Source: an optimization exercise on an open RTL-to-GDS flow (aim: small area). Production flows keep margins and buffers that such runs may drop. RTL that was checked went through simulation tests only; none was proved equivalent to the original. The series may have gaps, and a smaller design here may also do less where the tests do not look. Only the layout flow was run in run 5; the RTL was not checked for function there. The flow treats the clock pin as an ideal source, which a real chip does not have.

==> flow/design.v <==
`timescale 1ns / 1ps
module CLA (
    input [3:0] a,         
    input [3:0] b,         
    input ci,              
    output [3:0] sum,      
    output co              
);
    wire [3:0] p, g;
    wire [4:0] c;  
    assign c[0] = ci;
    assign g[0] = a[0] & b[0];
    assign g[1] = a[1] & b[1];
    assign g[2] = a[2] & b[2];
    assign g[3] = a[3] & b[3];
    assign p[0] = a[0] ^ b[0];
    assign p[1] = a[1] ^ b[1];
    assign p[2] = a[2] ^ b[2];
    assign p[3] = a[3] ^ b[3];
    assign c[1] = g[0] | (p[0] & c[0]);
    assign c[2] = g[1] | (p[1] & c[1]);
    assign c[3] = g[2] | (p[2] & c[2]);
    assign c[4] = g[3] | (p[3] & c[3]);
    assign sum[0] = p[0] ^ c[0];
    assign sum[1] = p[1] ^ c[1];
    assign sum[2] = p[2] ^ c[2];
    assign sum[3] = p[3] ^ c[3];
    assign co = c[4];
endmodule
`timescale 1ns / 1ps
module Subtraction(a, b, result);
input [3:0] a, b;
output [3:0] result;
wire [3:0] b_complement;
wire co;
assign b_complement = ~b + 1;
CLA minus(a, b_complement, 1'b0, result, co);
endmodule
`timescale 1ns / 1ps
module Combine_Multiplier(
input [3:0] a,
input [3:0] b,
output [7:0] p
);
wire [3:0] m0;
wire [4:0] m1;
wire [5:0] m2;
wire [6:0] m3;
wire [7:0] s1,s2,s3;
assign m0 = a & {4{b[0]}};
    assign m1 = (a & {4{b[1]}}) << 1;
    assign m2 = (a & {4{b[2]}}) << 2;
    assign m3 = (a & {4{b[3]}}) << 3;
    assign s1 = m1 + {4'b0000, m0};
    assign s2 = m2 + s1;
    assign s3 = m3 + s2;
    assign p = s3;
endmodule
`timescale 1ns / 1ps
module Division (
    input [3:0] a,          
    input [3:0] b,          
    output reg [3:0] quotient,  
    output reg [3:0] remainder  
);
    integer i;  
    always @(*) begin
        quotient = 4'b0000;
        remainder = 4'b0000;
        if (b == 0) begin
            quotient = 4'b1111;  
            remainder = 4'b0000;
        end else begin
            for (i = 3; i >= 0; i = i - 1) begin
                remainder = (remainder << 1) | a[i];
                if (remainder >= b) begin
                    remainder = remainder - b;  
                    quotient[i] = 1;            
                end
            end
        end
    end
endmodule
`timescale 1ns / 1ps
module operation(a, b, op, result);
input [3:0] a, b;
input [2:0] op;
output reg [7:0] result;
wire [3:0] add_out;
wire co;
wire [7:0] p;
wire [3:0] sub_out;
wire [3:0] div_out;
CLA add(a, b, 1'b0, add_out, co);
Subtraction sub(a, b, sub_out);
Combine_Multiplier multi(a, b, p);
Division div(a, b, div_out);
always @(*) begin
        case (op)
            3'b000: result <= {3'b0, co, add_out};  
            3'b001: result <= {4'b0, sub_out};   
            3'b010: result <= p;                 
            3'b011: result <= {4'b0, div_out};   
            3'b100: result <= a & b;         
            3'b101: result <= a | b;         
            3'b110: result <= a ^ b;         
            3'b111: result <= ~a;            
            default: result <= 8'b00000000;           
        endcase
    end
endmodule
`timescale 1ns / 1ps
module Bin2BCD_converter(   
    input           clk,
    input           reset,
    input           en,
    input   [11:0]  bin_d_in,
    output  [15:0]  bcd_d_out,
    output          rdy
    );
    parameter IDLE      = 3'b000;
    parameter SETUP     = 3'b001;
    parameter ADD      = 3'b010;
    parameter SHIFT     = 3'b011;
    parameter DONE     = 3'b100;
	reg [11:0]  bin_data;
	reg [27:0] bcd_data;
	reg [2:0] state;
	reg busy;
	reg [3:0]   sh_counter;
    reg [1:0]   add_counter;
    reg result_rdy;
    always @(posedge clk)
        begin
        if(reset)
            begin
            bcd_data    <= 0;
            state       <= IDLE;
            busy        <= 0;
            sh_counter  <= 0;
            add_counter <= 0;
            result_rdy  <= 0;
            end
        else
        begin
        if(en)
            begin
                if(~busy)
                    begin
                    bcd_data    <= {16'b0, bin_d_in};
                    state       <= SETUP;
                    end
            end
        case(state)
            IDLE:
                begin
                    result_rdy  <= 0;
                    busy        <= 0;
                end
            SETUP:
                begin
                busy        <= 1;
                state       <= ADD;
                end
            ADD:
                begin
                case(add_counter)
                0: begin
				if (bcd_data[15:12] > 4)
				    bcd_data[27:12] <= bcd_data[27:12] + 3;
				    add_counter <= add_counter +1;
				end
				1:begin
				if (bcd_data[19:16] > 4)
				    bcd_data[27:16] <= bcd_data[27:16] + 3;
				    add_counter <= add_counter +1;
				end
				2:begin
				 if((add_counter == 2) && (bcd_data[23:20] > 4))
                 begin
				    bcd_data[27:20] <= bcd_data[27:20] + 3;
				 end
				    add_counter <= add_counter +1;
				end
				3:begin
				 if((add_counter == 3) && (bcd_data[27:24] > 4))
                 begin
				    bcd_data[27:24] <= bcd_data[27:24] + 3;
				 end
				    add_counter <= 0;
				    state <= SHIFT;
				end
            endcase
				end 
            SHIFT:
                begin
                sh_counter  <= sh_counter + 1;
                bcd_data    <= bcd_data << 1;
                if(sh_counter == 11)
                    begin
                    sh_counter  <= 0;
                    state       <= DONE;
                    end
                else
                    begin
                    state   <= ADD;
                    end
                end
            DONE:
                begin
                    result_rdy <= 1;
                    state <= IDLE;
                end
            default:
                begin
                state <= IDLE;
                end
            endcase
        end
        end
        assign bcd_d_out = bcd_data[27:12];
        assign rdy = result_rdy;
endmodule
`timescale 1ns / 1ps
module ss_decode(clk, reset, bcd,seg);
    input clk;
    input reset;
    input [3:0] bcd;
    output reg[6:0] seg;
always @(posedge clk)
    if (reset)
        seg <= 7'b1000000;
    else
    begin
        case (bcd)  
            0 : seg <= 7'b1000000;
            1 : seg <= 7'b1111001;
            2 : seg <= 7'b0100100;
            3 : seg <= 7'b0110000;
            4 : seg <= 7'b0011001;
            5 : seg <= 7'b0010010;
            6 : seg <= 7'b0000010;
            7 : seg <= 7'b1111000;
            8 : seg <= 7'b0000000;
            9 : seg <= 7'b0010000;
            default : seg <= 7'b1111111; 
        endcase
        end 
endmodule
`timescale 1ns / 1ps
module multi_seg_drive(
    input clk,
    input reset,
    input [15:0] bcd_in,
    output [3:0] sseg_a_o,
    output [6:0] sseg_c_o);
parameter g_s = 5;
parameter gt = 4;
wire [6:0] sseg_o;
reg [3:0] anode;
reg [3:0] bcd_seg;
reg [g_s-1:0] g_count;
ss_decode ss_dec(clk, reset, bcd_seg,sseg_o);
always @(posedge clk)
    if (reset)
    begin
        g_count = 0;
        anode = 4'b0001;
        bcd_seg <= 4'b0000;
    end
    else
    begin
        g_count =g_count+1;
        if(g_count == 0)
            begin
            if(anode == 4'b0001)
                begin
                anode = 4'b1000;
                end   
            else 
                begin
                anode = anode >>1;
                end
             end
         if(&g_count[g_s-1:gt])
            begin
            case (anode)  
            4'b1000 : bcd_seg <= bcd_in[15:12];
            4'b0100 : bcd_seg <= bcd_in[11:8];
            4'b0010 : bcd_seg <= bcd_in[7:4];
            4'b0001 : bcd_seg <= bcd_in[3:0];
            default : bcd_seg <= 4'b1111; 
            endcase
         end 
         else 
            begin
            bcd_seg <= 4'b1111; 
            end 
          end
assign  sseg_a_o = ~anode;   
assign  sseg_c_o =  sseg_o;    
endmodule
`timescale 1ns / 1ps
module calculator(clk, reset, rst, a, b, op, seg, an);
input clk, reset, rst;
input [3:0] a, b;
input [2:0] op;
output [6:0] seg;
output [3:0] an;
wire [7:0] result;
wire [11:0] bin_d_in;
wire [15:0] bcd_d_out;
wire rdy;
assign bin_d_in = {4'b0, result};
operation ops(a, b, op, result);
Bin2BCD_converter Bin2BCD(clk, reset, rst, bin_d_in, bcd_d_out, rdy);
multi_seg_drive msd(clk, reset, bcd_d_out, an, seg);
endmodule
==> flow/run.sh <==
#!/bin/bash
# synth_recipe.tcl (not shown) runs the flow's synth.tcl, then flattens the netlist and writes it again
# the make line also repeats each setting of config.mk as NAME=value (left out here)
make -C /OpenROAD-flow-scripts/flow DESIGN_CONFIG=/design/flow/config.mk WORK_HOME=/design/flow/orfs CLKGATE_MAP_FILE= SYNTH_SCRIPT=/design/flow/synth_recipe.tcl finish
==> flow/config.mk <==
export PLATFORM = sky130hd
export DESIGN_NAME = calculator
export DESIGN_NICKNAME = calculator
export VERILOG_FILES = /design/flow/design.v
export SDC_FILE = /design/flow/constraint.sdc
export NUM_CORES = 4
export LEC_CHECK = 0
export CAP_MARGIN = 20
export CORE_MARGIN = 2
export CORE_UTILIZATION = 40
export SLEW_MARGIN = 20
==> flow/constraint.sdc <==
create_clock -name core_clock -period 6.0 [get_ports {clk}]
set_input_delay 1.2000 -clock core_clock [delete_from_list [all_inputs] [get_ports {clk}]]
set_output_delay 1.2000 -clock core_clock [all_outputs]
set_load 0.01 [all_outputs]
==> results.tsv, run 1 <==
stage	metric	value	unit
status	status	finished clean	
placed_design	preCtsSetupSlack	-0.3681	ns
die	dieArea	14720	µm²
sta	max_freq	177.2	MHz
sta	maxSlewViolCount	0	
routing	dr.first_iter.drc_count	595	
sta	setup_violations	0	
logic_synthesis	yosys_warnings	5	
setup_path	startpoint_type	primary input	
sta	finalCriticalPeriod	5.645	ns
clocking	cts_buffers	9	
final_layout	fillers	1330	
logic_synthesis	yosys-mux-area-fraction	2.614	%
logic_synthesis	synthTopCellsByCount	a21oi_1 (69), nor2_1 (69), nand2_1 (63)	
logic_synthesis	synth_compound_area_share	27.32	%
routing	dr.pass1.iters	6	
setup_path	critical_path_peak_fanout	4	
die	rows	42	
logic_synthesis	synth_cells	727	
logic_synthesis	synth_top_family_by_area	compound AO/OA/AOI/OAI gates	
die	die_w	121.3	µm
clocking	cts_sinks	58	
final_layout	antenna_cells	0	
sta	worst_hold_slack	0.4483	ns
global_routing	antenna_found_initial	0	
sta	worst_pin_slew	1.083	ns
final_layout	multi_input_cells	577	
clocking	cts_setup_buffers	0	
global_routing	grt_pass1_wl	25720	µm
sta	rsz0062_at_grt	no	
logic_synthesis	synth_ff_type	dfxtp_1	
logic_synthesis	synth_xor_area_share	3.591	%
logic_synthesis	seq_area_frac_synth	21.09	%
clocking	root_buffer	clkbuf_16	
clocking	cts_hold_buffers	0	
hold_path	whs_path_depth	2	
final_layout	multiInputGateArea	4025	µm²
setup_path	startpoint	a[3]	
final_layout	seq_share	18.29	%
final_layout	seq_area	1161	µm²
logic_synthesis	syn_area	5505	µm²
final_layout	layout.cells.non_filler	922	
sta	maxSlewHeadroom	27.78	%
logic_synthesis	synthSimpleGateAreaFrac	22.23	%
setup_path	rr_endpoint	Bin2BCD.bcd_data[24]	
logic_synthesis	synth_fa_ha_area_share	16.41	%
clocking	cts_tree	built	
clocking	htree_levels	3	
final_layout	postLayoutCoreUtil	47.56	%
die	n_tap_cell	176	
global_routing	grt_usage	21.39	%
routing	vias_per_cell	5.923	
clocking	clock_path_buffers	2	
-- run 1: state kept, by name, summed over array words and instances, names as in the netlist --
name	cells
Bin2BCD.sh_counter	4
Bin2BCD.state	3
msd.anode	4
msd.g_count	5
msd.ss_dec.seg	7
Bin2BCD.busy	1
Bin2BCD.bcd_data	28
Bin2BCD.add_counter	2
msd.bcd_seg	4
-- run 1: timing repair --
action	in CTS	in global routing
setup endpoints to repair	1	1
endpoints found under the hold margin	0	0
pin swaps	0	3
resized for setup	1	11
-- run 1: critical path, delay by kind of cell --
kind,cells,cell delay (ns)
muxes,1,0.24
buffers and inverters,5,1.00
AOI/OAI and AO/OA,13,1.77
adders and majority gates,4,1.09
and+or+nand+nor,4,0.51
-- run 1: cell families (layout without fill, tap and decap cells) --
group / Yosys count / after routing
fa+ha+maj: 65 / 65
mux: 13 / 13
xor+xnor: 21 / 21
buf+inv: 92 / 111
flops: 58 / 58
simple gates: 256 / 256
compound gates: 222 / 222
-- run 1: routing by layer --
metal  global-route usage (%)  wire (µm)  vias up
met5                        0          0        -
met4                    6.394        240        0
met3                    2.914        773       29
met2                    34.73       7103      173
met1                    29.48       7093     2597
li1                         -          -     2662
### The metal 1 layer, run 1

Scale: 6 px per µm. Supply wires on this layer in gray.
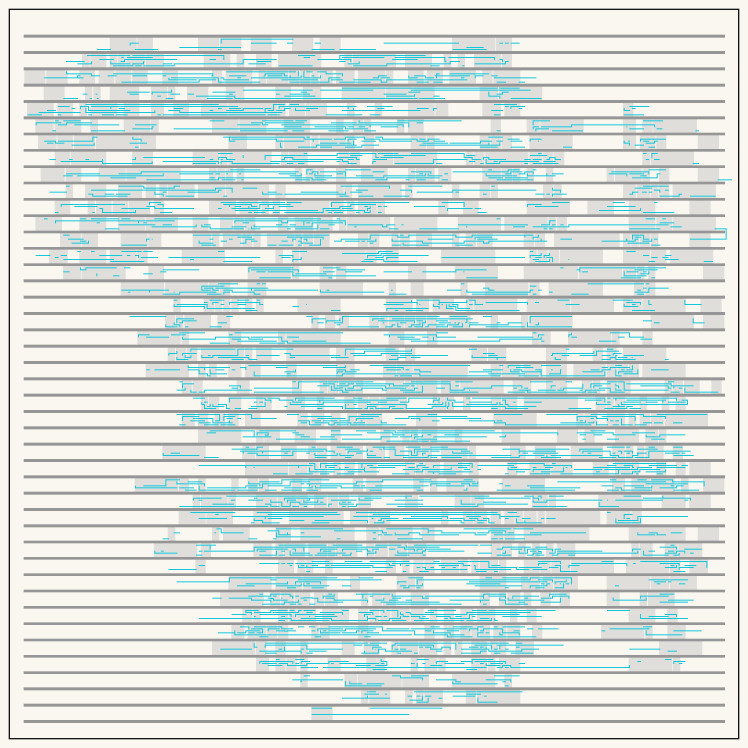
wire length on this layer: 7,090 µm
share of all routed wire: 47%
nets with wire on the layer: 753
main direction: horizontal

### M2 wires, run 1

Scale: 6 px per µm.
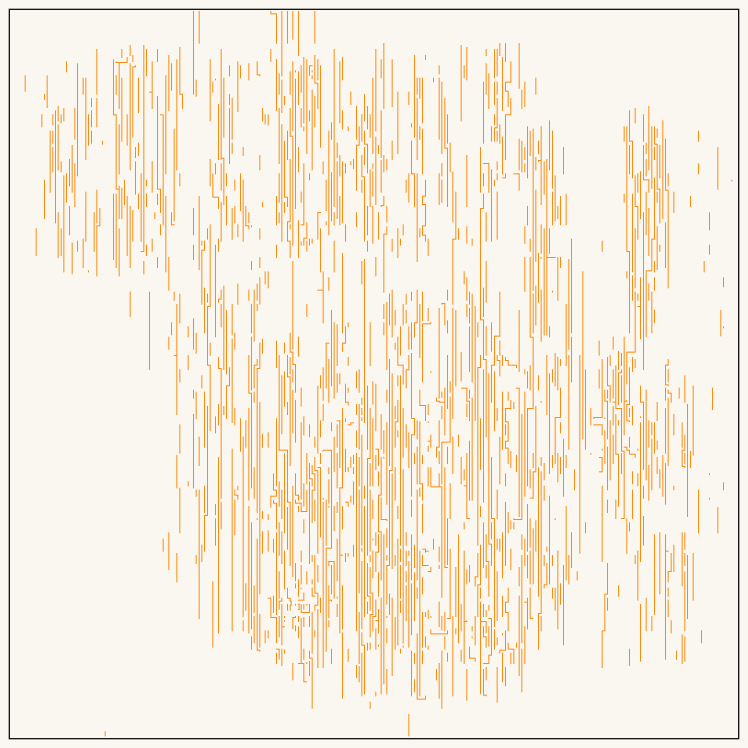
nets with wire on the layer: 657
main direction: vertical
share of all routed wire: 47%
longest straight run: 34.3 µm

### Met3 routing, run 1

Scale: 4 px per µm.
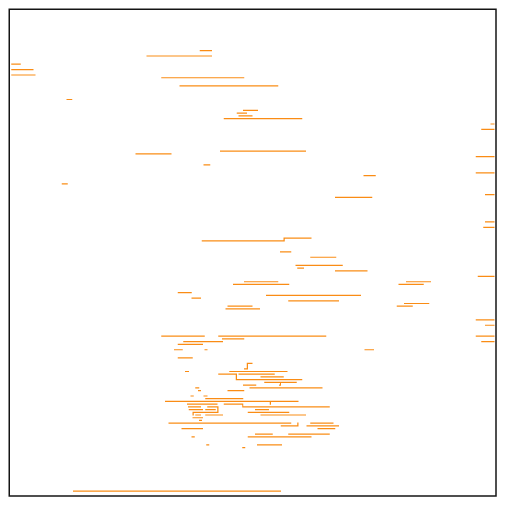
share of all routed wire: 5.1%
longest straight run: 51.8 µm
wire length on this layer: 774 µm
main direction: horizontal

## Run 2: what changed since run 1
==> flow/design.v (replaced) <==
`timescale 1ns / 1ps
module calculator(clk, reset, rst, a, b, op, seg, an);
input clk, reset, rst;
input [3:0] a, b;
input [2:0] op;
output [6:0] seg;
output [3:0] an;
reg [7:0] res;
reg [3:0] quo;
reg [4:0] rem;
integer i;
always @* begin
    rem = 5'd0;
    for (i = 3; i >= 0; i = i - 1) begin
        rem = {rem[3:0], a[i]};
        quo[i] = (rem >= {1'b0, b});
        if (quo[i]) rem = rem - {1'b0, b};
    end
    case (op)
        3'd0: res = a + b;
        3'd1: res = {4'b0, a - b};
        3'd2: res = a * b;
        3'd3: res = {4'b0, quo};
        3'd4: res = {4'b0, a & b};
        3'd5: res = {4'b0, a | b};
        3'd6: res = {4'b0, a ^ b};
        default: res = {4'b1111, ~a};
    endcase
end
reg [5:0] t;
reg [7:0] rr;
reg [3:0] ones, tens;
reg [1:0] hund;
wire free = (t == 6'd0) | (t == 6'd63);
wire load = rst & free;
reg sh, a0, a1, bi;
integer k;
always @* begin
    sh = 1'b0; a0 = 1'b0; a1 = 1'b0; bi = 1'b0;
    for (k = 0; k < 8; k = k + 1) begin
        if (t == 25 + 5 * k) begin sh = 1'b1; bi = rr[7 - k]; end
        if (k < 7 && t == 26 + 5 * k) a0 = 1'b1;
        if (k < 7 && t == 27 + 5 * k) a1 = 1'b1;
    end
end
always @(posedge clk) begin
    if (reset)
        t <= 6'd63;
    else if (rst | (t != 6'd63))
        t <= t + 6'd1;
    if (load)
        rr <= res;
    if (reset | load)
        {hund, tens, ones} <= 10'd0;
    else if (sh)
        {hund, tens, ones} <= {hund[0], tens, ones, bi};
    else if (a0 & (ones > 4'd4))
        ones <= ones + 4'd3;
    else if (a1 & (tens > 4'd4))
        tens <= tens + 4'd3;
end
reg [6:0] cnt;
reg [3:0] dig, dig2;
always @(posedge clk) begin
    if (reset) begin
        cnt  <= 7'd0;
        dig  <= 4'd0;
        dig2 <= 4'd0;
    end else begin
        cnt  <= cnt + 7'd1;
        dig2 <= dig;
        if (cnt[4:0] >= 5'd15 && cnt[4:0] != 5'd31)
            case (cnt[6:5])
                2'd0: dig <= ones;
                2'd1: dig <= 4'd0;
                2'd2: dig <= {2'b00, hund};
                default: dig <= tens;
            endcase
        else
            dig <= 4'd15;
    end
end
assign an = {cnt[6:5] != 2'd1, cnt[6:5] != 2'd2, cnt[6:5] != 2'd3, cnt[6:5] != 2'd0};
reg [6:0] pat;
always @* begin
    case (dig2)
        4'd0: pat = 7'b1000000;
        4'd1: pat = 7'b1111001;
        4'd2: pat = 7'b0100100;
        4'd3: pat = 7'b0110000;
        4'd4: pat = 7'b0011001;
        4'd5: pat = 7'b0010010;
        4'd6: pat = 7'b0000010;
        4'd7: pat = 7'b1111000;
        4'd8: pat = 7'b0000000;
        4'd9: pat = 7'b0010000;
        default: pat = 7'b1111111;
    endcase
end
assign seg = pat;
endmodule
--- a/flow/config.mk
+++ b/flow/config.mk
@@ -7,5 +7,6 @@
 export LEC_CHECK = 0
+export ABC_AREA = 1
 export CAP_MARGIN = 20
 export CORE_MARGIN = 2
-export CORE_UTILIZATION = 40
+export CORE_UTILIZATION = 60
 export SLEW_MARGIN = 20
### M2 wires, run 2

Scale: 8 px per µm.
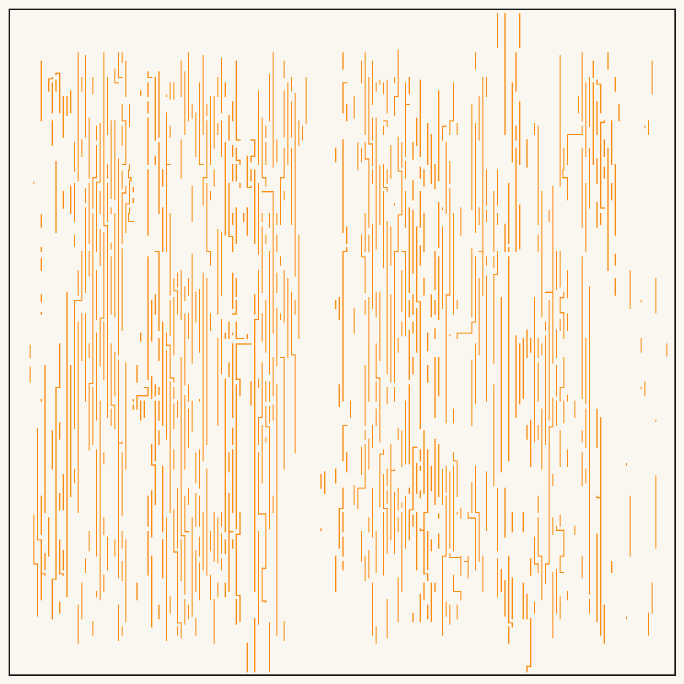
nets with wire on the layer: 512
wire length on this layer: 4,160 µm

==> run 2 against run 1 <==
Effect of this change: still clean; synthesized cell count fell by 29%; final area fell by 33%; critical path depth rose by 9; clock-buffer cell count fell by 4; final cell count fell by 32%; area after synthesis fell by 32%; register-to-register slack improved by 0.70 ns; utilization rose by 23 points; hold slack improved by 0.0013 ns; largest cell class unchanged.
==> results.tsv, run 2 <==
stage	metric	value	unit	change
sta	maxSlewViolCount	0		unchanged
logic_synthesis	synth_ff_type	dfxtp_1		
logic_synthesis	synth_compound_area_share	15.65	%	-12 points
logic_synthesis	synth_cells	517		-29%
sta	setup_violations	0		unchanged
sta	worst_pin_slew	0.6105	ns	-0.4727 ns
die	start_util	62.59	%	
clocking	htree_levels	2		-1
sta	rsz0062_at_grt	no		
setup_path	startpoint_type	primary input		
clocking	cts_buffers	5		-4
logic_synthesis	synthSimpleGateAreaFrac	24.59	%	+2.4 points
global_routing	busiest_layer	met2		
hold_path	whs_path_depth	1		-1
global_routing	grtUsageMet3	3.280	%	+0.37 points
final_layout	largest_reg_flops	8		-71%
logic_synthesis	seq_area_frac_synth	24.56	%	+3.5 points
clocking	cts_sinks	42		-28%
global_routing	grt_pass1_wl	13590	µm	-47%
routing	dr.pass1.iters	5		-1
logic_synthesis	syn_area	3750	µm²	-32%
logic_synthesis	yosys_warnings	1		-4
sta	finalCriticalPeriod	5.506	ns	-0.1383 ns
routing	dr.max_layer_used	met4		
die	die_w	83.06	µm	-32%
routing	wl_met2	4163	µm	-41%
clocking	cts_tree	built		
routing	route.detailed.drc	0		
global_routing	grt_use_met1	26.05	%	-3.4 points
logic_synthesis	synth_fa_ha_area_share	21.96	%	+5.5 points
logic_synthesis	yosys-mux-area-fraction	0	%	-2.6 points
clocking	clock_path_buffers	2		unchanged
logic_synthesis	synth_top_family_by_area	simple AND/OR/NAND/NOR gates		
placed_design	preCtsSetupSlack	-0.1785	ns	+0.1896 ns
logic_synthesis	synthTopCellsByCount	nand2_1 (101), inv_1 (89), ha_1 (53)		
routing	vias_per_cell	5.473		-7.6%
setup_path	startpoint	a[3]		
global_routing	grtUsageMet2	45.01	%	+10 points
hold_path	min_to	cnt[0]		
die	dieArea	6898	µm²	-53%
status	status	finished clean		
placed_design	io_buffers	24		
global_routing	grt_usage	23.47	%	+2.1 points
setup_path	rr_endpoint	tens[2]		
sta	max_freq	181.6	MHz	+2.5%
sta	hold_viol	0		
final_layout	antenna_cells	0		unchanged
setup_path	critical_path_peak_fanout	7		+3
final_layout	layout.cells.non_filler	628		-32%
sta	maxSlewHeadroom	59.17	%	+31 points
logic_synthesis	synth_xor_area_share	2.569	%	-1.0 points
clocking	cts_hold_buffers	0		unchanged
### Cell outlines without signal wires, run 2

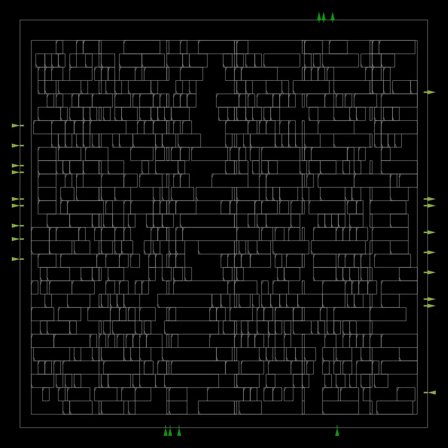
row count: 28
Seq Cell Count: 42

-- run 2: cells by family after synthesis --
family	Yosys count
buf+inv	104
fa+ha+maj	61
flops	42
simple gates	205
compound gates	94
xor+xnor	11
-- run 2: metrics by stage --
stage / hold slack (ns) / utilization (%)
2_1_floorplan: 0.4024 / -
3_3_place_gp: 0.4152 / 68.55
3_5_place_dp: 0.4343 / 68.55
4_1_cts: 0.4524 / 70.36
5_1_grt: 0.4752 / 70.91
6_report: 0.4497 / 70.91
-- run 2: worst max-delay path: cells and delay by family --
family / cells / cell delay (ns)
AOI/OAI and AO/OA: 6 / 0.79
adders and majority gates: 5 / 1.04
buffers and inverters: 7 / 0.85
and+or+nand+nor: 18 / 1.69
-- run 2: area by class of cell --
type                    count  area (µm²)  share of cell area, %
flip-flops and latches     42       920.9                  21.68
inverters                 102       385.4                  9.072
multi-input cells         371        2454                  57.76
clock inverters             3       40.04                 0.9426
well taps                  75       93.84                  2.209
repair buffers             30       285.3                  6.716
clock buffers               5       68.82                  1.620
-- run 2: repair_timing --
item | in CTS | in global routing
endpoints found under the setup margin | 0 | 1
setup buffers | 0 | 1
resized for setup | 0 | 8
## Run 3: what changed since run 2
==> flow/design.v (replaced) <==
`timescale 1ns / 1ps
module calculator(clk, reset, rst, a, b, op, seg, an);
input clk, reset, rst;
input [3:0] a, b;
input [2:0] op;
output [6:0] seg;
output [3:0] an;
reg [2:0] p;
reg [3:0] r;
wire idle  = (p == 3'd7);
wire setup = (p == 3'd4) & (r == 4'd15);
wire load  = rst & (idle | setup);
wire sh    = (p == 3'd4);
wire a0    = (p == 3'd0);
wire a1    = (p == 3'd1);
wire step  = sh & (r[3:2] == 2'b00);         
wire oshf  = sh & (r[3] ^ r[2]);             
wire last  = (r == 4'd11);
always @(posedge clk) begin
    if (reset) begin
        p <= 3'd7;
        r <= 4'd11;
    end else if (idle) begin
        if (rst) begin
            p <= 3'd4;
            r <= 4'd15;
        end
    end else if (sh & ~last) begin
        p <= 3'd0;
        r <= r + 4'd1;
    end else
        p <= p + 3'd1;
end
reg [3:0] A, P, Q;
reg mmul, mmsk;    
reg mdiv;
wire [4:0] msum = {1'b0, P} + {1'b0, A & {4{Q[0]}}};
wire [4:0] dx   = {P, Q[3]};
wire [5:0] ddif = {1'b0, dx} - {2'b00, A};
wire dge  = ~ddif[5];
always @(posedge clk) begin
    if (load) begin
        mmul <= (op == 3'd0) | (op == 3'd1) | (op == 3'd2);
        mdiv <= (op == 3'd3);
        mmsk <= (op == 3'd1) | (op == 3'd3);
        case (op)
            3'd0: begin A <= a;     Q <= 4'd1;  P <= b;     end
            3'd1: begin A <= 4'd15; Q <= b;     P <= a;     end
            3'd2: begin A <= a;     Q <= b;     P <= 4'd0;  end
            3'd3: begin A <= b;     Q <= a;     P <= 4'd0;  end
            3'd4: begin A <= a;     Q <= a & b; P <= 4'd0;  end
            3'd5: begin A <= a;     Q <= a | b; P <= 4'd0;  end
            3'd6: begin A <= a;     Q <= a ^ b; P <= 4'd0;  end
            default: begin A <= a;  Q <= ~a;    P <= 4'd15; end
        endcase
    end else if (step & mmul) begin
        {P, Q} <= {msum, Q[3:1]};
    end else if (step & mdiv) begin
        P <= dge ? ddif[3:0] : dx[3:0];
        Q <= {Q[2:0], dge};
    end else if (oshf) begin
        {P, Q} <= {P[2:0], Q, 1'b0};
    end
end
wire bi = P[3] & ~(mmsk & ~r[3]) & oshf;
reg [3:0] ones, tens;
reg [1:0] hund;
function [3:0] adj(input [3:0] o);
    adj = (o > 4'd4) ? o + 4'd3 : o;
endfunction
always @(posedge clk) begin
    if (reset | load)
        {hund, tens, ones} <= 10'd0;
    else if (sh)
        {hund, tens, ones} <= {hund[0], tens, ones, bi};
    else if (a0)
        ones <= adj(ones);
    else if (a1)
        tens <= adj(tens);
end
reg [6:0] cnt;
reg [3:0] dig, dig2;
wire show = (cnt[4] | (cnt[3:0] == 4'd15)) & (cnt[4:0] != 5'd31);
always @(posedge clk) begin
    if (reset) begin
        cnt  <= 7'd0;
        dig  <= 4'd0;
        dig2 <= 4'd0;
    end else begin
        cnt  <= cnt + 7'd1;
        dig2 <= dig;
        if (show)
            case (cnt[6:5])
                2'd0: dig <= ones;
                2'd1: dig <= 4'd0;
                2'd2: dig <= {2'b00, hund};
                default: dig <= tens;
            endcase
        else
            dig <= 4'd15;
    end
end
assign an = {cnt[6:5] != 2'd1, cnt[6:5] != 2'd2, cnt[6:5] != 2'd3, cnt[6:5] != 2'd0};
wire [3:0] x = dig2;
wire blank = x[3] & (x[2] | x[1]);
assign seg[0] = (x == 4'd1) | (x == 4'd4) | blank;
assign seg[1] = (x == 4'd5) | (x == 4'd6) | blank;
assign seg[2] = (x == 4'd2) | blank;
assign seg[3] = (x == 4'd1) | (x == 4'd4) | (x == 4'd7) | blank;
assign seg[4] = (x == 4'd1) | (x == 4'd3) | (x == 4'd4) | (x == 4'd5) | (x == 4'd7) | (x == 4'd9) | blank;
assign seg[5] = (x == 4'd1) | (x == 4'd2) | (x == 4'd3) | (x == 4'd7) | blank;
assign seg[6] = (x == 4'd0) | (x == 4'd1) | (x == 4'd7) | blank;
endmodule
### Cell outlines without signal wires, run 3

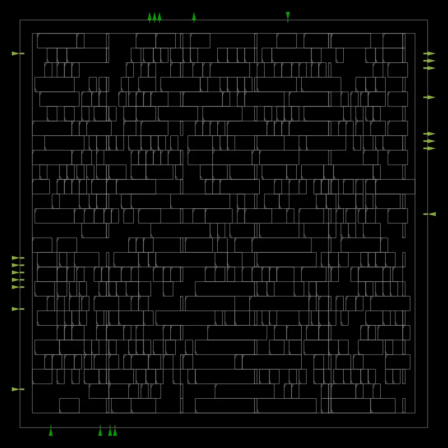
fill count: 447
row count: 26

==> run 3 against run 2 <==
Effect of this change: critical path depth fell by 31; still clean on timing, DRC and antenna; largest cell class unchanged; setup slack improved by 2.6 ns; via count is 19% lower; non-clock buffer count is 6 lower.
==> results.tsv, run 3 <==
stage	metric	value	unit	change
final_layout	postLayoutCoreUtil	69.65	%	-1.3 points
clocking	cts_resized	0		unchanged
sta	maxSlewViolCount	0		unchanged
logic_synthesis	synth_cells	433		-16%
routing	route.detailed.drc	0		unchanged
sta	setup_violations	0		unchanged
clocking	cts_hold_buffers	0		unchanged
sta	worst_hold_slack	0.4075	ns	-0.04212 ns
sta	maxSlewHeadroom	55.34	%	-3.8 points
global_routing	grt_pass1_wl	11020	µm	-19%
status	status	finished clean		
logic_synthesis	synthSimpleGateAreaFrac	24.38	%	-0.22 points
logic_synthesis	yosys-mux-area-fraction	0	%	unchanged
final_layout	antenna_cells	0		unchanged
global_routing	grt_use_met1	33.33	%	+7.3 points
die	die_w	75.95	µm	-8.6%
sta	max_freq	340.9	MHz	+88%
final_layout	layout.cells.non_filler	528		-16%
logic_synthesis	synthTopCellsByCount	inv_1 (79), nand2_1 (79), nor2_1 (48)		
die	dieArea	5768	µm²	-16%
global_routing	busiest_layer	met2		
clocking	htree_levels	2		unchanged
global_routing	grtUsageMet3	2.976	%	-0.30 points
placed_design	preCtsSetupSlack	3.182	ns	+3.361 ns
routing	dr.pass1.iters	5		unchanged
clocking	cts_sinks	47		+12%
sta	rsz0062_at_grt	no		
clocking	cts_setup_buffers	0		unchanged
sta	hold_viol	0		unchanged
logic_synthesis	syn_area	3105	µm²	-17%
logic_synthesis	synth_compound_area_share	15.91	%	+0.27 points
setup_path	rr_endpoint	Q[1]		
placed_design	io_buffers	24		unchanged
routing	wl_met2	2741	µm	-34%
hold_path	min_to	dig2[3]		
### Where the registers sit, run 3

Scale: 8 px per µm.
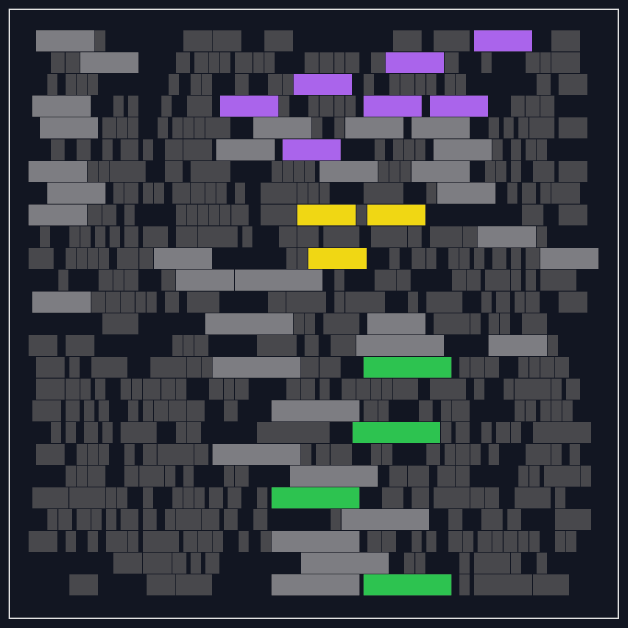
legend:
  green:
    netlist_name: P
    flops: 4
  yellow:
    netlist_name: p
    flops: 3
  purple:
    netlist_name: cnt
    flops: 7
not colored: 33

[run 3: changes by cell type in the layout (fill, tap and decap cells not counted), sizes merged, moves of 8 or more]
cell | before | now
inv | 102 | 82
nor3 | 15 | 6
nand3 | 20 | 33
ha | 53 | 27
o21ai | 35 | 27
nand2 | 108 | 81
[run 3: area by class of cell]
| class | count | area (µm²) |
|---|---|---|
| Fill cell | 447 | 1530 |
| Clock inverter | 1 | 8.758 |
| Sequential cell | 47 | 1091 |
| Clock buffer | 7 | 107.6 |
| Inverter | 81 | 304.0 |
| Multi-Input combinational cell | 298 | 1673 |
| Timing Repair Buffer | 24 | 240.2 |
| Tap cell | 70 | 87.58 |
[run 3: how the worst max path moves through the flow]
stage | startpoint | end | cells after the start
after floorplan | a[1] | Q[1] | 8
after global placement | a[1] | Q[1] | 9
after detailed placement | rst | P[1] | 3
after CTS | dig2[1] | seg[3] | 5
after global routing | dig2[1] | seg[3] | 5
final | dig2[1] | seg[3] | 5
[run 3: critical path: cells and delay by family, from the launching register on]
kind,cells,cell delay [ns]
buffers and inverters,1,0.53
and+or+nand+nor,3,0.43
DFF,1,0.39
AOI/OAI and AO/OA,1,0.08
## Run 4: what changed since run 3
==> flow/flow/run.sh (new file) <==
#!/bin/bash
# Own layout flow: the standard synthesis, then its combinational logic
# re-mapped by ABC (flip-flops untouched, equivalence proven with Yosys
# before the new netlist is used), then the standard layout steps with
# sky130_fd_sc_hd__buf_1 as the port buffers.
set -uo pipefail
HERE=$(pwd)
R=$HERE/orfs/results/sky130hd/calculator/base
LIB=/OpenROAD-flow-scripts/flow/platforms/sky130hd/lib/sky130_fd_sc_hd__tt_025C_1v80.lib

bash standard.sh synth > log_synth.log 2>&1 || { echo "standard synthesis failed"; exit 1; }

mkdir -p remap
cp "$R/1_2_yosys.v" remap/in.v
cp flow/remap.ys flow/eq.ys remap/
# ABC script: area-oriented mapping
echo 'abc -script +strash;&get,-n;&st;&deepsyn,-T,30;&dch;&nf,-R,1000;&put -liberty '"$LIB"' -dont_use *probe* -dont_use *lpflow*' > remap/abc.ys
# blackbox every sequential or tie cell the netlist uses
grep -o 'sky130_fd_sc_hd__[a-z0-9_]*' remap/in.v | sort -u | grep -E '__(df|edf|sdf|sedf|dl|conb)' | sed 's/^/blackbox /' > remap/bb.ys
(cd remap && yosys -q -l ../log_remap.log remap.ys) > /dev/null 2>&1
ok=$?
if [ $ok -eq 0 ]; then
  (cd remap && yosys -l ../log_equiv.log eq.ys) > /dev/null 2>&1
  ok=$?
fi
if [ $ok -eq 0 ]; then
  echo "using the re-mapped netlist"
  cp remap/out.v "$R/1_2_yosys.v"
  rm -f "$R/1_synth.odb" "$R/1_synth.sdc"
else
  echo "re-mapping not used"
fi

bash standard.sh "BUFFER_PORTS_ARGS=-buffer_cell sky130_fd_sc_hd__buf_1" finish > log_finish.log 2>&1 || { echo "layout failed"; exit 1; }
==> flow/flow/eq.ys (new file) <==
read_liberty -ignore_miss_func /OpenROAD-flow-scripts/flow/platforms/sky130hd/lib/sky130_fd_sc_hd__tt_025C_1v80.lib
read_verilog in.v
rename calculator gold
read_verilog out.v
rename calculator gate
hierarchy -check
rename -hide gold/w:_* gold/c:_* gate/w:_* gate/c:_*
flatten gold gate
opt_clean
equiv_make gold gate eq
hierarchy -top eq
equiv_simple -seq 2
equiv_induct
equiv_status -assert
==> flow/flow/remap.ys (new file) <==
# Re-map the combinational logic of the standard synthesis netlist (in.v)
# with a stronger ABC script. The flip-flops (listed in bb.ys as blackboxes)
# and their instance names are kept exactly as the standard synthesis made them.
read_liberty -ignore_miss_func /OpenROAD-flow-scripts/flow/platforms/sky130hd/lib/sky130_fd_sc_hd__tt_025C_1v80.lib
script bb.ys
read_verilog in.v
hierarchy -top calculator
flatten
opt -purge
script abc.ys
opt_clean -purge
hilomap -singleton -hicell sky130_fd_sc_hd__conb_1 HI -locell sky130_fd_sc_hd__conb_1 LO
insbuf -buf sky130_fd_sc_hd__buf_1 A X
check -assert
tee -o stat.txt stat -liberty /OpenROAD-flow-scripts/flow/platforms/sky130hd/lib/sky130_fd_sc_hd__tt_025C_1v80.lib
write_verilog -noattr -noexpr -nohex -nodec out.v
==> flow/standard.sh (new file) <==
#!/bin/bash
# synth_recipe.tcl (not shown) runs the flow's synth.tcl, then flattens the netlist and writes it again
# the make line also repeats each setting of config.mk as NAME=value (left out here)
make -C /OpenROAD-flow-scripts/flow DESIGN_CONFIG=/design/flow/config.mk WORK_HOME=/design/flow/orfs CLKGATE_MAP_FILE= SYNTH_SCRIPT=/design/flow/synth_recipe.tcl "${@:-finish}"
removed: flow/run.sh
### The metal 1 layer, run 4

Scale: 10 px per µm. Supply wires on this layer in gray.
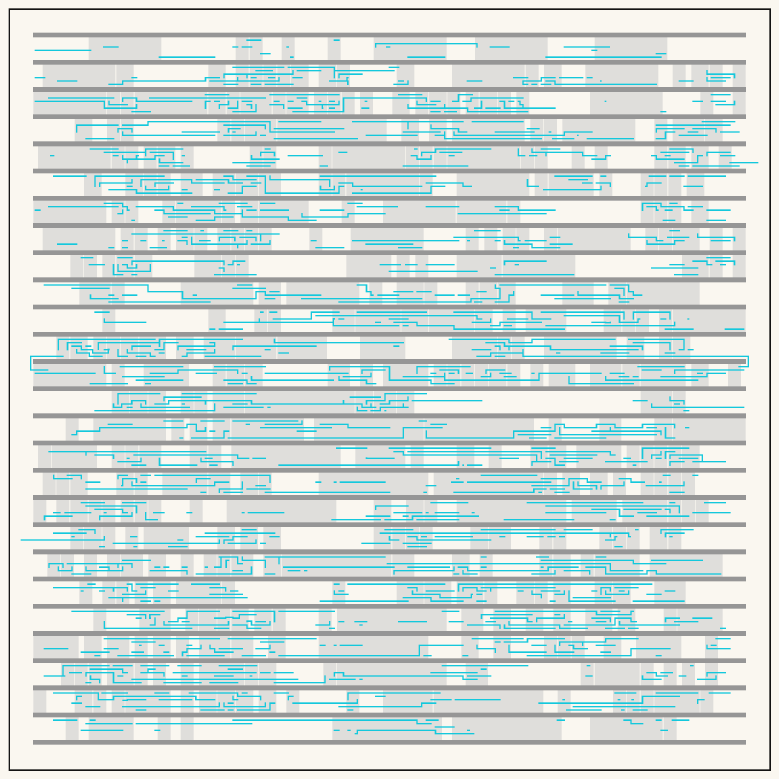
wire length on this layer: 3,290 µm
longest straight run: 24.8 µm

==> run 4 against run 3 <==
Effect of this change: via count is 0.29% higher; hold slack better by 0.0066 ns; critical path type unchanged; still clean; clock-buffer cell count down 2; clock skew is 0.0054 ns higher; non-clock buffer count unchanged; critical path depth is the same; wire length rose by 2.0%; highest routed layer unchanged.
==> results.tsv, run 4 <==
stage	metric	value	unit	change
status	status	finished clean		
setup_path	cp_top_family	simple AND/OR/NAND/NOR gates		
sta	maxSlewHeadroom	46.76	%	-8.6 points
sta	rsz0062_at_grt	no		
hold_path	min_to	dig2[3]		
logic_synthesis	synthTopCellsByCount	inv_1 (79), nand2_1 (79), nor2_1 (48)		
sta	setup_violations	0		unchanged
routing	dr.pass1.iters	5		unchanged
global_routing	grt_pass1_wl	11050	µm	+0.31%
final_layout	antenna_cells	0		unchanged
global_routing	grt_usage	23.28	%	
placed_design	io_buffers	24		unchanged
setup_path	startpoint	dig2[1]		
sta	max_freq	377.4	MHz	+11%
routing	route.detailed.drc	0		unchanged
logic_synthesis	synth_cells	433		unchanged
setup_path	cp.buffers_inverters	1		unchanged
logic_synthesis	syn_area	3105	µm²	unchanged
sta	maxSlewViolCount	0		unchanged
die	die_w	75.95	µm	unchanged
clocking	cts_sinks	47		unchanged
setup_path	startpoint_type	flip-flop		
final_layout	postLayoutCoreUtil	66.63	%	-3.0 points
global_routing	grt_use_met1	34.17	%	+0.84 points
global_routing	grtUsageMet3	4.048	%	+1.1 points
clocking	cts_resized	0		unchanged
setup_path	rr_endpoint	Q[3]		
setup_path	cp_num_cells	5		unchanged
routing	wl_met2	2819	µm	+2.8%
die	coreArea	5042	µm²	
clocking	cts_setup_buffers	0		unchanged
setup_path	crit_end	seg[3]		
### Where the registers sit, run 4

Scale: 8 px per µm.
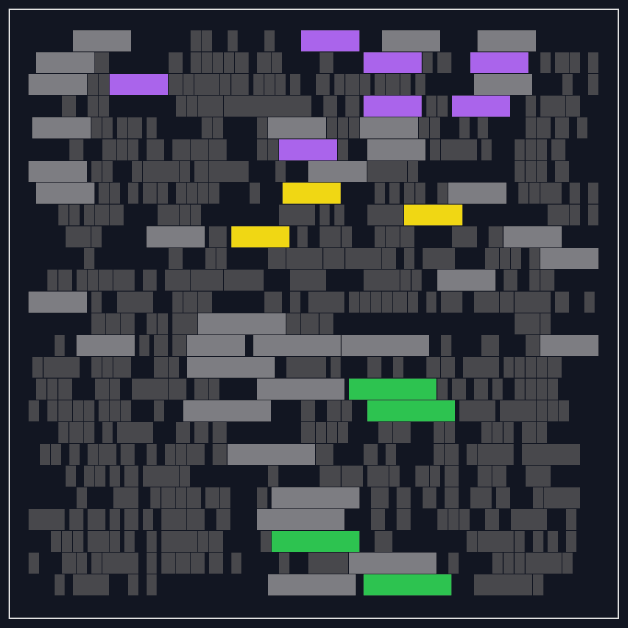
legend:
  yellow:
    netlist_name: p
    flops: 3
  purple:
    netlist_name: cnt
    flops: 7
  green:
    netlist_name: P
    flops: 4

-- run 4: cell counts after synthesis --
No cell type changed its count.
-- run 4: final cells by class --
cell class / count / area, µm²
Fill cell: 488 / 1683
Multi-Input combinational cell: 298 / 1673
Sequential cell: 47 / 1091
Inverter: 81 / 304.0
Timing Repair Buffer: 24 / 90.09
Tap cell: 70 / 87.58
Clock buffer: 5 / 68.82
Clock inverter: 3 / 45.04
-- run 4: metrics by stage --
step	cells	area (µm²)	hold WS, ns
final	528	3359	0.4141
after floorplan	433	3105	0.3883
after CTS	528	3359	0.4118
after global placement	520	3246	0.3933
after detailed placement	520	3246	0.4044
after global routing	528	3359	0.4274
-- run 4: cells by family (layout without fill, tap and decap cells) --
| family | count (synthesis) | after routing | share of synthesized area (%) |
|---|---|---|---|
| and+or+nand+nor | 178 | 178 | 24.38 |
| buffers and inverters | 88 | 113 | 11.00 |
| AOI/OAI and AO/OA | 86 | 86 | 15.92 |
| DFF | 47 | 47 | 35.13 |
| adders and majority gates | 29 | 29 | 12.17 |
| xor gates and xnor gates | 5 | 5 | 1.410 |
## Run 5: what changed since run 4
--- a/flow/design.v
+++ b/flow/design.v
@@ -34,4 +34,6 @@
 reg [3:0] A, P, Q;
-reg mmul, mmsk;    
-reg mdiv;
+reg [1:0] m;       
+wire mmul = m[0];
+wire mdiv = m[1] & ~m[0];
+wire mmsk = m[1];
 wire [4:0] msum = {1'b0, P} + {1'b0, A & {4{Q[0]}}};
@@ -39,17 +41,14 @@
 wire [5:0] ddif = {1'b0, dx} - {2'b00, A};
-wire dge  = ~ddif[5];
+wire dge  = ~ddif[5] & mdiv & step;    
 always @(posedge clk) begin
     if (load) begin
-        mmul <= (op == 3'd0) | (op == 3'd1) | (op == 3'd2);
-        mdiv <= (op == 3'd3);
-        mmsk <= (op == 3'd1) | (op == 3'd3);
         case (op)
-            3'd0: begin A <= a;     Q <= 4'd1;  P <= b;     end
-            3'd1: begin A <= 4'd15; Q <= b;     P <= a;     end
-            3'd2: begin A <= a;     Q <= b;     P <= 4'd0;  end
-            3'd3: begin A <= b;     Q <= a;     P <= 4'd0;  end
-            3'd4: begin A <= a;     Q <= a & b; P <= 4'd0;  end
-            3'd5: begin A <= a;     Q <= a | b; P <= 4'd0;  end
-            3'd6: begin A <= a;     Q <= a ^ b; P <= 4'd0;  end
-            default: begin A <= a;  Q <= ~a;    P <= 4'd15; end
+            3'd0: begin A <= a;     Q <= 4'd1;  P <= b;     m <= 2'b01; end
+            3'd1: begin A <= 4'd15; Q <= b;     P <= a;     m <= 2'b11; end
+            3'd2: begin A <= a;     Q <= b;     P <= 4'd0;  m <= 2'b01; end
+            3'd3: begin A <= b;     Q <= a;     P <= 4'd0;  m <= 2'b10; end
+            3'd4: begin A <= a;     Q <= a & b; P <= 4'd0;  m <= 2'b00; end
+            3'd5: begin A <= a;     Q <= a | b; P <= 4'd0;  m <= 2'b00; end
+            3'd6: begin A <= a;     Q <= a ^ b; P <= 4'd0;  m <= 2'b00; end
+            default: begin A <= a;  Q <= ~a;    P <= 4'd15; m <= 2'b00; end
         endcase
@@ -57,7 +56,5 @@
         {P, Q} <= {msum, Q[3:1]};
-    end else if (step & mdiv) begin
+    end else if ((step & mdiv) | oshf) begin
         P <= dge ? ddif[3:0] : dx[3:0];
         Q <= {Q[2:0], dge};
-    end else if (oshf) begin
-        {P, Q} <= {P[2:0], Q, 1'b0};
     end
--- a/flow/flow/run.sh
+++ b/flow/flow/run.sh
@@ -14,3 +14,3 @@
 cp "$R/1_2_yosys.v" remap/in.v
-cp flow/remap.ys flow/eq.ys remap/
+cp flow/remap.ys flow/eq.ys flow/chk.ys remap/
 # ABC script: area-oriented mapping
@@ -22,3 +22,3 @@
 if [ $ok -eq 0 ]; then
-  (cd remap && yosys -l ../log_equiv.log eq.ys) > /dev/null 2>&1
+  (cd remap && yosys -l ../log_check.log chk.ys && yosys -l ../log_equiv.log eq.ys) > /dev/null 2>&1
   ok=$?
==> flow/flow/chk.ys (new file) <==
read_liberty -lib /OpenROAD-flow-scripts/flow/platforms/sky130hd/lib/sky130_fd_sc_hd__tt_025C_1v80.lib
read_verilog out.v
hierarchy -check -top calculator
check -assert
--- a/flow/flow/remap.ys
+++ b/flow/flow/remap.ys
@@ -13,3 +13,2 @@
 insbuf -buf sky130_fd_sc_hd__buf_1 A X
-check -assert
 tee -o stat.txt stat -liberty /OpenROAD-flow-scripts/flow/platforms/sky130hd/lib/sky130_fd_sc_hd__tt_025C_1v80.lib
--- a/flow/config.mk
+++ b/flow/config.mk
@@ -11,2 +11,5 @@
 export CORE_UTILIZATION = 60
+export CTS_BUF_LIST = sky130_fd_sc_hd__clkbuf_8
+export CTS_CLUSTER_DIAMETER = 100
+export CTS_CLUSTER_SIZE = 25
 export SLEW_MARGIN = 20
### Met3 routing, run 5

Scale: 6 px per µm.
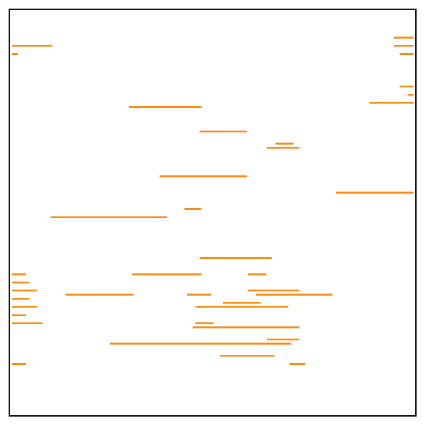
longest straight run: 29.9 µm
main direction: horizontal
wire length on this layer: 273 µm
share of all routed wire: 5.4%

==> run 5 against run 4 <==
Effect of this change: utilization is 1.3 points higher; still clean on timing, DRC and antenna; largest cell class unchanged; flip-flop and latch count shrank 1; clock skew is 0.0095 ns lower; first-iteration DRC count shrank 9.6%; area after synthesis is 22% lower; wire length is 20% lower; final cell count down 30%; hold slack better by 0.026 ns; critical path type is now reg -> reg.
==> results.tsv, run 5 <==
stage	metric	value	unit	change
sta	worst_hold_slack	0.4398	ns	+0.02571 ns
logic_synthesis	syn_area	2420	µm²	-22%
die	die_w	67.51	µm	-11%
clocking	cts_resized	0		unchanged
final_layout	final_common_cell	a21oi_1		
setup_path	startpoint_type	flip-flop		
final_layout	antenna_cells	0		unchanged
final_layout	postLayoutCoreUtil	67.88	%	+1.3 points
routing	wl_met1	2640	µm	
final_layout	finish.instance_area	2676	µm²	-20%
clocking	cts_sinks	46		-2.1%
global_routing	grt_pass1_wl	8231	µm	-26%
sta	maxSlewViolCount	0		unchanged
routing	dr.pass1.iters	5		unchanged
sta	rsz0062_at_grt	no		
clocking	root_buffer	clkbuf_8		
global_routing	grt_use_met1	37.29	%	+3.1 points
setup_path	path_class	reg -> reg		
routing	dr.first_iter.drc_count	141		
global_routing	grt_usage	24.05	%	+0.76 points
sta	maxSlewHeadroom	56.51	%	+9.8 points
setup_path	crit_end	P[0]		
setup_path	startpoint	p[0]		
final_layout	drive_gt1_share	3.135	%	
routing	route.detailed.drc	0		unchanged
setup_path	rr_endpoint	P[0]		
sta	setup_violations	0		unchanged
logic_synthesis	synth_cells	285		-34%
clocking	cts_setup_buffers	0		unchanged
status	status	finished clean		
sta	max_freq	342.5	MHz	-9.3%
global_routing	grtUsageMet3	4.667	%	+0.62 points
placed_design	dp.cells	361		-31%
die	coreArea	3943	µm²	-22%
sta	setup_slack	3.080	ns	
global_routing	grt_max_degree	23		
sta	fin_skew	0.003188	ns	
placed_design	io_buffers	24		unchanged
final_layout	largest_reg_flops	7		
placed_design	placed_cell_area	2587	µm²	-20%
routing	wl_met2	2134	µm	-24%
### Cell outlines without signal wires, run 5

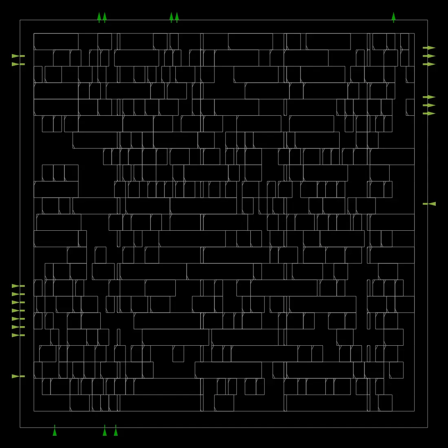
sequential share of cell area: 39.64%
Final Non-Filler Cells: 369
fill count: 330
row count: 23

## run 5: layout make-up
class | instances | area (µm²) | share of cell area [%]
clock buffer | 5 | 68.82 | 2.571
clock inverter | 3 | 20.02 | 0.7480
inverter | 11 | 41.29 | 1.543
multi-input combinational | 228 | 1318 | 49.23
sequential | 46 | 1061 | 39.64
tap | 50 | 62.56 | 2.338
timing repair buffer | 26 | 105.1 | 3.927
## run 5: worst max-delay path, cell delays in order (launching register included)
cell      delay [ns]
dfxtp_1         0.38
nor2_1          0.39
and2_0          0.50
and3_1          0.29
nand2_1         0.10
o21a_1          0.30
clkinv_1        0.22
nand2_1         0.18
a21oi_1         0.22
a221oi_1        0.08
## run 5: worst min-delay path by stage
| stage | depth (start not counted) | startpoint | to |
|---|---|---|---|
| finish | 1 | dig[2] | dig2[2] |
| global route | 1 | dig[3] | dig2[3] |
| CTS | 1 | dig[2] | dig2[2] |
| detailed placement | 1 | dig[2] | dig2[2] |
| global placement | 1 | dig[2] | dig2[2] |
| floorplan | 1 | dig[0] | dig2[0] |
## Run 6: what changed since run 5
--- a/flow/design.v
+++ b/flow/design.v
@@ -33,3 +33,7 @@
 end
-reg [3:0] A, P, Q;
+reg [3:0] P, Q;
+reg [3:0] ones, tens;
+reg [1:0] hund;
+wire [3:0] A = tens;
+wire dval = r[3] ^ r[2];                  
 reg [1:0] m;       
@@ -45,10 +49,10 @@
         case (op)
-            3'd0: begin A <= a;     Q <= 4'd1;  P <= b;     m <= 2'b01; end
-            3'd1: begin A <= 4'd15; Q <= b;     P <= a;     m <= 2'b11; end
-            3'd2: begin A <= a;     Q <= b;     P <= 4'd0;  m <= 2'b01; end
-            3'd3: begin A <= b;     Q <= a;     P <= 4'd0;  m <= 2'b10; end
-            3'd4: begin A <= a;     Q <= a & b; P <= 4'd0;  m <= 2'b00; end
-            3'd5: begin A <= a;     Q <= a | b; P <= 4'd0;  m <= 2'b00; end
-            3'd6: begin A <= a;     Q <= a ^ b; P <= 4'd0;  m <= 2'b00; end
-            default: begin A <= a;  Q <= ~a;    P <= 4'd15; m <= 2'b00; end
+            3'd0: begin Q <= 4'd1;  P <= b;     m <= 2'b01; end
+            3'd1: begin Q <= b;     P <= a;     m <= 2'b11; end
+            3'd2: begin Q <= b;     P <= 4'd0;  m <= 2'b01; end
+            3'd3: begin Q <= a;     P <= 4'd0;  m <= 2'b10; end
+            3'd4: begin Q <= a & b; P <= 4'd0;  m <= 2'b00; end
+            3'd5: begin Q <= a | b; P <= 4'd0;  m <= 2'b00; end
+            3'd6: begin Q <= a ^ b; P <= 4'd0;  m <= 2'b00; end
+            default: begin Q <= ~a; P <= 4'd15; m <= 2'b00; end
         endcase
@@ -61,5 +65,3 @@
 end
-wire bi = P[3] & ~(mmsk & ~r[3]) & oshf;
-reg [3:0] ones, tens;
-reg [1:0] hund;
+wire bi = P[3] & ~(mmsk & ~r[3]);
 function [3:0] adj(input [3:0] o);
@@ -68,5 +70,10 @@
 always @(posedge clk) begin
-    if (reset | load)
+    if (reset) begin
         {hund, tens, ones} <= 10'd0;
-    else if (sh)
+    end else if (load) begin
+        {hund, ones} <= 6'd0;
+        tens <= (op == 3'd3) ? b : (op == 3'd1) ? 4'd15 : a;
+    end else if (step & (r[1:0] == 2'd3))
+        tens <= 4'd0;
+    else if (oshf)
         {hund, tens, ones} <= {hund[0], tens, ones, bi};
@@ -74,3 +81,3 @@
         ones <= adj(ones);
-    else if (a1)
+    else if (a1 & dval)
         tens <= adj(tens);
@@ -93,3 +100,3 @@
                 2'd2: dig <= {2'b00, hund};
-                default: dig <= tens;
+                default: dig <= dval ? tens : 4'd0;
             endcase
--- a/flow/flow/run.sh
+++ b/flow/flow/run.sh
@@ -33,2 +33,2 @@
 
-bash standard.sh "BUFFER_PORTS_ARGS=-buffer_cell sky130_fd_sc_hd__buf_1" finish > log_finish.log 2>&1 || { echo "layout failed"; exit 1; }
+bash standard.sh "BUFFER_PORTS_ARGS=-buffer_cell sky130_fd_sc_hd__buf_1" "CTS_ARGS=-sink_clustering_enable -repair_clock_nets -buf_list sky130_fd_sc_hd__clkbuf_8 -dont_use_dummy_load" finish > log_finish.log 2>&1 || { echo "layout failed"; exit 1; }
--- a/flow/config.mk
+++ b/flow/config.mk
@@ -11,5 +11,2 @@
 export CORE_UTILIZATION = 60
-export CTS_BUF_LIST = sky130_fd_sc_hd__clkbuf_8
-export CTS_CLUSTER_DIAMETER = 100
-export CTS_CLUSTER_SIZE = 25
 export SLEW_MARGIN = 20
### Cell outlines without signal wires, run 6

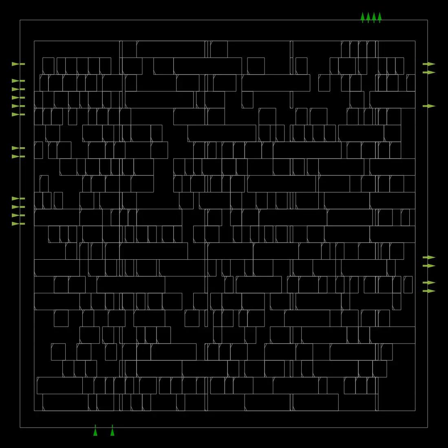
Well Taps: 48
Final Non-Filler Cells: 362
core footprint: 3689 µm²
sequential share of cell area: 37.10%

==> run 6 against run 5 <==
Effect of this change: clock skew grew 0.0064 ns; register-to-register slack got worse by 0.02 ns; flip-flop and latch count fell by 4; synthesized cell count fell by 0.70%; area after synthesis down 4.9%; via count rose by 5.7%; non-clock buffer count did not move; final cell count is 1.9% lower; largest cell class unchanged.
==> results.tsv, run 6 <==
stage	metric	value	unit	change
status	status	finished clean		
final_layout	antenna_cells	0		unchanged
sta	setup_slack	3.057	ns	-0.02261 ns
global_routing	grt_pass1_wl	9259	µm	+12%
routing	wl_met2	2599	µm	+22%
die	rows	22		-4.3%
sta	setup_violations	0		unchanged
routing	dr.first_iter.drc_count	184		+30%
clocking	root_buffer	clkbuf_8		
clocking	cts_resized	0		unchanged
setup_path	startpoint_type	flip-flop		
sta	rsz0062_at_grt	no		
clocking	cts_sinks	42		-8.7%
logic_synthesis	syn_area	2302	µm²	-4.9%
routing	wl_met1	2439	µm	-7.6%
sta	maxSlewHeadroom	62.42	%	+5.9 points
routing	dr.pass1.iters	5		unchanged
final_layout	finish.instance_area	2536	µm²	-5.2%
global_routing	grt_usage	27.85	%	+3.8 points
sta	max_freq	339.8	MHz	-0.77%
global_routing	grtUsageMet3	6.303	%	+1.6 points
final_layout	largest_reg_flops	7		unchanged
sta	maxSlewViolCount	0		unchanged
sta	fin_skew	0.009566	ns	+0.006378 ns
global_routing	grt_max_degree	27		+17%
global_routing	grt_use_met1	36.76	%	-0.53 points
logic_synthesis	synth_cells	283		-0.70%
placed_design	placed_cell_area	2467	µm²	-4.6%
final_layout	drive_gt1_share	2.229	%	-0.91 points
clocking	cts_setup_buffers	0		unchanged
final_layout	fillers	319		-3.3%
### Met3 routing, run 6

Scale: 8 px per µm.
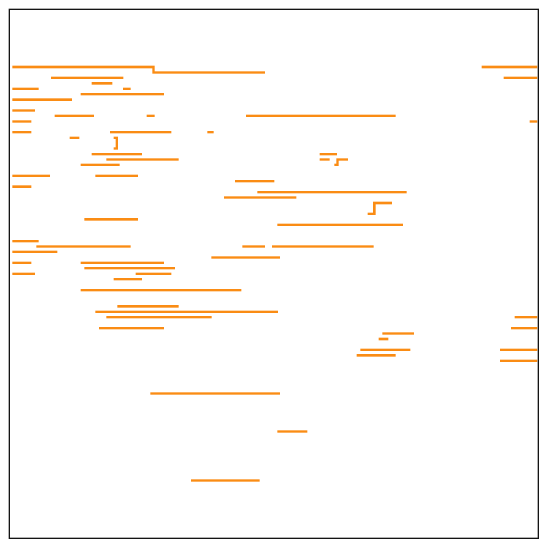
share of all routed wire: 7.4%
longest straight run: 22.5 µm

-- run 6: changes by cell type in the layout (fill, tap and decap cells not counted), sizes merged, moves of 3 or more --
cell,delta
or3,+3
nand3,+5
clkinv,-6
edfxtp,-4
a21oi,-6
nor3b,-3
o21ai,+9
nor3,+4
a21o,+4
xor2,-5
a31oi,-4
-- run 6: final timing paths --
check / startpoint / endpoint / slack [ns]
setup reg to reg: p[2] / Q[1] / 3.06
hold reg to reg: dig[1] / dig2[1] / 0.44
setup / recovery: p[2] / Q[1] / 3.06
hold / removal: dig[1] / dig2[1] / 0.44
-- run 6: cell type report --
cell class / instances / area [µm²] / area share [%]
Inverter: 7 / 26.28 / 1.036
Sequential cell: 42 / 940.9 / 37.10
Tap cell: 48 / 60.06 / 2.368
Timing Repair Buffer: 26 / 105.1 / 4.144
Multi-Input combinational cell: 234 / 1335 / 52.64
Clock buffer: 5 / 68.82 / 2.713
-- run 6: critical path: stages, from the launching register on --
cell	delay, ns
dfxtp_1	0.44
clkinv_1	0.11
nor3_1	0.47
and3_1	0.32
and3_1	0.19
o21ai_0	0.08
buf_4	0.18
clkinv_1	0.15
nor2_1	0.15
a22oi_1	0.21
o21ai_0	0.14
o41ai_1	0.31
## Run 7: what changed since run 6
--- a/flow/design.v
+++ b/flow/design.v
@@ -38,10 +38,10 @@
 wire dval = r[3] ^ r[2];                  
-reg [1:0] m;       
-wire mmul = m[0];
-wire mdiv = m[1] & ~m[0];
-wire mmsk = m[1];
-wire [4:0] msum = {1'b0, P} + {1'b0, A & {4{Q[0]}}};
-wire [4:0] dx   = {P, Q[3]};
-wire [5:0] ddif = {1'b0, dx} - {2'b00, A};
-wire dge  = ~ddif[5] & mdiv & step;    
+wire mmul = ones[0];
+wire mdiv = ones[1] & ~ones[0];
+wire mclr = ones[1];
+wire lastst = step & (r[1:0] == 2'd3);    
+wire [3:0] aop1 = mdiv ? {P[2:0], Q[3]} : P;
+wire [3:0] aop2 = A & {4{Q[0] | mdiv}};
+wire [4:0] asum = {1'b0, aop1} + {1'b0, aop2} + {4'b0, mdiv};
+wire dge = (asum[4] | P[3]) & mdiv & step;    
 always @(posedge clk) begin
@@ -49,15 +49,16 @@
         case (op)
-            3'd0: begin Q <= 4'd1;  P <= b;     m <= 2'b01; end
-            3'd1: begin Q <= b;     P <= a;     m <= 2'b11; end
-            3'd2: begin Q <= b;     P <= 4'd0;  m <= 2'b01; end
-            3'd3: begin Q <= a;     P <= 4'd0;  m <= 2'b10; end
-            3'd4: begin Q <= a & b; P <= 4'd0;  m <= 2'b00; end
-            3'd5: begin Q <= a | b; P <= 4'd0;  m <= 2'b00; end
-            3'd6: begin Q <= a ^ b; P <= 4'd0;  m <= 2'b00; end
-            default: begin Q <= ~a; P <= 4'd15; m <= 2'b00; end
+            3'd0: begin Q <= 4'd1;  P <= b;     end
+            3'd1: begin Q <= b;     P <= a;     end
+            3'd2: begin Q <= b;     P <= 4'd0;  end
+            3'd3: begin Q <= a;     P <= 4'd0;  end
+            3'd4: begin Q <= a & b; P <= 4'd0;  end
+            3'd5: begin Q <= a | b; P <= 4'd0;  end
+            3'd6: begin Q <= a ^ b; P <= 4'd0;  end
+            default: begin Q <= ~a; P <= 4'd15; end
         endcase
     end else if (step & mmul) begin
-        {P, Q} <= {msum, Q[3:1]};
+        P <= (lastst & mclr) ? 4'd0 : asum[4:1];
+        Q <= {asum[0], Q[3:1]};
     end else if ((step & mdiv) | oshf) begin
-        P <= dge ? ddif[3:0] : dx[3:0];
+        P <= (lastst & mclr) ? 4'd0 : dge ? asum[3:0] : {P[2:0], Q[3]};
         Q <= {Q[2:0], dge};
@@ -65,5 +66,7 @@
 end
-wire bi = P[3] & ~(mmsk & ~r[3]);
 function [3:0] adj(input [3:0] o);
-    adj = (o > 4'd4) ? o + 4'd3 : o;
+    adj = {o[3] | o[2] & o[0] | o[2] & o[1],
+           o[3] & o[0] | o[2] & ~o[1] & ~o[0],
+           ~o[2] & o[1] | o[1] & o[0] | o[3] & ~o[0],
+           ~o[3] & ~o[2] & o[0] | o[2] & o[1] & ~o[0] | o[3] & ~o[0]};
 endfunction
@@ -73,8 +76,14 @@
     end else if (load) begin
-        {hund, ones} <= 6'd0;
-        tens <= (op == 3'd3) ? b : (op == 3'd1) ? 4'd15 : a;
-    end else if (step & (r[1:0] == 2'd3))
-        tens <= 4'd0;
+        hund <= 2'd0;
+        tens <= (op == 3'd3) ? ~b : (op == 3'd1) ? 4'd15 : a;
+        case (op)
+            3'd0, 3'd2: ones <= 4'b0001;
+            3'd1:       ones <= 4'b0011;
+            3'd3:       ones <= 4'b0010;
+            default:    ones <= 4'b0000;
+        endcase
+    end else if (lastst)
+        {tens, ones} <= 8'd0;
     else if (oshf)
-        {hund, tens, ones} <= {hund[0], tens, ones, bi};
+        {hund, tens, ones} <= {hund[0], tens, ones, P[3]};
     else if (a0)
@@ -97,3 +106,3 @@
             case (cnt[6:5])
-                2'd0: dig <= ones;
+                2'd0: dig <= dval ? ones : 4'd0;
                 2'd1: dig <= 4'd0;
--- a/flow/flow/remap.ys
+++ b/flow/flow/remap.ys
@@ -8,2 +8,3 @@
 flatten
+rename -hide w:*.*
 opt -purge
--- a/flow/config.mk
+++ b/flow/config.mk
@@ -11,2 +11,3 @@
 export CORE_UTILIZATION = 60
+export GPL_TIMING_DRIVEN = 0
 export SLEW_MARGIN = 20
### Where the registers sit, run 7

Scale: 10 px per µm.
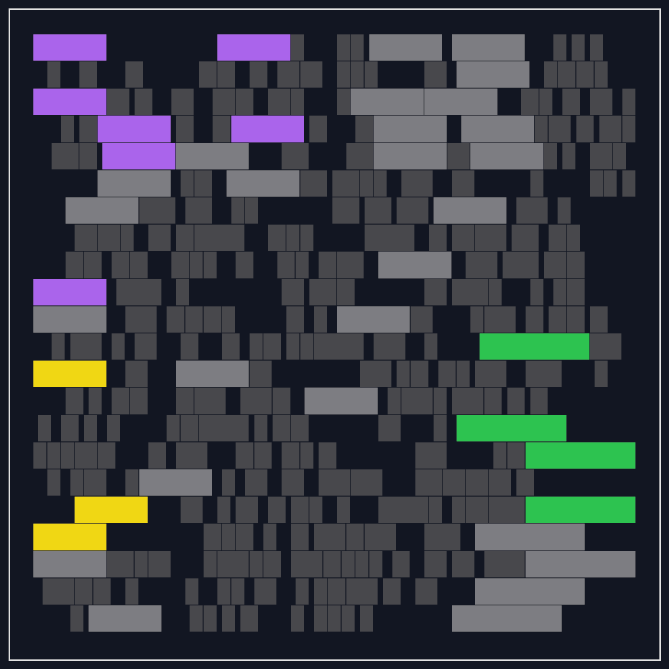
legend:
  yellow:
    netlist_name: p
    flops: 3
  purple:
    netlist_name: cnt
    flops: 7
    where: upper left
  green:
    netlist_name: P
    flops: 4
not colored: 26

==> run 7 against run 6 <==
Effect of this change: setup slack got worse by 0.22 ns; first-iteration DRC count decreased by 6.5%; register-to-register slack got worse by 0.22 ns; area after synthesis decreased by 3.2%; wire length decreased by 2.9%; global-route usage decreased by 0.22 points; hold slack got worse by 0.0032 ns; utilization decreased by 0.72 points; critical path type unchanged.
==> results.tsv, run 7 <==
stage	metric	value	unit	change
final_layout	multi_input_area_share	53.65	%	+1.0 points
die	rows	22		unchanged
clocking	root_buffer	clkbuf_8		
setup_path	path_cells	nand2b_1 -> mux2i_1 -> clkinv_1 -> maj3_1 -> xor2_1 -> nand2_1 -> a21oi_1 -> a311oi_1 -> a221oi_1 -> o21ai_0		
setup_path	critical_path.slowest_cell	dfxtp_1		
routing	dr.first_iter.drc_count	172		-6.5%
clocking	cts_sinks	40		-4.8%
setup_path	slowest_delay	0.58	ns	+0.11 ns
sta	setup_slack	2.839	ns	-0.2182 ns
sta	max_freq	316.4	MHz	-6.9%
final_layout	clkCellAreaFrac	2.805	%	+0.091 points
global_routing	grt_pass1_wl	9025	µm	-2.5%
final_layout	buf_share	3.672	%	-0.47 points
status	status	finished clean		
final_layout	dominant_cells	multi-input gates		
routing	wl_met1	2428	µm	-0.45%
final_layout	num-nonclk-inverters	10		+3
sta	maxSlewHeadroom	29.91	%	-33 points
die	coreArea	3606	µm²	-2.2%
die	n_tap_cell	48		unchanged
routing	dr.pass1.iters	4		-1
### M2 wires, run 7

Scale: 10 px per µm.
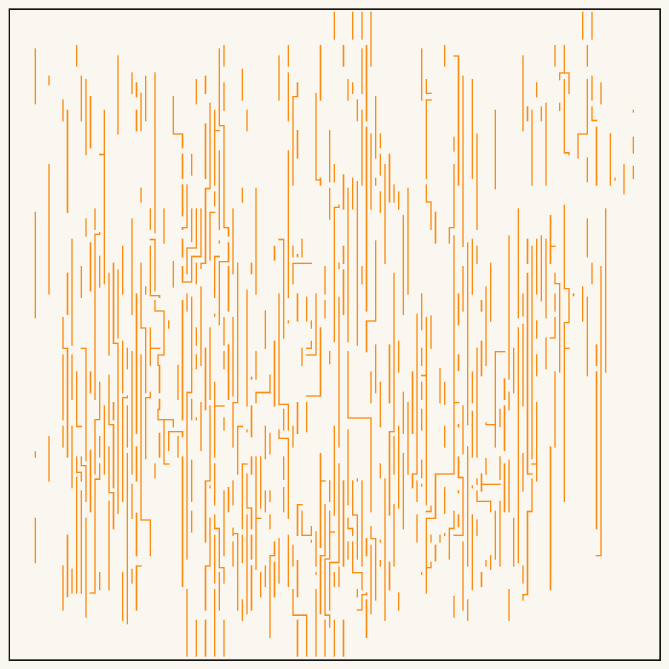
nets with wire on the layer: 275
longest straight run: 28.9 µm
main direction: vertical
share of all routed wire: 47%

## run 7: cell types whose count changed in the layout (fill, tap and decap cells not counted), moves of 4 or more
cell | before | now
nand2_1 | 26 | 34
nor2b_1 | 11 | 7
a211oi_1 | 4 | 0
xor2_1 | 1 | 6
or2_0 | 5 | 1
o22ai_1 | 3 | 7
## run 7: final timing paths
path | cells past startpoint | endpoint | slack, ns | start
setup reg to reg | 10 | P[3] | 2.84 | ones[0]
hold / removal | 1 | dig2[0] | 0.44 | dig[0]
hold reg to reg | 1 | dig2[0] | 0.44 | dig[0]
setup / recovery | 10 | P[3] | 2.84 | ones[0]
## run 7: stage by stage
step	cell area, µm²	cells	utilization [%]
CTS	2454	362	68.04
floorplan	2228	285	-
finish	2454	362	68.04
global placement	2379	357	65.96
global route	2454	362	68.04
detailed placement	2385	357	66.13
## Run 8: what changed since run 7
--- a/flow/flow/run.sh
+++ b/flow/flow/run.sh
@@ -33,2 +33,20 @@
 
-bash standard.sh "BUFFER_PORTS_ARGS=-buffer_cell sky130_fd_sc_hd__buf_1" "CTS_ARGS=-sink_clustering_enable -repair_clock_nets -buf_list sky130_fd_sc_hd__clkbuf_8 -dont_use_dummy_load" finish > log_finish.log 2>&1 || { echo "layout failed"; exit 1; }
+ARGS=("BUFFER_PORTS_ARGS=-buffer_cell sky130_fd_sc_hd__buf_1" "CTS_ARGS=-sink_clustering_enable -repair_clock_nets -buf_list sky130_fd_sc_hd__clkbuf_8 -dont_use_dummy_load")
+bash standard.sh "${ARGS[@]}" place > log_place.log 2>&1 || { echo "placement failed"; exit 1; }
+
+# Clock tree: the clock port drives K clkbuf_8 leaf buffers, one per cluster
+# of flip-flops; use the smallest K whose estimated clock-pin slew is low,
+# else leave the clock tree to the standard CTS step.
+export FLOW_HOME RESDIR=$R CTS_BUF=sky130_fd_sc_hd__clkbuf_8
+for K in 3 4; do
+  CTS_K=$K openroad -no_init -exit flow/mycts.tcl > log_cts_try$K.log 2>&1
+  s=$(grep -o 'worst clock pin slew (placement estimate): [0-9.e-]*' log_cts_try$K.log | awk '{print $NF}')
+  echo "K=$K estimated clock-pin slew: $s"
+  if [ -n "$s" ] && awk -v s="$s" 'BEGIN { exit !(s < 0.110) }'; then
+    CTS_K=$K OUTDB=$R/4_1_cts.odb OUTSDC=$R/4_cts.sdc openroad -no_init -exit flow/mycts.tcl > log_cts.log 2>&1 \
+      && echo "clock tree with $K leaf buffers" || rm -f $R/4_1_cts.odb $R/4_cts.sdc
+    break
+  fi
+done
+
+bash standard.sh "${ARGS[@]}" finish > log_finish.log 2>&1 || { echo "layout failed"; exit 1; }
==> flow/flow/mycts.tcl (new file) <==
# Clock tree: the clock port drives K leaf buffers directly, each placed at
# the centre of a cluster of flip-flops (k-means on their positions).
set P $::env(FLOW_HOME)/platforms/sky130hd
set R $::env(RESDIR)
set K $::env(CTS_K)
set BUF $::env(CTS_BUF)
read_liberty $P/lib/sky130_fd_sc_hd__tt_025C_1v80.lib
read_db $R/3_place.odb
read_sdc $R/3_place.sdc
source $P/setRC.tcl
set block [ord::get_db_block]
set pins {}
set xs {}
set ys {}
foreach pin [get_pins -of_objects [get_nets clk]] {
  if {[get_property $pin direction] != "input"} { continue }
  set inst [sta::sta_to_db_inst [get_cells -of_objects $pin]]
  set bb [$inst getBBox]
  lappend pins $pin
  lappend xs [expr {([$bb xMin] + [$bb xMax]) / 2.0}]
  lappend ys [expr {([$bb yMin] + [$bb yMax]) / 2.0}]
}
set n [llength $pins]
puts "clock sinks: $n"
# initial centres: sinks spread along x+y order
set order [lsort -real -indices [lmap x $xs y $ys {expr {$x + $y}}]]
for {set k 0} {$k < $K} {incr k} {
  set i [lindex $order [expr {int(($k + 0.5) * $n / $K)}]]
  set cx($k) [lindex $xs $i]; set cy($k) [lindex $ys $i]
}
for {set it 0} {$it < 50} {incr it} {
  for {set k 0} {$k < $K} {incr k} { set sx($k) 0.0; set sy($k) 0.0; set cnt($k) 0 }
  for {set i 0} {$i < $n} {incr i} {
    set x [lindex $xs $i]; set y [lindex $ys $i]
    set best 0; set bd 1e30
    for {set k 0} {$k < $K} {incr k} {
      set d [expr {abs($x - $cx($k)) + abs($y - $cy($k))}]
      if {$d < $bd} { set bd $d; set best $k }
    }
    set asg($i) $best
    set sx($best) [expr {$sx($best) + $x}]; set sy($best) [expr {$sy($best) + $y}]; incr cnt($best)
  }
  for {set k 0} {$k < $K} {incr k} {
    if {$cnt($k) > 0} { set cx($k) [expr {$sx($k) / $cnt($k)}]; set cy($k) [expr {$sy($k) / $cnt($k)}] }
  }
}
set dbu [$block getDbUnitsPerMicron]
for {set k 0} {$k < $K} {incr k} {
  set pl {}
  for {set i 0} {$i < $n} {incr i} { if {$asg($i) == $k} { lappend pl [lindex $pins $i] } }
  if {[llength $pl] == 0} { continue }
  puts "leaf $k: [llength $pl] sinks at [expr {$cx($k)/$dbu}] [expr {$cy($k)/$dbu}]"
  insert_buffer -buffer_cell $BUF -net clk -load_pins $pl -location [list [expr {$cx($k)/$dbu}] [expr {$cy($k)/$dbu}]] -buffer_name clkleaf_$k -net_name clknet_leaf_$k
}
foreach inst [$block getInsts] { if {[string match clkleaf_* [$inst getName]]} { $inst setSourceType TIMING } }
detailed_placement
check_placement
set_propagated_clock [all_clocks]
estimate_parasitics -placement
set worst 0
foreach pin [get_pins -hierarchical */CLK] {
  set s [get_property $pin slew_max]
  if {$s > $worst} {set worst $s}
}
puts "worst clock pin slew (placement estimate): $worst"
report_checks -path_delay min_max -format end
if {[info exists ::env(OUTDB)]} {
  write_db $::env(OUTDB)
  write_sdc -no_timestamp $::env(OUTSDC)
}
### Cell outlines without signal wires, run 8

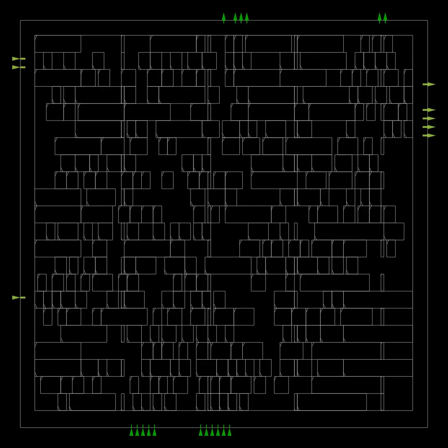
Final Non-Filler Cells: 360
fill count: 333
sequential share of cell area: 36.31%
Seq Cell Count: 40
post-layout util: 67.28%

==> run 8 against run 7 <==
Effect of this change: area after synthesis unchanged; final area decreased by 1.1%; setup slack got worse by 0.0086 ns; clock-buffer cell count decreased by 2; highest routed layer unchanged.
==> results.tsv, run 8 <==
stage	metric	value	unit	change
global_routing	antenna_found_initial	0		
sta	fin_crit_sh	52.83	%	
global_routing	grt_max_degree	23		
clocking	clk_pin_slew	0.09	ns	
routing	dr.pass1.iters	4		unchanged
global_routing	grt_pass1_vias	1962		
sta	worst_hold_slack	0.4467	ns	
sta	max_freq	315.5	MHz	-0.27%
sta	setup_slack	2.831	ns	-0.008570 ns
final_layout	syn_to_final_growth	8.872	%	
routing	wl_met2	2595	µm	
final_layout	finish.instance_area	2426	µm²	-1.1%
status	status	finished clean		
logic_synthesis	yosys_warnings	1		
routing	postRouteAntennaNets	0		
routing	wl_met1	2423	µm	-0.21%
die	die_w	64.94	µm	
placed_design	placed_cell_area	2385	µm²	unchanged
logic_synthesis	syn_area	2228	µm²	
final_layout	seq_area	880.8	µm²	
logic_synthesis	syn_avg_cell_area	7.819	µm²	
global_routing	grt_usage	26.15	%	
global_routing	grtUsageMet3	1.215	%	
run	cap_violations	0		
routing	route.detailed.drc	0		
placed_design	gp_congestion	0.9666		
sta	finalCriticalPeriod	3.170	ns	
global_routing	grt_pass1_wl	8983	µm	-0.47%
routing	dr.first_iter.drc_count	180		+4.7%
die	rows	22		unchanged
setup_path	arrival	3.17	ns	
die	dieArea	4217	µm²	
sta	maxSlewHeadroom	29.94	%	about the same
logic_synthesis	synth_cells	285		
hold_path	hp-class	reg -> reg		
die	coreArea	3606	µm²	unchanged
placed_design	dp.cells	357		unchanged
### Where the registers sit, run 8

Scale: 10 px per µm.
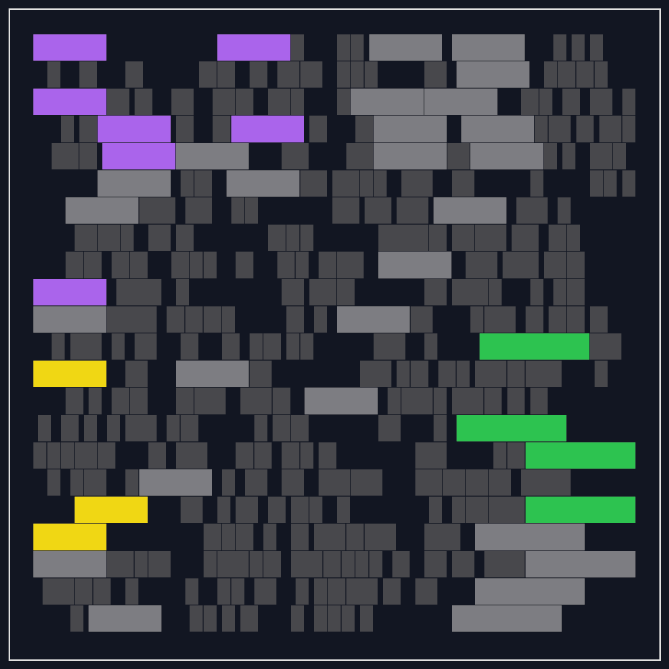
legend:
  green:
    netlist_name: P
    flops: 4
  yellow:
    netlist_name: p
    flops: 3
  purple:
    netlist_name: cnt
    flops: 7
    where: upper left

-- run 8: layout make-up --
type	count	area share (%)
sequential	40	36.31
clock buffer	3	1.702
multi-input combinational	235	54.25
tap	48	2.475
inverter	10	1.547
timing repair buffer	24	3.713
-- run 8: worst max-delay path, stage by stage --
cell      delay [ns]
buf_1           0.73
clkinv_1        0.50
nand2_1         0.31
nor2_1          0.15
a21oi_1         0.17
o211ai_1        0.10
-- run 8: worst paths after layout --
path / startpoint / to / slack, ns / depth (start not counted)
max: reset / tens[1] / 2.83 / 6
min: dig[0] / dig2[0] / 0.45 / 1
max reg2reg: ones[0] / P[3] / 2.83 / 10
min reg2reg: dig[0] / dig2[0] / 0.45 / 1
## Run 9: what changed since run 8
--- a/flow/flow/run.sh
+++ b/flow/flow/run.sh
@@ -14,14 +14,3 @@
 cp "$R/1_2_yosys.v" remap/in.v
-cp flow/remap.ys flow/eq.ys flow/chk.ys remap/
-# ABC script: area-oriented mapping
-echo 'abc -script +strash;&get,-n;&st;&deepsyn,-T,30;&dch;&nf,-R,1000;&put -liberty '"$LIB"' -dont_use *probe* -dont_use *lpflow*' > remap/abc.ys
-# blackbox every sequential or tie cell the netlist uses
-grep -o 'sky130_fd_sc_hd__[a-z0-9_]*' remap/in.v | sort -u | grep -E '__(df|edf|sdf|sedf|dl|conb)' | sed 's/^/blackbox /' > remap/bb.ys
-(cd remap && yosys -q -l ../log_remap.log remap.ys) > /dev/null 2>&1
-ok=$?
-if [ $ok -eq 0 ]; then
-  (cd remap && yosys -l ../log_check.log chk.ys && yosys -l ../log_equiv.log eq.ys) > /dev/null 2>&1
-  ok=$?
-fi
-if [ $ok -eq 0 ]; then
+if bash flow/remap.sh remap > log_remap.log 2>&1; then
   echo "using the re-mapped netlist"
==> flow/flow/remap.sh (new file) <==
#!/bin/bash
# remap.sh DIR: re-map the combinational logic of DIR/in.v (the standard
# synthesis netlist) several times with ABC, keep the smallest result that
# Yosys proves equivalent to in.v, and write it to DIR/out.v.
# Logs go to DIR/*.log.
set -u
D=$1
F=$(cd "$(dirname "$0")" && pwd)
LIB=/OpenROAD-flow-scripts/flow/platforms/sky130hd/lib/sky130_fd_sc_hd__tt_025C_1v80.lib
cd "$D"
cp in.v best.v
area() { grep 'Chip area' "$1" | awk '{print $NF}'; }
best_area=1e9
for it in 1 2 3; do
  for S in 0 1 2 3; do
    W=it${it}_s$S; mkdir -p $W; cp best.v $W/in.v; cp "$F/remap.ys" $W/
    grep -o 'sky130_fd_sc_hd__[a-z0-9_]*' $W/in.v | sort -u | grep -E '__(df|edf|sdf|sedf|dl|conb)' | sed 's/^/blackbox /' > $W/bb.ys
    echo "abc -script +strash;&get,-n;&st;&deepsyn,-T,30,-S,$S;&dch;&nf,-R,1000,-p;&put -liberty $LIB -dont_use *probe* -dont_use *lpflow*" > $W/abc.ys
    (cd $W && timeout 600 yosys -q -l remap.log remap.ys > /dev/null 2>&1) &
  done
  wait
  for S in 0 1 2 3; do
    W=it${it}_s$S
    [ -f $W/stat.txt ] && [ -f $W/out.v ] || continue
    a=$(area $W/stat.txt)
    echo "iteration $it seed $S: $a"
    if awk -v a="$a" -v b="$best_area" 'BEGIN { exit !(a < b) }'; then best_area=$a; cp $W/out.v best.v; fi
  done
done
echo "best: $best_area"
cp best.v out.v
cp "$F/chk.ys" "$F/eq.ys" .
yosys -q -l check.log chk.ys > /dev/null 2>&1 || { echo "check failed"; exit 1; }
yosys -l equiv.log eq.ys > /dev/null 2>&1 || { echo "equivalence failed"; exit 1; }
echo "equivalence proven"
### Cell outlines without signal wires, run 9

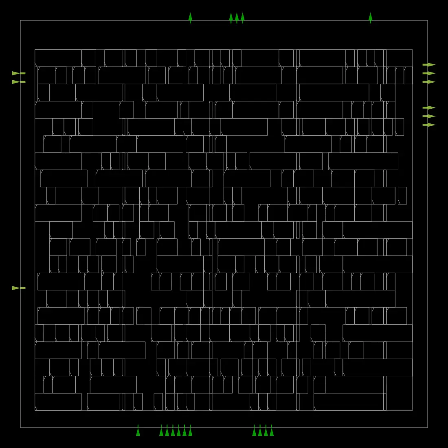
fill count: 312
Well Taps: 46
row count: 21
post-layout util: 69.82%

==> run 9 against run 8 <==
Effect of this change: critical endpoint is now P[1]; utilization rose by 2.5 points; final area fell by 1.7%; clock-buffer cell count did not move; non-clock buffer count did not move; via count fell by 8.2%; wire length fell by 7.3%; hold slack got worse by 0.015 ns; setup slack got worse by 0.19 ns.
==> results.tsv, run 9 <==
stage	metric	value	unit	change
sta	fin_crit_sh	55.92	%	+3.1 points
sta	finalCriticalPeriod	3.355	ns	+0.1856 ns
routing	dr.first_iter.drc_count	115		-36%
global_routing	grt_max_degree	26		+13%
clocking	clk_pin_slew	0.10	ns	about the same
die	coreArea	3416	µm²	-5.3%
final_layout	dominant_cells	multi-input gates		
placed_design	gp_congestion	0.9117		-5.7%
final_layout	clkCellAreaFrac	1.731	%	+0.029 points
final_layout	n_clock_buffer	3		unchanged
final_layout	multi_input_cells	217		-7.7%
sta	max_freq	298.0	MHz	-5.5%
routing	postRouteAntennaNets	0		unchanged
global_routing	grt_pass1_vias	1880		-4.2%
global_routing	grtUsageMet3	1.215	%	unchanged
final_layout	seq_share	36.94	%	+0.63 points
final_layout	num-nonclk-inverters	8		-2
global_routing	grt_pass1_wl	8618	µm	-4.1%
logic_synthesis	synth_cells	265		-7.0%
routing	wl_met2	2371	µm	-8.6%
hold_path	hp-class	reg -> reg		
logic_synthesis	syn_avg_cell_area	8.282	µm²	+5.9%
sta	setup_violations	0		
final_layout	multiInputGateArea	1284	µm²	
setup_path	arrival	3.27	ns	+0.10 ns
routing	wl_met1	2334	µm	-3.7%
final_layout	multi_input_area_share	53.83	%	-0.42 points
die	die_w	64.48	µm	-0.71%
placed_design	placed_cell_area	2342	µm²	-1.8%
global_routing	antenna_found_initial	0		unchanged
sta	maxSlewHeadroom	59.51	%	+30 points
final_layout	finish.instance_area	2385	µm²	-1.7%
routing	route.detailed.drc	0		unchanged
final_layout	seq_area	880.8	µm²	unchanged
die	dieArea	4158	µm²	-1.4%
global_routing	grt_usage	24.95	%	-1.2 points
final_layout	buf_share	3.830	%	+0.12 points
final_layout	num-nonclk-buffers	24		unchanged
sta	worst_hold_slack	0.4313	ns	-0.01542 ns
status	status	finished clean		
routing	dr.pass1.iters	4		unchanged
final_layout	syn_to_final_growth	8.666	%	
### The metal 1 layer, run 9

Scale: 10 px per µm. Supply wires on this layer in gray.
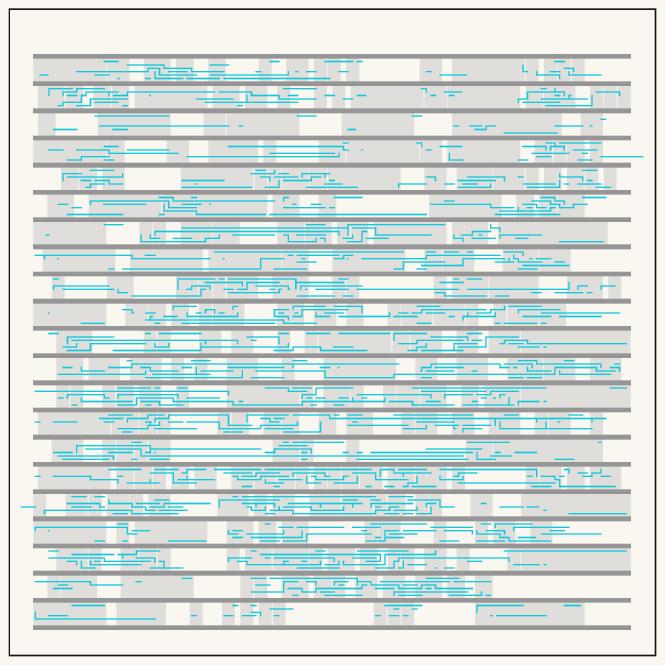
longest straight run: 32.2 µm
wire length on this layer: 2,330 µm
nets with wire on the layer: 290
main direction: horizontal

## run 9: cell count changes in the layout (fill, tap and decap cells not counted), sizes merged, moves of 4 or more
cell,delta
o21ai,-15
o211ai,+7
nor2,-8
a221oi,-4
a21oi,-11
nor3,-7
nand2,+6
## run 9: worst paths after layout
path / from / endpoint / slack [ns] / depth (start not counted)
hold reg to reg: dig[3] / dig2[3] / 0.43 / 1
setup reg to reg: tens[1] / P[1] / 2.64 / 11
hold / removal: dig[3] / dig2[3] / 0.43 / 1
setup / recovery: tens[1] / P[1] / 2.64 / 11
## run 9: worst max-delay path, cell delays in order (launching register included)
cell and delay, ns:
dfxtp_1 0.52, xnor2_1 0.17, nand3_1 0.14, o211ai_1 0.14
nand2b_1 0.19, a311o_1 0.39, maj3_1 0.38, xnor2_1 0.30
nand2_1 0.11, a21o_1 0.21, nor3b_1 0.19, a221o_1 0.37
## run 9: metrics by stage
| stage | cells | setup slack (ns) |
|---|---|---|
| after detailed placement | 335 | 2.684 |
| after global placement | 335 | 2.765 |
| final | 338 | 2.645 |
| after floorplan | 265 | 3.027 |
| after global routing | 338 | 2.412 |
## Run 10: what changed since run 9
--- a/flow/design.v
+++ b/flow/design.v
@@ -37,6 +37,7 @@
 wire [3:0] A = tens;
+wire [2:0] sop = ones[2:0];
 wire dval = r[3] ^ r[2];                  
-wire mmul = ones[0];
-wire mdiv = ones[1] & ~ones[0];
-wire mclr = ones[1];
+wire mmul = ~sop[2] & ~(sop[1] & sop[0]);                 
+wire mdiv = (sop == 3'd3);
+wire mclr = (sop == 3'd1) | (sop == 3'd3) | (sop == 3'd4) | (sop == 3'd5) | (sop == 3'd6);
 wire lastst = step & (r[1:0] == 2'd3);    
@@ -46,14 +47,16 @@
 wire dge = (asum[4] | P[3]) & mdiv & step;    
+reg nb;
+always @* begin
+    case (sop)
+        3'd3: nb = asum[4] | P[3];
+        3'd4: nb = P[3] & Q[3];
+        3'd5: nb = P[3] | Q[3];
+        3'd6: nb = P[3] ^ Q[3];
+        default: nb = ~P[3];
+    endcase
+end
 always @(posedge clk) begin
     if (load) begin
-        case (op)
-            3'd0: begin Q <= 4'd1;  P <= b;     end
-            3'd1: begin Q <= b;     P <= a;     end
-            3'd2: begin Q <= b;     P <= 4'd0;  end
-            3'd3: begin Q <= a;     P <= 4'd0;  end
-            3'd4: begin Q <= a & b; P <= 4'd0;  end
-            3'd5: begin Q <= a | b; P <= 4'd0;  end
-            3'd6: begin Q <= a ^ b; P <= 4'd0;  end
-            default: begin Q <= ~a; P <= 4'd15; end
-        endcase
+        P <= (op[2:1] == 2'b01) ? 4'd0 : a;
+        Q <= (op == 3'd3) ? a : (op == 3'd7) ? 4'd15 : b;
     end else if (step & mmul) begin
@@ -61,5 +64,5 @@
         Q <= {asum[0], Q[3:1]};
-    end else if ((step & mdiv) | oshf) begin
+    end else if (step | oshf) begin
         P <= (lastst & mclr) ? 4'd0 : dge ? asum[3:0] : {P[2:0], Q[3]};
-        Q <= {Q[2:0], dge};
+        Q <= {Q[2:0], nb & step};
     end
@@ -77,9 +80,9 @@
         hund <= 2'd0;
-        tens <= (op == 3'd3) ? ~b : (op == 3'd1) ? 4'd15 : a;
-        case (op)
-            3'd0, 3'd2: ones <= 4'b0001;
-            3'd1:       ones <= 4'b0011;
-            3'd3:       ones <= 4'b0010;
-            default:    ones <= 4'b0000;
+        case (op[1:0])
+            2'd0: tens <= 4'd1;
+            2'd1: tens <= 4'd15;
+            2'd2: tens <= a;
+            default: tens <= ~b;
         endcase
+        ones <= {1'b0, op};
     end else if (lastst)
@@ -88,3 +91,3 @@
         {hund, tens, ones} <= {hund[0], tens, ones, P[3]};
-    else if (a0)
+    else if (a0 & dval)
         ones <= adj(ones);
### Cell outlines without signal wires, run 10

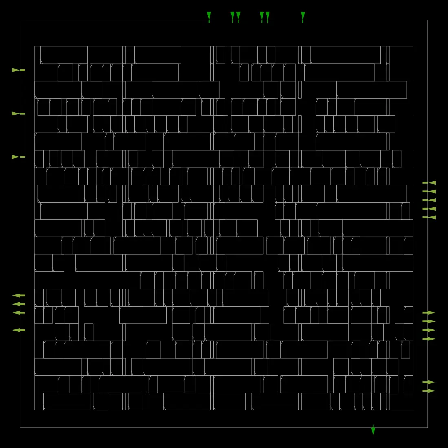
sequential share of cell area: 37.49%
post-layout util: 69.32%
Final Non-Filler Cells: 347
fill count: 275
core footprint: 3390 µm²

==> run 10 against run 9 <==
Effect of this change: die area down 1.6%; register-to-register slack lost 0.44 ns; hold slack better by 0.015 ns; area after synthesis decreased by 1.7%; setup slack worse by 0.44 ns; via count rose by 3.2%; global-route usage is 0.55 points higher; flip-flop and latch count stayed put; critical path type unchanged; highest routed layer unchanged.
==> results.tsv, run 10 <==
stage	metric	value	unit	change
sta	setup_slack	2.202	ns	-0.4424 ns
die	rows	21		unchanged
setup_path	rrSetupSlack	2.20	ns	-0.44 ns
global_routing	antenna_found_initial	0		unchanged
status	status	finished clean		
routing	dr.first_iter.drc_count	304		+160%
setup_path	arrival	3.67	ns	+0.40 ns
setup_path	crit_end	P[2]		
final_layout	multiInputGateArea	1267	µm²	-1.3%
clocking	clk_pin_slew	0.11	ns	about the same
placed_design	gp_congestion	0.9218		+1.1%
routing	dr.pass1.iters	5		+1
global_routing	grt_pass1_vias	1984		+5.5%
sta	maxSlewHeadroom	44.15	%	-15 points
global_routing	grt_pass1_wl	8763	µm	+1.7%
setup_path	cp_top_family	compound AO/OA/AOI/OAI gates		
placed_design	dp.cells	344		+2.7%
sta	setup_violations	0		unchanged
setup_path	critical_path.slowest_cell	dfxtp_1		
setup_path	cp.buffers_inverters	0		unchanged
### The metal 1 layer, run 10

Scale: 10 px per µm. Supply wires on this layer in gray.
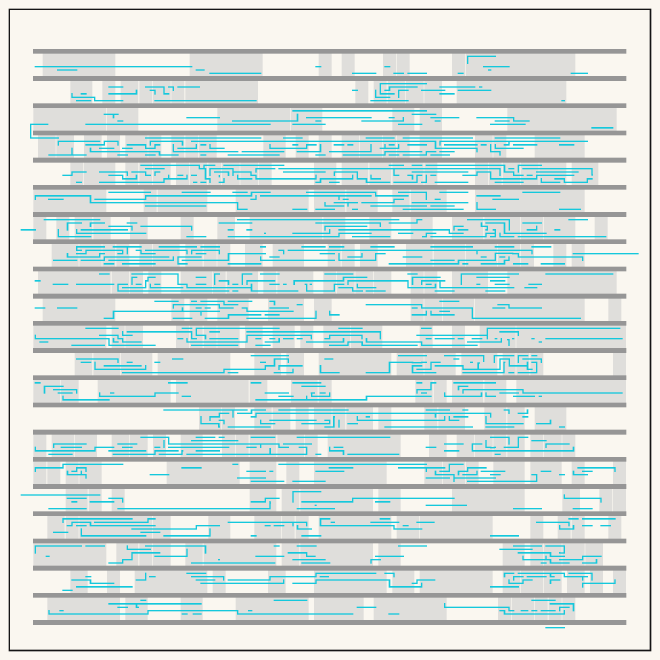
wire length on this layer: 2,300 µm
share of all routed wire: 47%
nets with wire on the layer: 292
longest straight run: 24.4 µm
main direction: horizontal

run 10: changes by cell type in the layout (fill, tap and decap cells not counted), moves of 5 or more:
| cell | previous run | this run |
|---|---|---|
| clkinv_1 | 8 | 3 |
| nand2_1 | 40 | 47 |
| nor2_1 | 25 | 34 |
| o211ai_1 | 10 | 1 |
| o21ai_0 | 11 | 19 |
| o22ai_1 | 10 | 5 |
run 10: layer usage:
metal  vias up  wire length [µm]  global-route usage (%)  share of wire (%)
met5         -                 0                       0                  0
met4         0                97                   5.707                2.0
met3        10               331                   1.585                6.8
met2        92              2167                   41.93                 44
met1       955              2298                   36.85                 47
li1       1067                 -                       -                  -
run 10: per-stage QoR:
step / hold slack, ns / area (µm²)
5_1_grt: 0.4766 / 2350
2_1_floorplan: 0.4138 / 2158
3_5_place_dp: 0.4226 / 2306
3_3_place_gp: 0.4214 / 2306
6_report: 0.4462 / 2350
run 10: cell type report:
type	count	share of cell area, %
Sequential cell	40	37.49
Clock buffer	3	1.757
Multi-Input combinational cell	231	53.94
Timing Repair Buffer	24	3.887
Tap cell	46	2.449
Inverter	3	0.4792
## Run 11: what changed since run 10
--- a/flow/design.v
+++ b/flow/design.v
@@ -10,3 +10,3 @@
 wire idle  = (p == 3'd7);
-wire setup = (p == 3'd4) & (r == 4'd15);
+wire setup = (p == 3'd4) & r[3] & r[2];       
 wire load  = rst & (idle | setup);
--- a/flow/flow/run.sh
+++ b/flow/flow/run.sh
@@ -25,13 +25,14 @@
 
-# Clock tree: the clock port drives K clkbuf_8 leaf buffers, one per cluster
-# of flip-flops; use the smallest K whose estimated clock-pin slew is low,
+# Clock tree: the clock port drives K leaf buffers, one per cluster of
+# flip-flops; use the smallest choice whose estimated clock-pin slew is low,
 # else leave the clock tree to the standard CTS step.
-export FLOW_HOME RESDIR=$R CTS_BUF=sky130_fd_sc_hd__clkbuf_8
-for K in 3 4; do
-  CTS_K=$K openroad -no_init -exit flow/mycts.tcl > log_cts_try$K.log 2>&1
-  s=$(grep -o 'worst clock pin slew (placement estimate): [0-9.e-]*' log_cts_try$K.log | awk '{print $NF}')
-  echo "K=$K estimated clock-pin slew: $s"
-  if [ -n "$s" ] && awk -v s="$s" 'BEGIN { exit !(s < 0.110) }'; then
-    CTS_K=$K OUTDB=$R/4_1_cts.odb OUTSDC=$R/4_cts.sdc openroad -no_init -exit flow/mycts.tcl > log_cts.log 2>&1 \
-      && echo "clock tree with $K leaf buffers" || rm -f $R/4_1_cts.odb $R/4_cts.sdc
+export FLOW_HOME RESDIR=$R
+for choice in 3:sky130_fd_sc_hd__clkbuf_4 4:sky130_fd_sc_hd__clkbuf_4 3:sky130_fd_sc_hd__clkbuf_8 4:sky130_fd_sc_hd__clkbuf_8; do
+  K=${choice%%:*}; B=${choice#*:}
+  CTS_K=$K CTS_BUF=$B openroad -no_init -exit flow/mycts.tcl > log_cts_try_${K}_$B.log 2>&1
+  s=$(grep -o 'worst clock pin slew (placement estimate): [0-9.e-]*' log_cts_try_${K}_$B.log | awk '{print $NF}')
+  echo "K=$K $B estimated clock-pin slew: $s"
+  if [ -n "$s" ] && awk -v s="$s" 'BEGIN { exit !(s < 0.115) }'; then
+    CTS_K=$K CTS_BUF=$B OUTDB=$R/4_1_cts.odb OUTSDC=$R/4_cts.sdc openroad -no_init -exit flow/mycts.tcl > log_cts.log 2>&1 \
+      && echo "clock tree with $K leaf buffers $B" || rm -f $R/4_1_cts.odb $R/4_cts.sdc
     break
--- a/flow/flow/remap.sh
+++ b/flow/flow/remap.sh
@@ -13,3 +13,3 @@
 best_area=1e9
-for it in 1 2 3; do
+for it in 1 2 3 4; do
   for S in 0 1 2 3; do
--- a/flow/config.mk
+++ b/flow/config.mk
@@ -10,3 +10,3 @@
 export CORE_MARGIN = 2
-export CORE_UTILIZATION = 60
+export CORE_UTILIZATION = 80
 export GPL_TIMING_DRIVEN = 0
==> run 11 against run 10 <==
Effect of this change: area after synthesis fell by 1.0%; the run now fails in global placement; synthesized cell count is 5.1% lower.
==> results.tsv, run 11 <==
stage	metric	value	unit	change
die	rows	18		-14%
status	tool.error	[ERROR GPL-0301] Utilization 102.707 % exceeds 100%.		
die	die_h	55.67	µm	
logic_synthesis	yosys_warnings	1		
logic_synthesis	syn_nets	274		
die	die_w	55.67	µm	
status	status	aborted with a tool error		
placed_design	io_buffers	24		
logic_synthesis	syn_avg_cell_area	8.215	µm²	
logic_synthesis	synth_cells	260		
die	ios	25		
die	start_util	85.44	%	
status	haltStage	global placement		
logic_synthesis	syn_area	2136	µm²	
## Run 12: what changed since run 11
--- a/flow/config.mk
+++ b/flow/config.mk
@@ -10,4 +10,5 @@
 export CORE_MARGIN = 2
-export CORE_UTILIZATION = 80
+export CORE_UTILIZATION = 70
 export GPL_TIMING_DRIVEN = 0
+export PLACE_DENSITY = 0.85
 export SLEW_MARGIN = 20
### Where the registers sit, run 12

Scale: 10 px per µm.
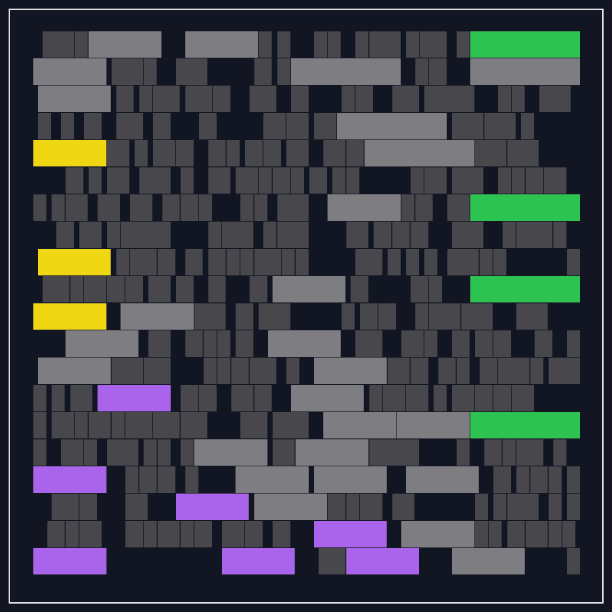
legend:
  green:
    netlist_name: P
    flops: 4
  purple:
    netlist_name: cnt
    flops: 7
  yellow:
    netlist_name: p
    flops: 3

==> run 12 against run 11 <==
Effect of this change: now clean on timing, DRC and antenna; synthesized cell count increased by 2.7%; area after synthesis decreased by 0.12%.
==> results.tsv, run 12 <==
stage	metric	value	unit	change
setup_path	cp_top_family	simple AND/OR/NAND/NOR gates		
setup_path	path_cells	buf_1 -> clkinv_1 -> a31oi_1 -> or2_0 -> nor2b_1 -> o21ai_0 -> nor2_1 -> a221oi_1 -> xor2_1		
global_routing	antenna_found_initial	0		
sta	hold_viol	0		
routing	postRouteAntennaNets	0		
global_routing	grtUsageMet2	51.49	%	
logic_synthesis	syn_avg_cell_area	7.990	µm²	-2.7%
routing	vias	2073		
die	start_util	71.64	%	-14 points
global_routing	grtUsageMet3	1.965	%	
die	rows	20		+2
global_routing	grt_pass1_wl	8507	µm	
placed_design	gp_congestion	0.9517		
sta	max_freq	280.5	MHz	
status	status	finished clean		
placed_design	io_buffers	24		unchanged
final_layout	drive_gt1_share	1.020	%	
logic_synthesis	yosys_warnings	1		unchanged
setup_path	critical_path.slowest_cell	or2_0		
logic_synthesis	syn_area	2133	µm²	-0.12%
final_layout	regMostFlops	cnt		
setup_path	cp-end-kind	flip-flop		
sta	rsz0062_at_grt	no		
setup_path	critPathRequiredTime	5.90	ns	
placed_design	hpwl	3814	µm	
die	die_h	59.21	µm	+6.3%
final_layout	antenna_cells	0		
global_routing	grt_pass1_vias	1882		
sta	fin_crit_sh	59.43	%	
die	ios	25		unchanged
global_routing	busiest_layer	met2		
logic_synthesis	syn_nets	281		+2.6%
logic_synthesis	synth_cells	267		+2.7%
die	die_w	59.21	µm	+6.3%
### Met3 routing, run 12

Scale: 8 px per µm.
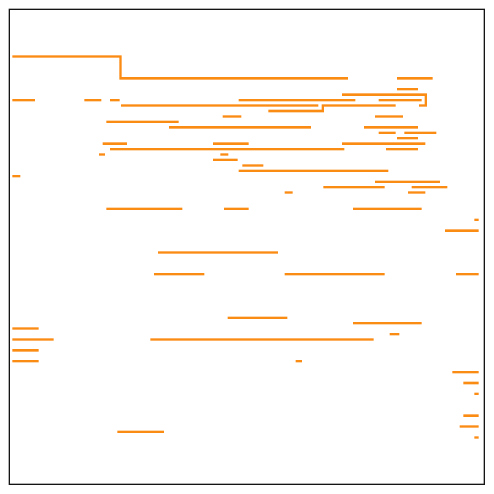
share of all routed wire: 7.9%
main direction: horizontal
wire length on this layer: 402 µm

==> run 12: layer usage <==
metal	vias up	wire length (µm)
li1	1036	-
met1	924	2214
met2	104	2435
met3	9	402
met4	0	68
met5	-	0
==> run 12: area by class of cell <==
cell class                      count  area, µm²  share of cell area, %
Multi-Input combinational cell    222       1234                  53.50
Sequential cell                    40      880.8                  38.20
Timing Repair Buffer               24      90.09                  3.907
Clock buffer                        3      41.29                  1.791
Tap cell                           33      41.29                  1.791
Inverter                            5      18.77                 0.8139
==> run 12: final timing paths <==
path / to / slack, ns / depth (start not counted) / startpoint
max: P[2] / 2.43 / 9 / rst
max reg2reg: P[2] / 2.49 / 13 / ones[0]
min reg2reg: dig2[2] / 0.46 / 1 / dig[2]
min: dig2[2] / 0.46 / 1 / dig[2]
==> run 12: metrics by stage <==
step | hold slack, ns | utilization, %
after floorplan | 0.4138 | -
after global placement | 0.4206 | 76.05
after detailed placement | 0.4247 | 76.05
after global routing | 0.4756 | 77.44
final | 0.4608 | 77.44
## Run 13: what changed since run 12
--- a/flow/config.mk
+++ b/flow/config.mk
@@ -10,5 +10,4 @@
 export CORE_MARGIN = 2
-export CORE_UTILIZATION = 70
+export CORE_UTILIZATION = 60
 export GPL_TIMING_DRIVEN = 0
-export PLACE_DENSITY = 0.85
 export SLEW_MARGIN = 20
### Met3 routing, run 13

Scale: 8 px per µm.
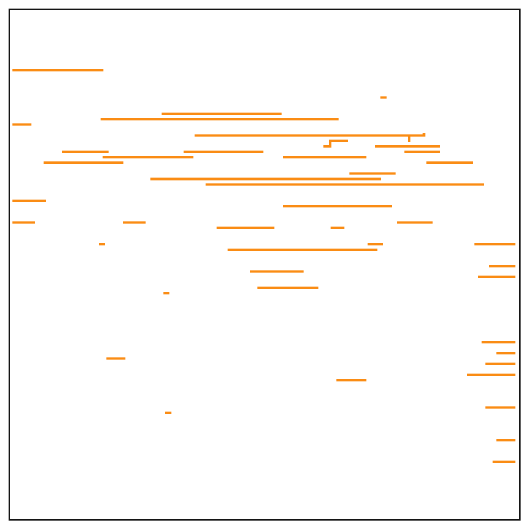
nets with wire on the layer: 37
share of all routed wire: 6.5%
longest straight run: 34.5 µm

==> run 13 against run 12 <==
Effect of this change: global-route usage decreased by 5.2 points; critical path depth unchanged; clock-buffer cell count unchanged; critical path type unchanged; utilization decreased by 8.4 points; still clean.
==> results.tsv, run 13 <==
stage	metric	value	unit	change
setup_path	critPathRequiredTime	5.87	ns	-0.03 ns
setup_path	critical_path_peak_fanout	9		
setup_path	path_class	in -> reg		
placed_design	hpwl	3787	µm	-0.72%
final_layout	regMostFlops	cnt		
global_routing	antenna_found_initial	0		unchanged
final_layout	drive_gt1_share	1.020	%	unchanged
die	ios	25		unchanged
sta	rsz0062_at_grt	no		
setup_path	startpoint	rst		
placed_design	io_buffers	24		unchanged
die	die_w	63.63	µm	+7.5%
setup_path	rrSetupSlack	2.61	ns	+0.12 ns
final_layout	layout_common_cells	nand2_1 (40), dfxtp_1 (32), nor2_1 (28), o21ai_0 (28), buf_1 (24)		
die	start_util	63.43	%	-8.2 points
logic_synthesis	synth_cells	267		unchanged
sta	hold_viol	0		unchanged
setup_path	cp.buffers_inverters	2		
sta	max_freq	277.5	MHz	-1.1%
final_layout	antenna_cells	0		unchanged
die	die_h	63.63	µm	+7.5%
logic_synthesis	syn_avg_cell_area	7.990	µm²	unchanged
setup_path	path_cells	buf_1 -> clkinv_1 -> a31oi_1 -> or2_0 -> nor2b_1 -> o21ai_0 -> nor2_1 -> a221oi_1 -> xor2_1		
setup_path	reg2reg_from	ones[0]		
status	status	finished clean		
hold_path	hp-class	reg -> reg		
setup_path	cp-end-kind	flip-flop		
global_routing	grt_pass1_wl	8438	µm	-0.81%
setup_path	critical_path.slowest_cell	or2_0		
final_layout	finish.instance_area	2322	µm²	
final_layout	final_common_cell	nand2_1		
final_layout	syn_to_final_growth	8.856	%	
logic_synthesis	syn_nets	281		unchanged
sta	worst_pin_slew	0.9189	ns	
placed_design	gp_congestion	0.9324		-2.0%
setup_path	crit_end	P[2]		
setup_path	r2r_cells	13		unchanged
sta	setup_slack	2.396	ns	
setup_path	cp_num_cells	9		unchanged
setup_path	cp_top_family	simple AND/OR/NAND/NOR gates		
logic_synthesis	yosys_warnings	1		unchanged
global_routing	grt_max_degree	23		
final_layout	postLayoutCoreUtil	69.05	%	-8.4 points
sta	fin_crit_sh	60.06	%	+0.64 points
setup_path	rr_endpoint	P[2]		
routing	postRouteAntennaNets	0		unchanged
sta	worst_hold_slack	0.4434	ns	-0.01750 ns
routing	vias	2117		+2.1%
die	rows	21		+5.0%
logic_synthesis	syn_area	2133	µm²	unchanged
global_routing	grt_pass1_vias	1835		-2.5%
### M2 wires, run 13

Scale: 12 px per µm.
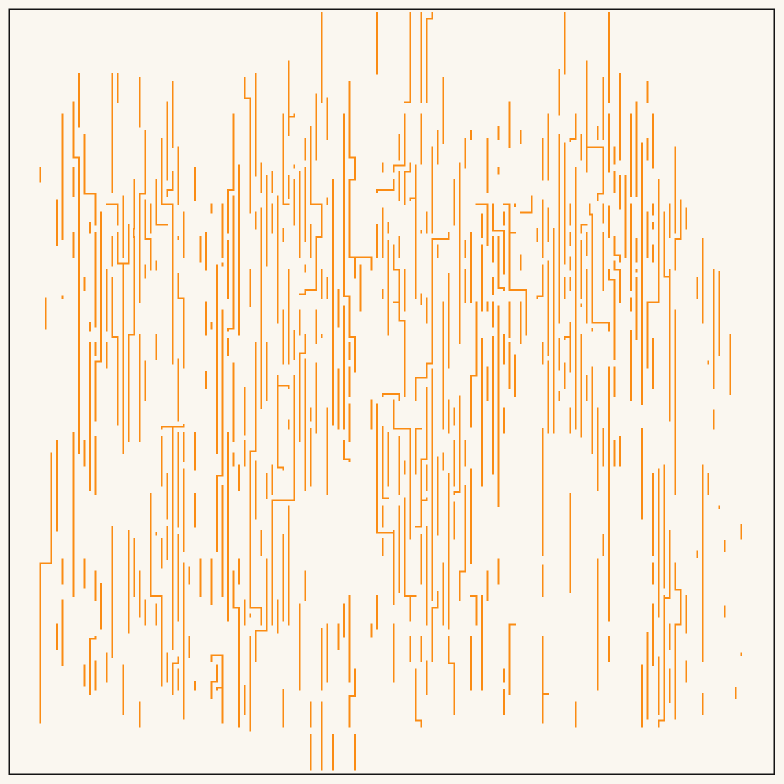
main direction: vertical
share of all routed wire: 46%
nets with wire on the layer: 263
longest straight run: 24.7 µm

==> run 13: how the worst min path moves through the flow <==
stage                     startpoint       to  cells past startpoint  slack, ns
after floorplan               dig[0]  dig2[0]                      1       0.41
after global placement        dig[3]  dig2[3]                      1       0.42
after detailed placement      dig[0]  dig2[0]                      1       0.42
after global routing          dig[3]  dig2[3]                      1       0.46
final                         dig[0]  dig2[0]                      1       0.44
==> run 13: layout make-up <==
type                            instances  area, µm²  share of cell area (%)
Multi-Input combinational cell        222       1234                   53.12
Sequential cell                        40      880.8                   37.93
Timing Repair Buffer                   24      90.09                   3.879
Tap cell                               46      57.56                   2.478
Clock buffer                            3      41.29                   1.778
Inverter                                5      18.77                  0.8082
==> run 13: routing by layer <==
layer	wire length (µm)	vias to the layer above	track usage, %	share of wire [%]
met4	104	0	5.435	2.0
met1	2301	988	36.86	45
met5	0	-	0	0
li1	-	1049	-	-
met2	2358	69	42.24	46
met3	332	11	1.429	6.5
## Run 14: what changed since run 13
--- a/flow/flow/run.sh
+++ b/flow/flow/run.sh
@@ -29,3 +29,3 @@
 export FLOW_HOME RESDIR=$R
-for choice in 3:sky130_fd_sc_hd__clkbuf_4 4:sky130_fd_sc_hd__clkbuf_4 3:sky130_fd_sc_hd__clkbuf_8 4:sky130_fd_sc_hd__clkbuf_8; do
+for choice in 3:sky130_fd_sc_hd__clkbuf_4 4:sky130_fd_sc_hd__clkbuf_4 3:sky130_fd_sc_hd__buf_6 3:sky130_fd_sc_hd__clkbuf_8 4:sky130_fd_sc_hd__clkbuf_8; do
   K=${choice%%:*}; B=${choice#*:}
--- a/flow/flow/remap.sh
+++ b/flow/flow/remap.sh
@@ -13,3 +13,3 @@
 best_area=1e9
-for it in 1 2 3 4; do
+for it in 1 2 3 4 5; do
   for S in 0 1 2 3; do
### Where the registers sit, run 14

Scale: 10 px per µm.
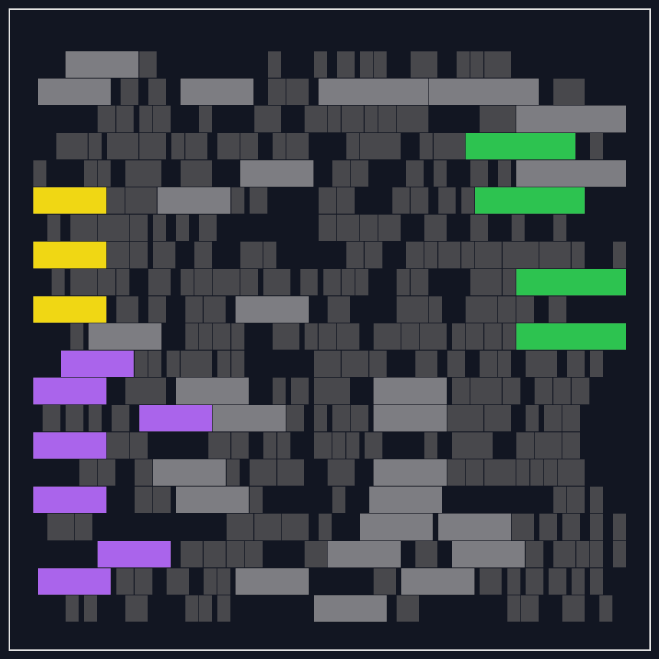
legend:
  purple:
    netlist_name: cnt
    flops: 7
  yellow:
    netlist_name: p
    flops: 3
  green:
    netlist_name: P
    flops: 4

==> run 14 against run 13 <==
Effect of this change: maximum frequency up 4.3%; utilization fell by 0.092 points; hold slack hardly changed; wire length decreased by 1.7%; clock skew decreased by 0.012 ns; global-route usage fell by 0.34 points; area after synthesis rose by 1.1%; register-to-register slack worse by 0.07 ns; final area is 0.65% higher.
==> results.tsv, run 14 <==
stage	metric	value	unit	change
setup_path	r2r_cells	16		+3
setup_path	critical_path_peak_fanout	14		+5
logic_synthesis	syn_avg_cell_area	7.868	µm²	-1.5%
hold_path	hold_start	dig[3]		
final_layout	seq_share	37.69	%	-0.24 points
final_layout	regMostFlops	cnt		
placed_design	io_buffers	24		unchanged
final_layout	buf_share	3.854	%	-0.025 points
setup_path	rrSetupSlack	2.54	ns	-0.07 ns
global_routing	grt_max_degree	18		-22%
die	n_tap_cell	46		unchanged
hold_path	whs_path_depth	1		unchanged
final_layout	dominant_cells	multi-input gates		
final_layout	num-nonclk-buffers	24		unchanged
placed_design	gp_congestion	0.8595		-7.8%
status	status	finished clean		
setup_path	cp-end-kind	flip-flop		
setup_path	reg2reg_from	tens[0]		
global_routing	grt_pass1_wl	8473	µm	+0.41%
routing	vias	2116		-0.047%
setup_path	critical_path.slowest_cell	dfxtp_1		
sta	hold_viol	0		unchanged
die	die_h	63.94	µm	+0.50%
routing	postRouteAntennaNets	0		unchanged
### M2 wires, run 14

Scale: 10 px per µm.
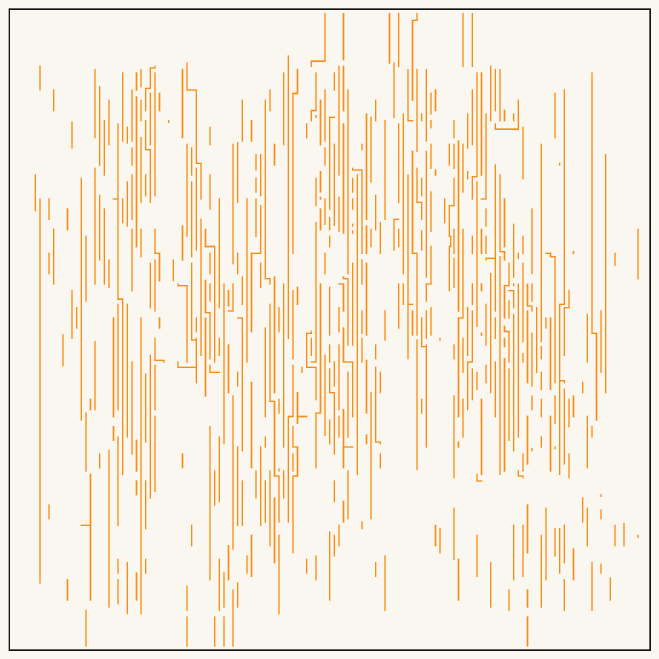
nets with wire on the layer: 258
wire length on this layer: 2,380 µm
longest straight run: 38.4 µm
main direction: vertical
share of all routed wire: 47%

-- run 14: how the worst max path moves through the flow --
stage / start / to / slack (ns) / cells past startpoint
floorplan: tens[0] / P[3] / 3.02 / 16
global placement: tens[0] / P[3] / 2.67 / 16
detailed placement: tens[0] / P[3] / 2.62 / 16
global route: tens[0] / P[3] / 2.13 / 16
finish: tens[0] / P[3] / 2.54 / 16
-- run 14: metrics by stage --
| stage | instances | hold slack (ns) | util (%) | setup WS, ns |
|---|---|---|---|---|
| 6_report | 347 | 0.4435 | 68.96 | 2.544 |
| 3_3_place_gp | 344 | 0.4185 | 67.96 | 2.671 |
| 2_1_floorplan | 274 | 0.4138 | - | 3.021 |
| 5_1_grt | 347 | 0.4684 | 68.96 | 2.132 |
| 3_5_place_dp | 344 | 0.4290 | 67.96 | 2.623 |
-- run 14: routing by layer --
metal / track usage [%] / routed length [µm]
met4: 3.533 / 28
met1: 34.72 / 2305
met3: 1.937 / 298
met2: 44.01 / 2379
met5: 0 / 0

## Gallery

Met3 routing.
picture 1
Scale: 8 px per µm.
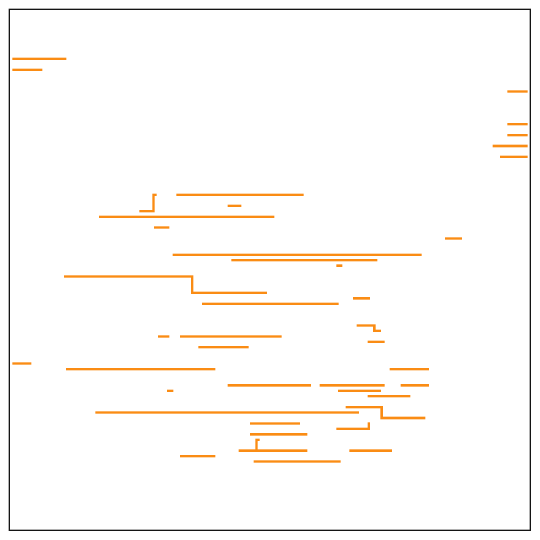
picture 2
Scale: 8 px per µm.
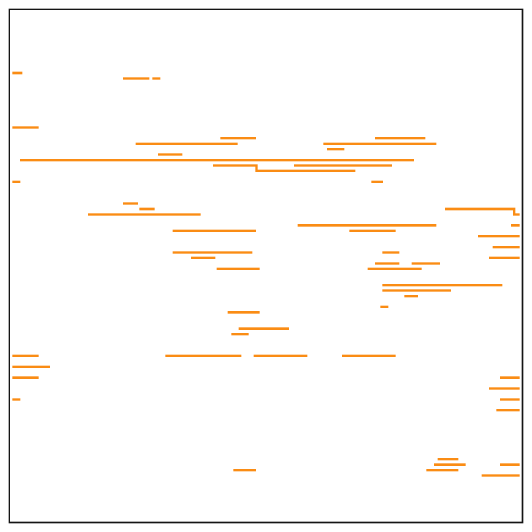
picture 3
Scale: 6 px per µm.
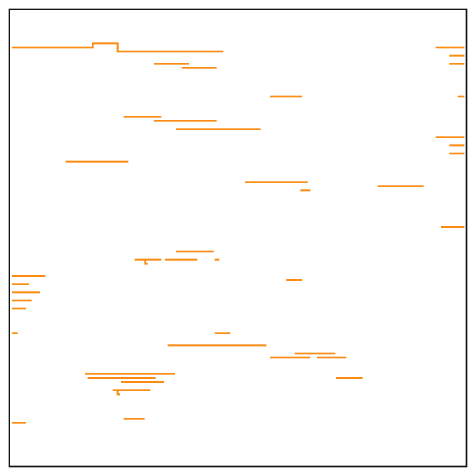
picture 4
Scale: 6 px per µm.
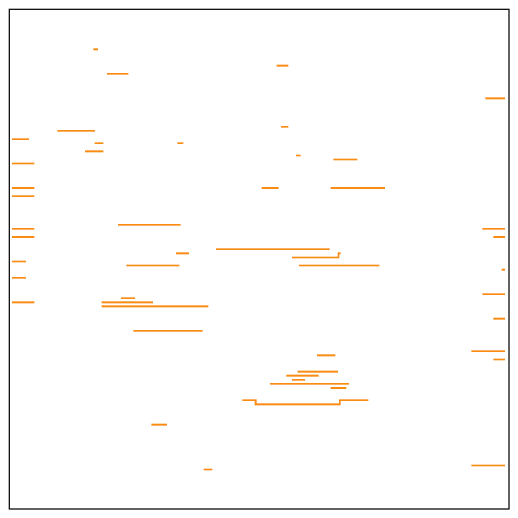
picture 5
Scale: 8 px per µm.
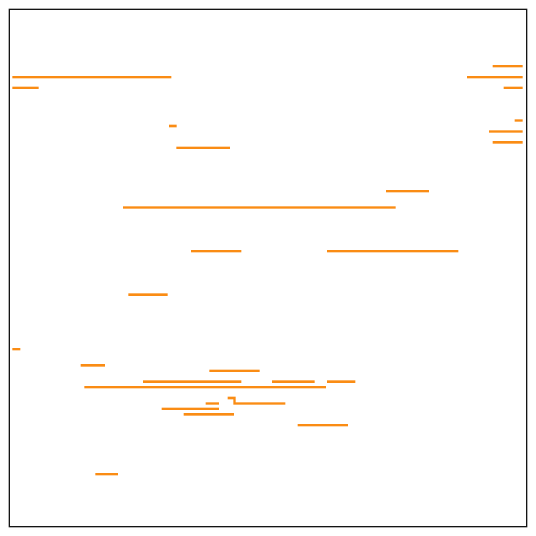
- largest die: picture 4
Run 4 is picture 3.
Run 9 is picture 5.
Run 7 is picture 1.
Run 10 is picture 2.
Run 2 is picture 4.


## Gallery

Where the registers sit.
(a)
Scale: 10 px per µm.
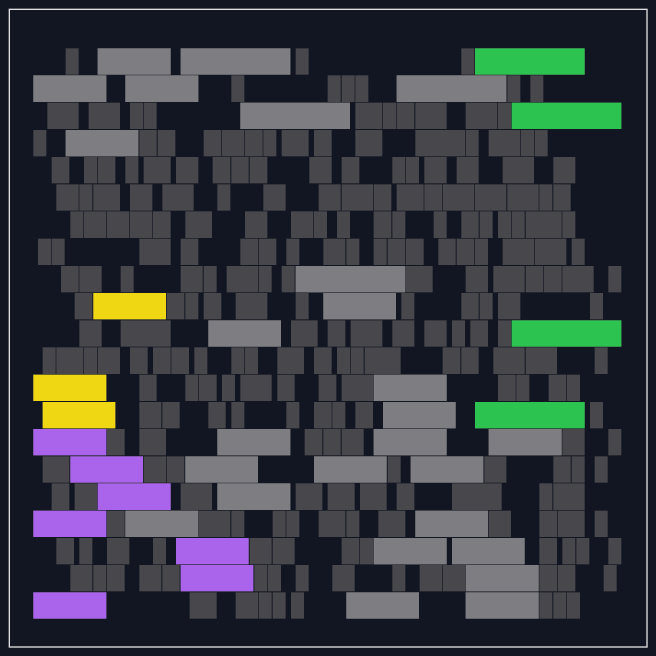
(b)
Scale: 8 px per µm.
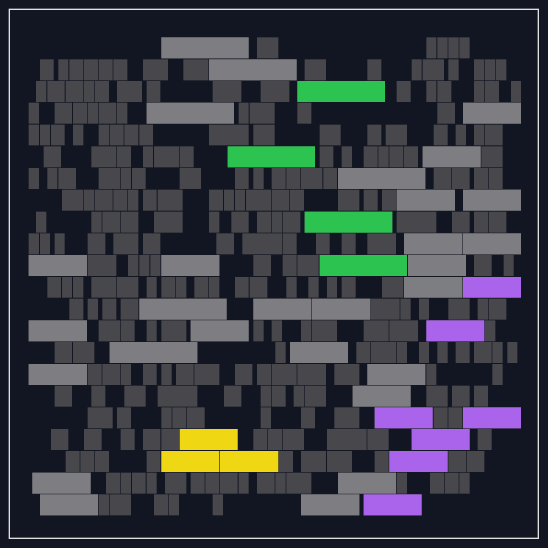
(c)
Scale: 10 px per µm.
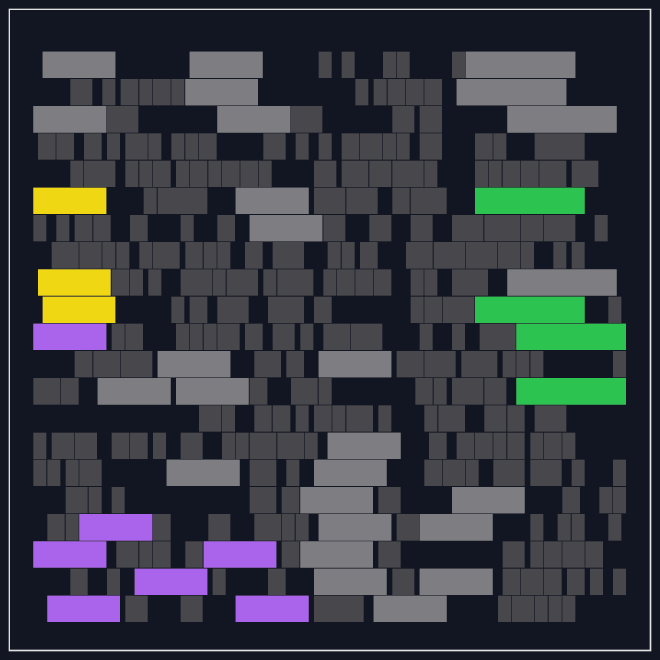
(d)
Scale: 8 px per µm.
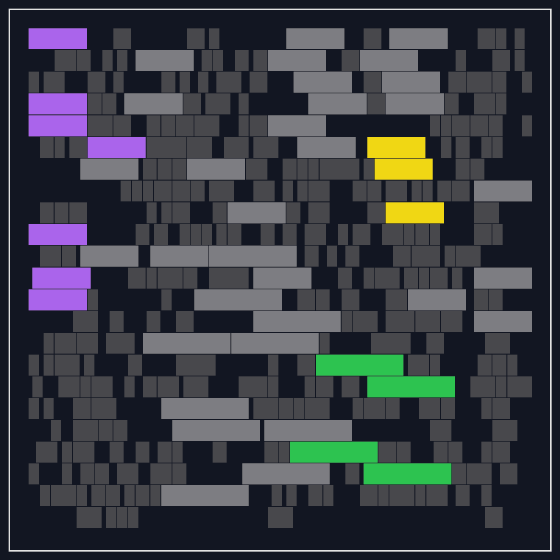
(e)
Scale: 10 px per µm.
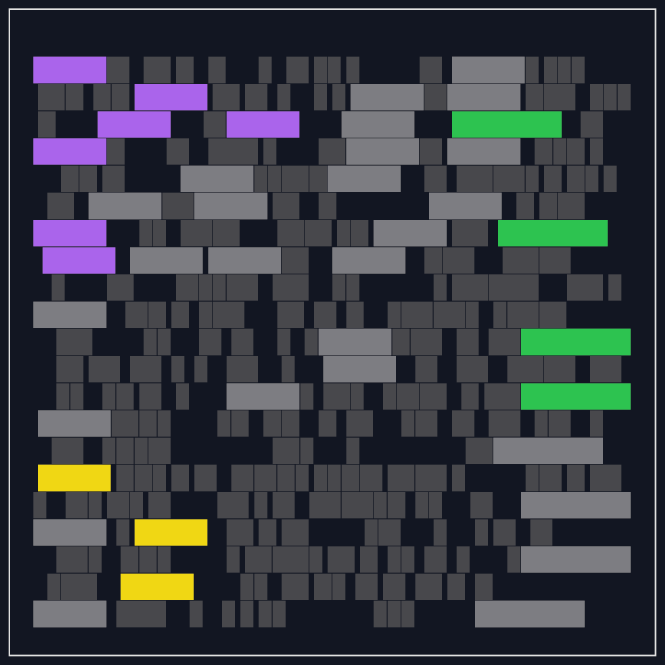
(b): run 6
(a): run 13
(e): run 9
(c): run 10
(d): run 5

Key to (c):
legend:
  yellow:
    netlist_name: p
    flops: 3
  purple:
    netlist_name: cnt
    flops: 7
    where: lower left
  green:
    netlist_name: P
    flops: 4
    where: middle right
not colored: 26

## what the ideal ports hide
The results above use ideal ports. As a check the final layouts listed here were re-extracted and re-timed, cells and wires unchanged.
Step 1 sets driving cells, clkbuf_16 on the clock port and buf_2 on the other inputs (assumed; they add their load-dependent delay and slew).
Step 2 times the ports against the registers' clock, not the clock port: input delays grow and output delays shrink by t, the midpoint of the rising clock arrivals with the driver on.
Three values: no drivers, after step 1, after step 2; two values: the first two.
run	shift t [ns]	setup WS [ns]	worst setup path at the end	clock arrival spread, ns	slew at the worst register clock pin (ns)
run 1	0.366	0.355 / 0.361 / -0.005	input to register	0.009 / 0.009	0.06 / 0.06
run 2	0.325	0.494 / 0.499 / 0.175	input to register	0.006 / 0.007	0.08 / 0.08
run 3	0.317	3.067 / 3.037 / 3.175	input to register	0.008 / 0.009	0.09 / 0.09
run 4	0.324	3.350 / 3.321 / 3.525	input to register	0.014 / 0.014	0.09 / 0.09
run 5	0.326	3.080 / 3.080 / 2.942	input to register	0.004 / 0.004	0.09 / 0.09
run 6	0.320	3.057 / 3.057 / 2.902	input to register	0.010 / 0.009	0.08 / 0.08
run 7	0.305	2.839 / 2.839 / 2.659	input to register	0.013 / 0.013	0.07 / 0.07
run 8	0.188	2.830 / 2.831 / 2.662	input to register	0.024 / 0.024	0.09 / 0.09
run 9	0.189	2.645 / 2.645 / 2.645	register to register	0.029 / 0.029	0.10 / 0.10
run 10	0.194	2.202 / 2.202 / 2.202	register to register	0.037 / 0.036	0.11 / 0.10
run 12	0.193	2.434 / 2.461 / 2.268	input to register	0.024 / 0.025	0.10 / 0.10
run 13	0.192	2.396 / 2.424 / 2.232	input to register	0.021 / 0.021	0.09 / 0.09
run 14	0.169	2.544 / 2.544 / 2.544	register to register	0.008 / 0.007	0.09 / 0.09
With both steps, setup timing fails in run 1, where it was met with ideal ports. The setup slack of run 1, which loses most, moves by +0.006 ns with the drivers and by -0.360 ns with both steps.
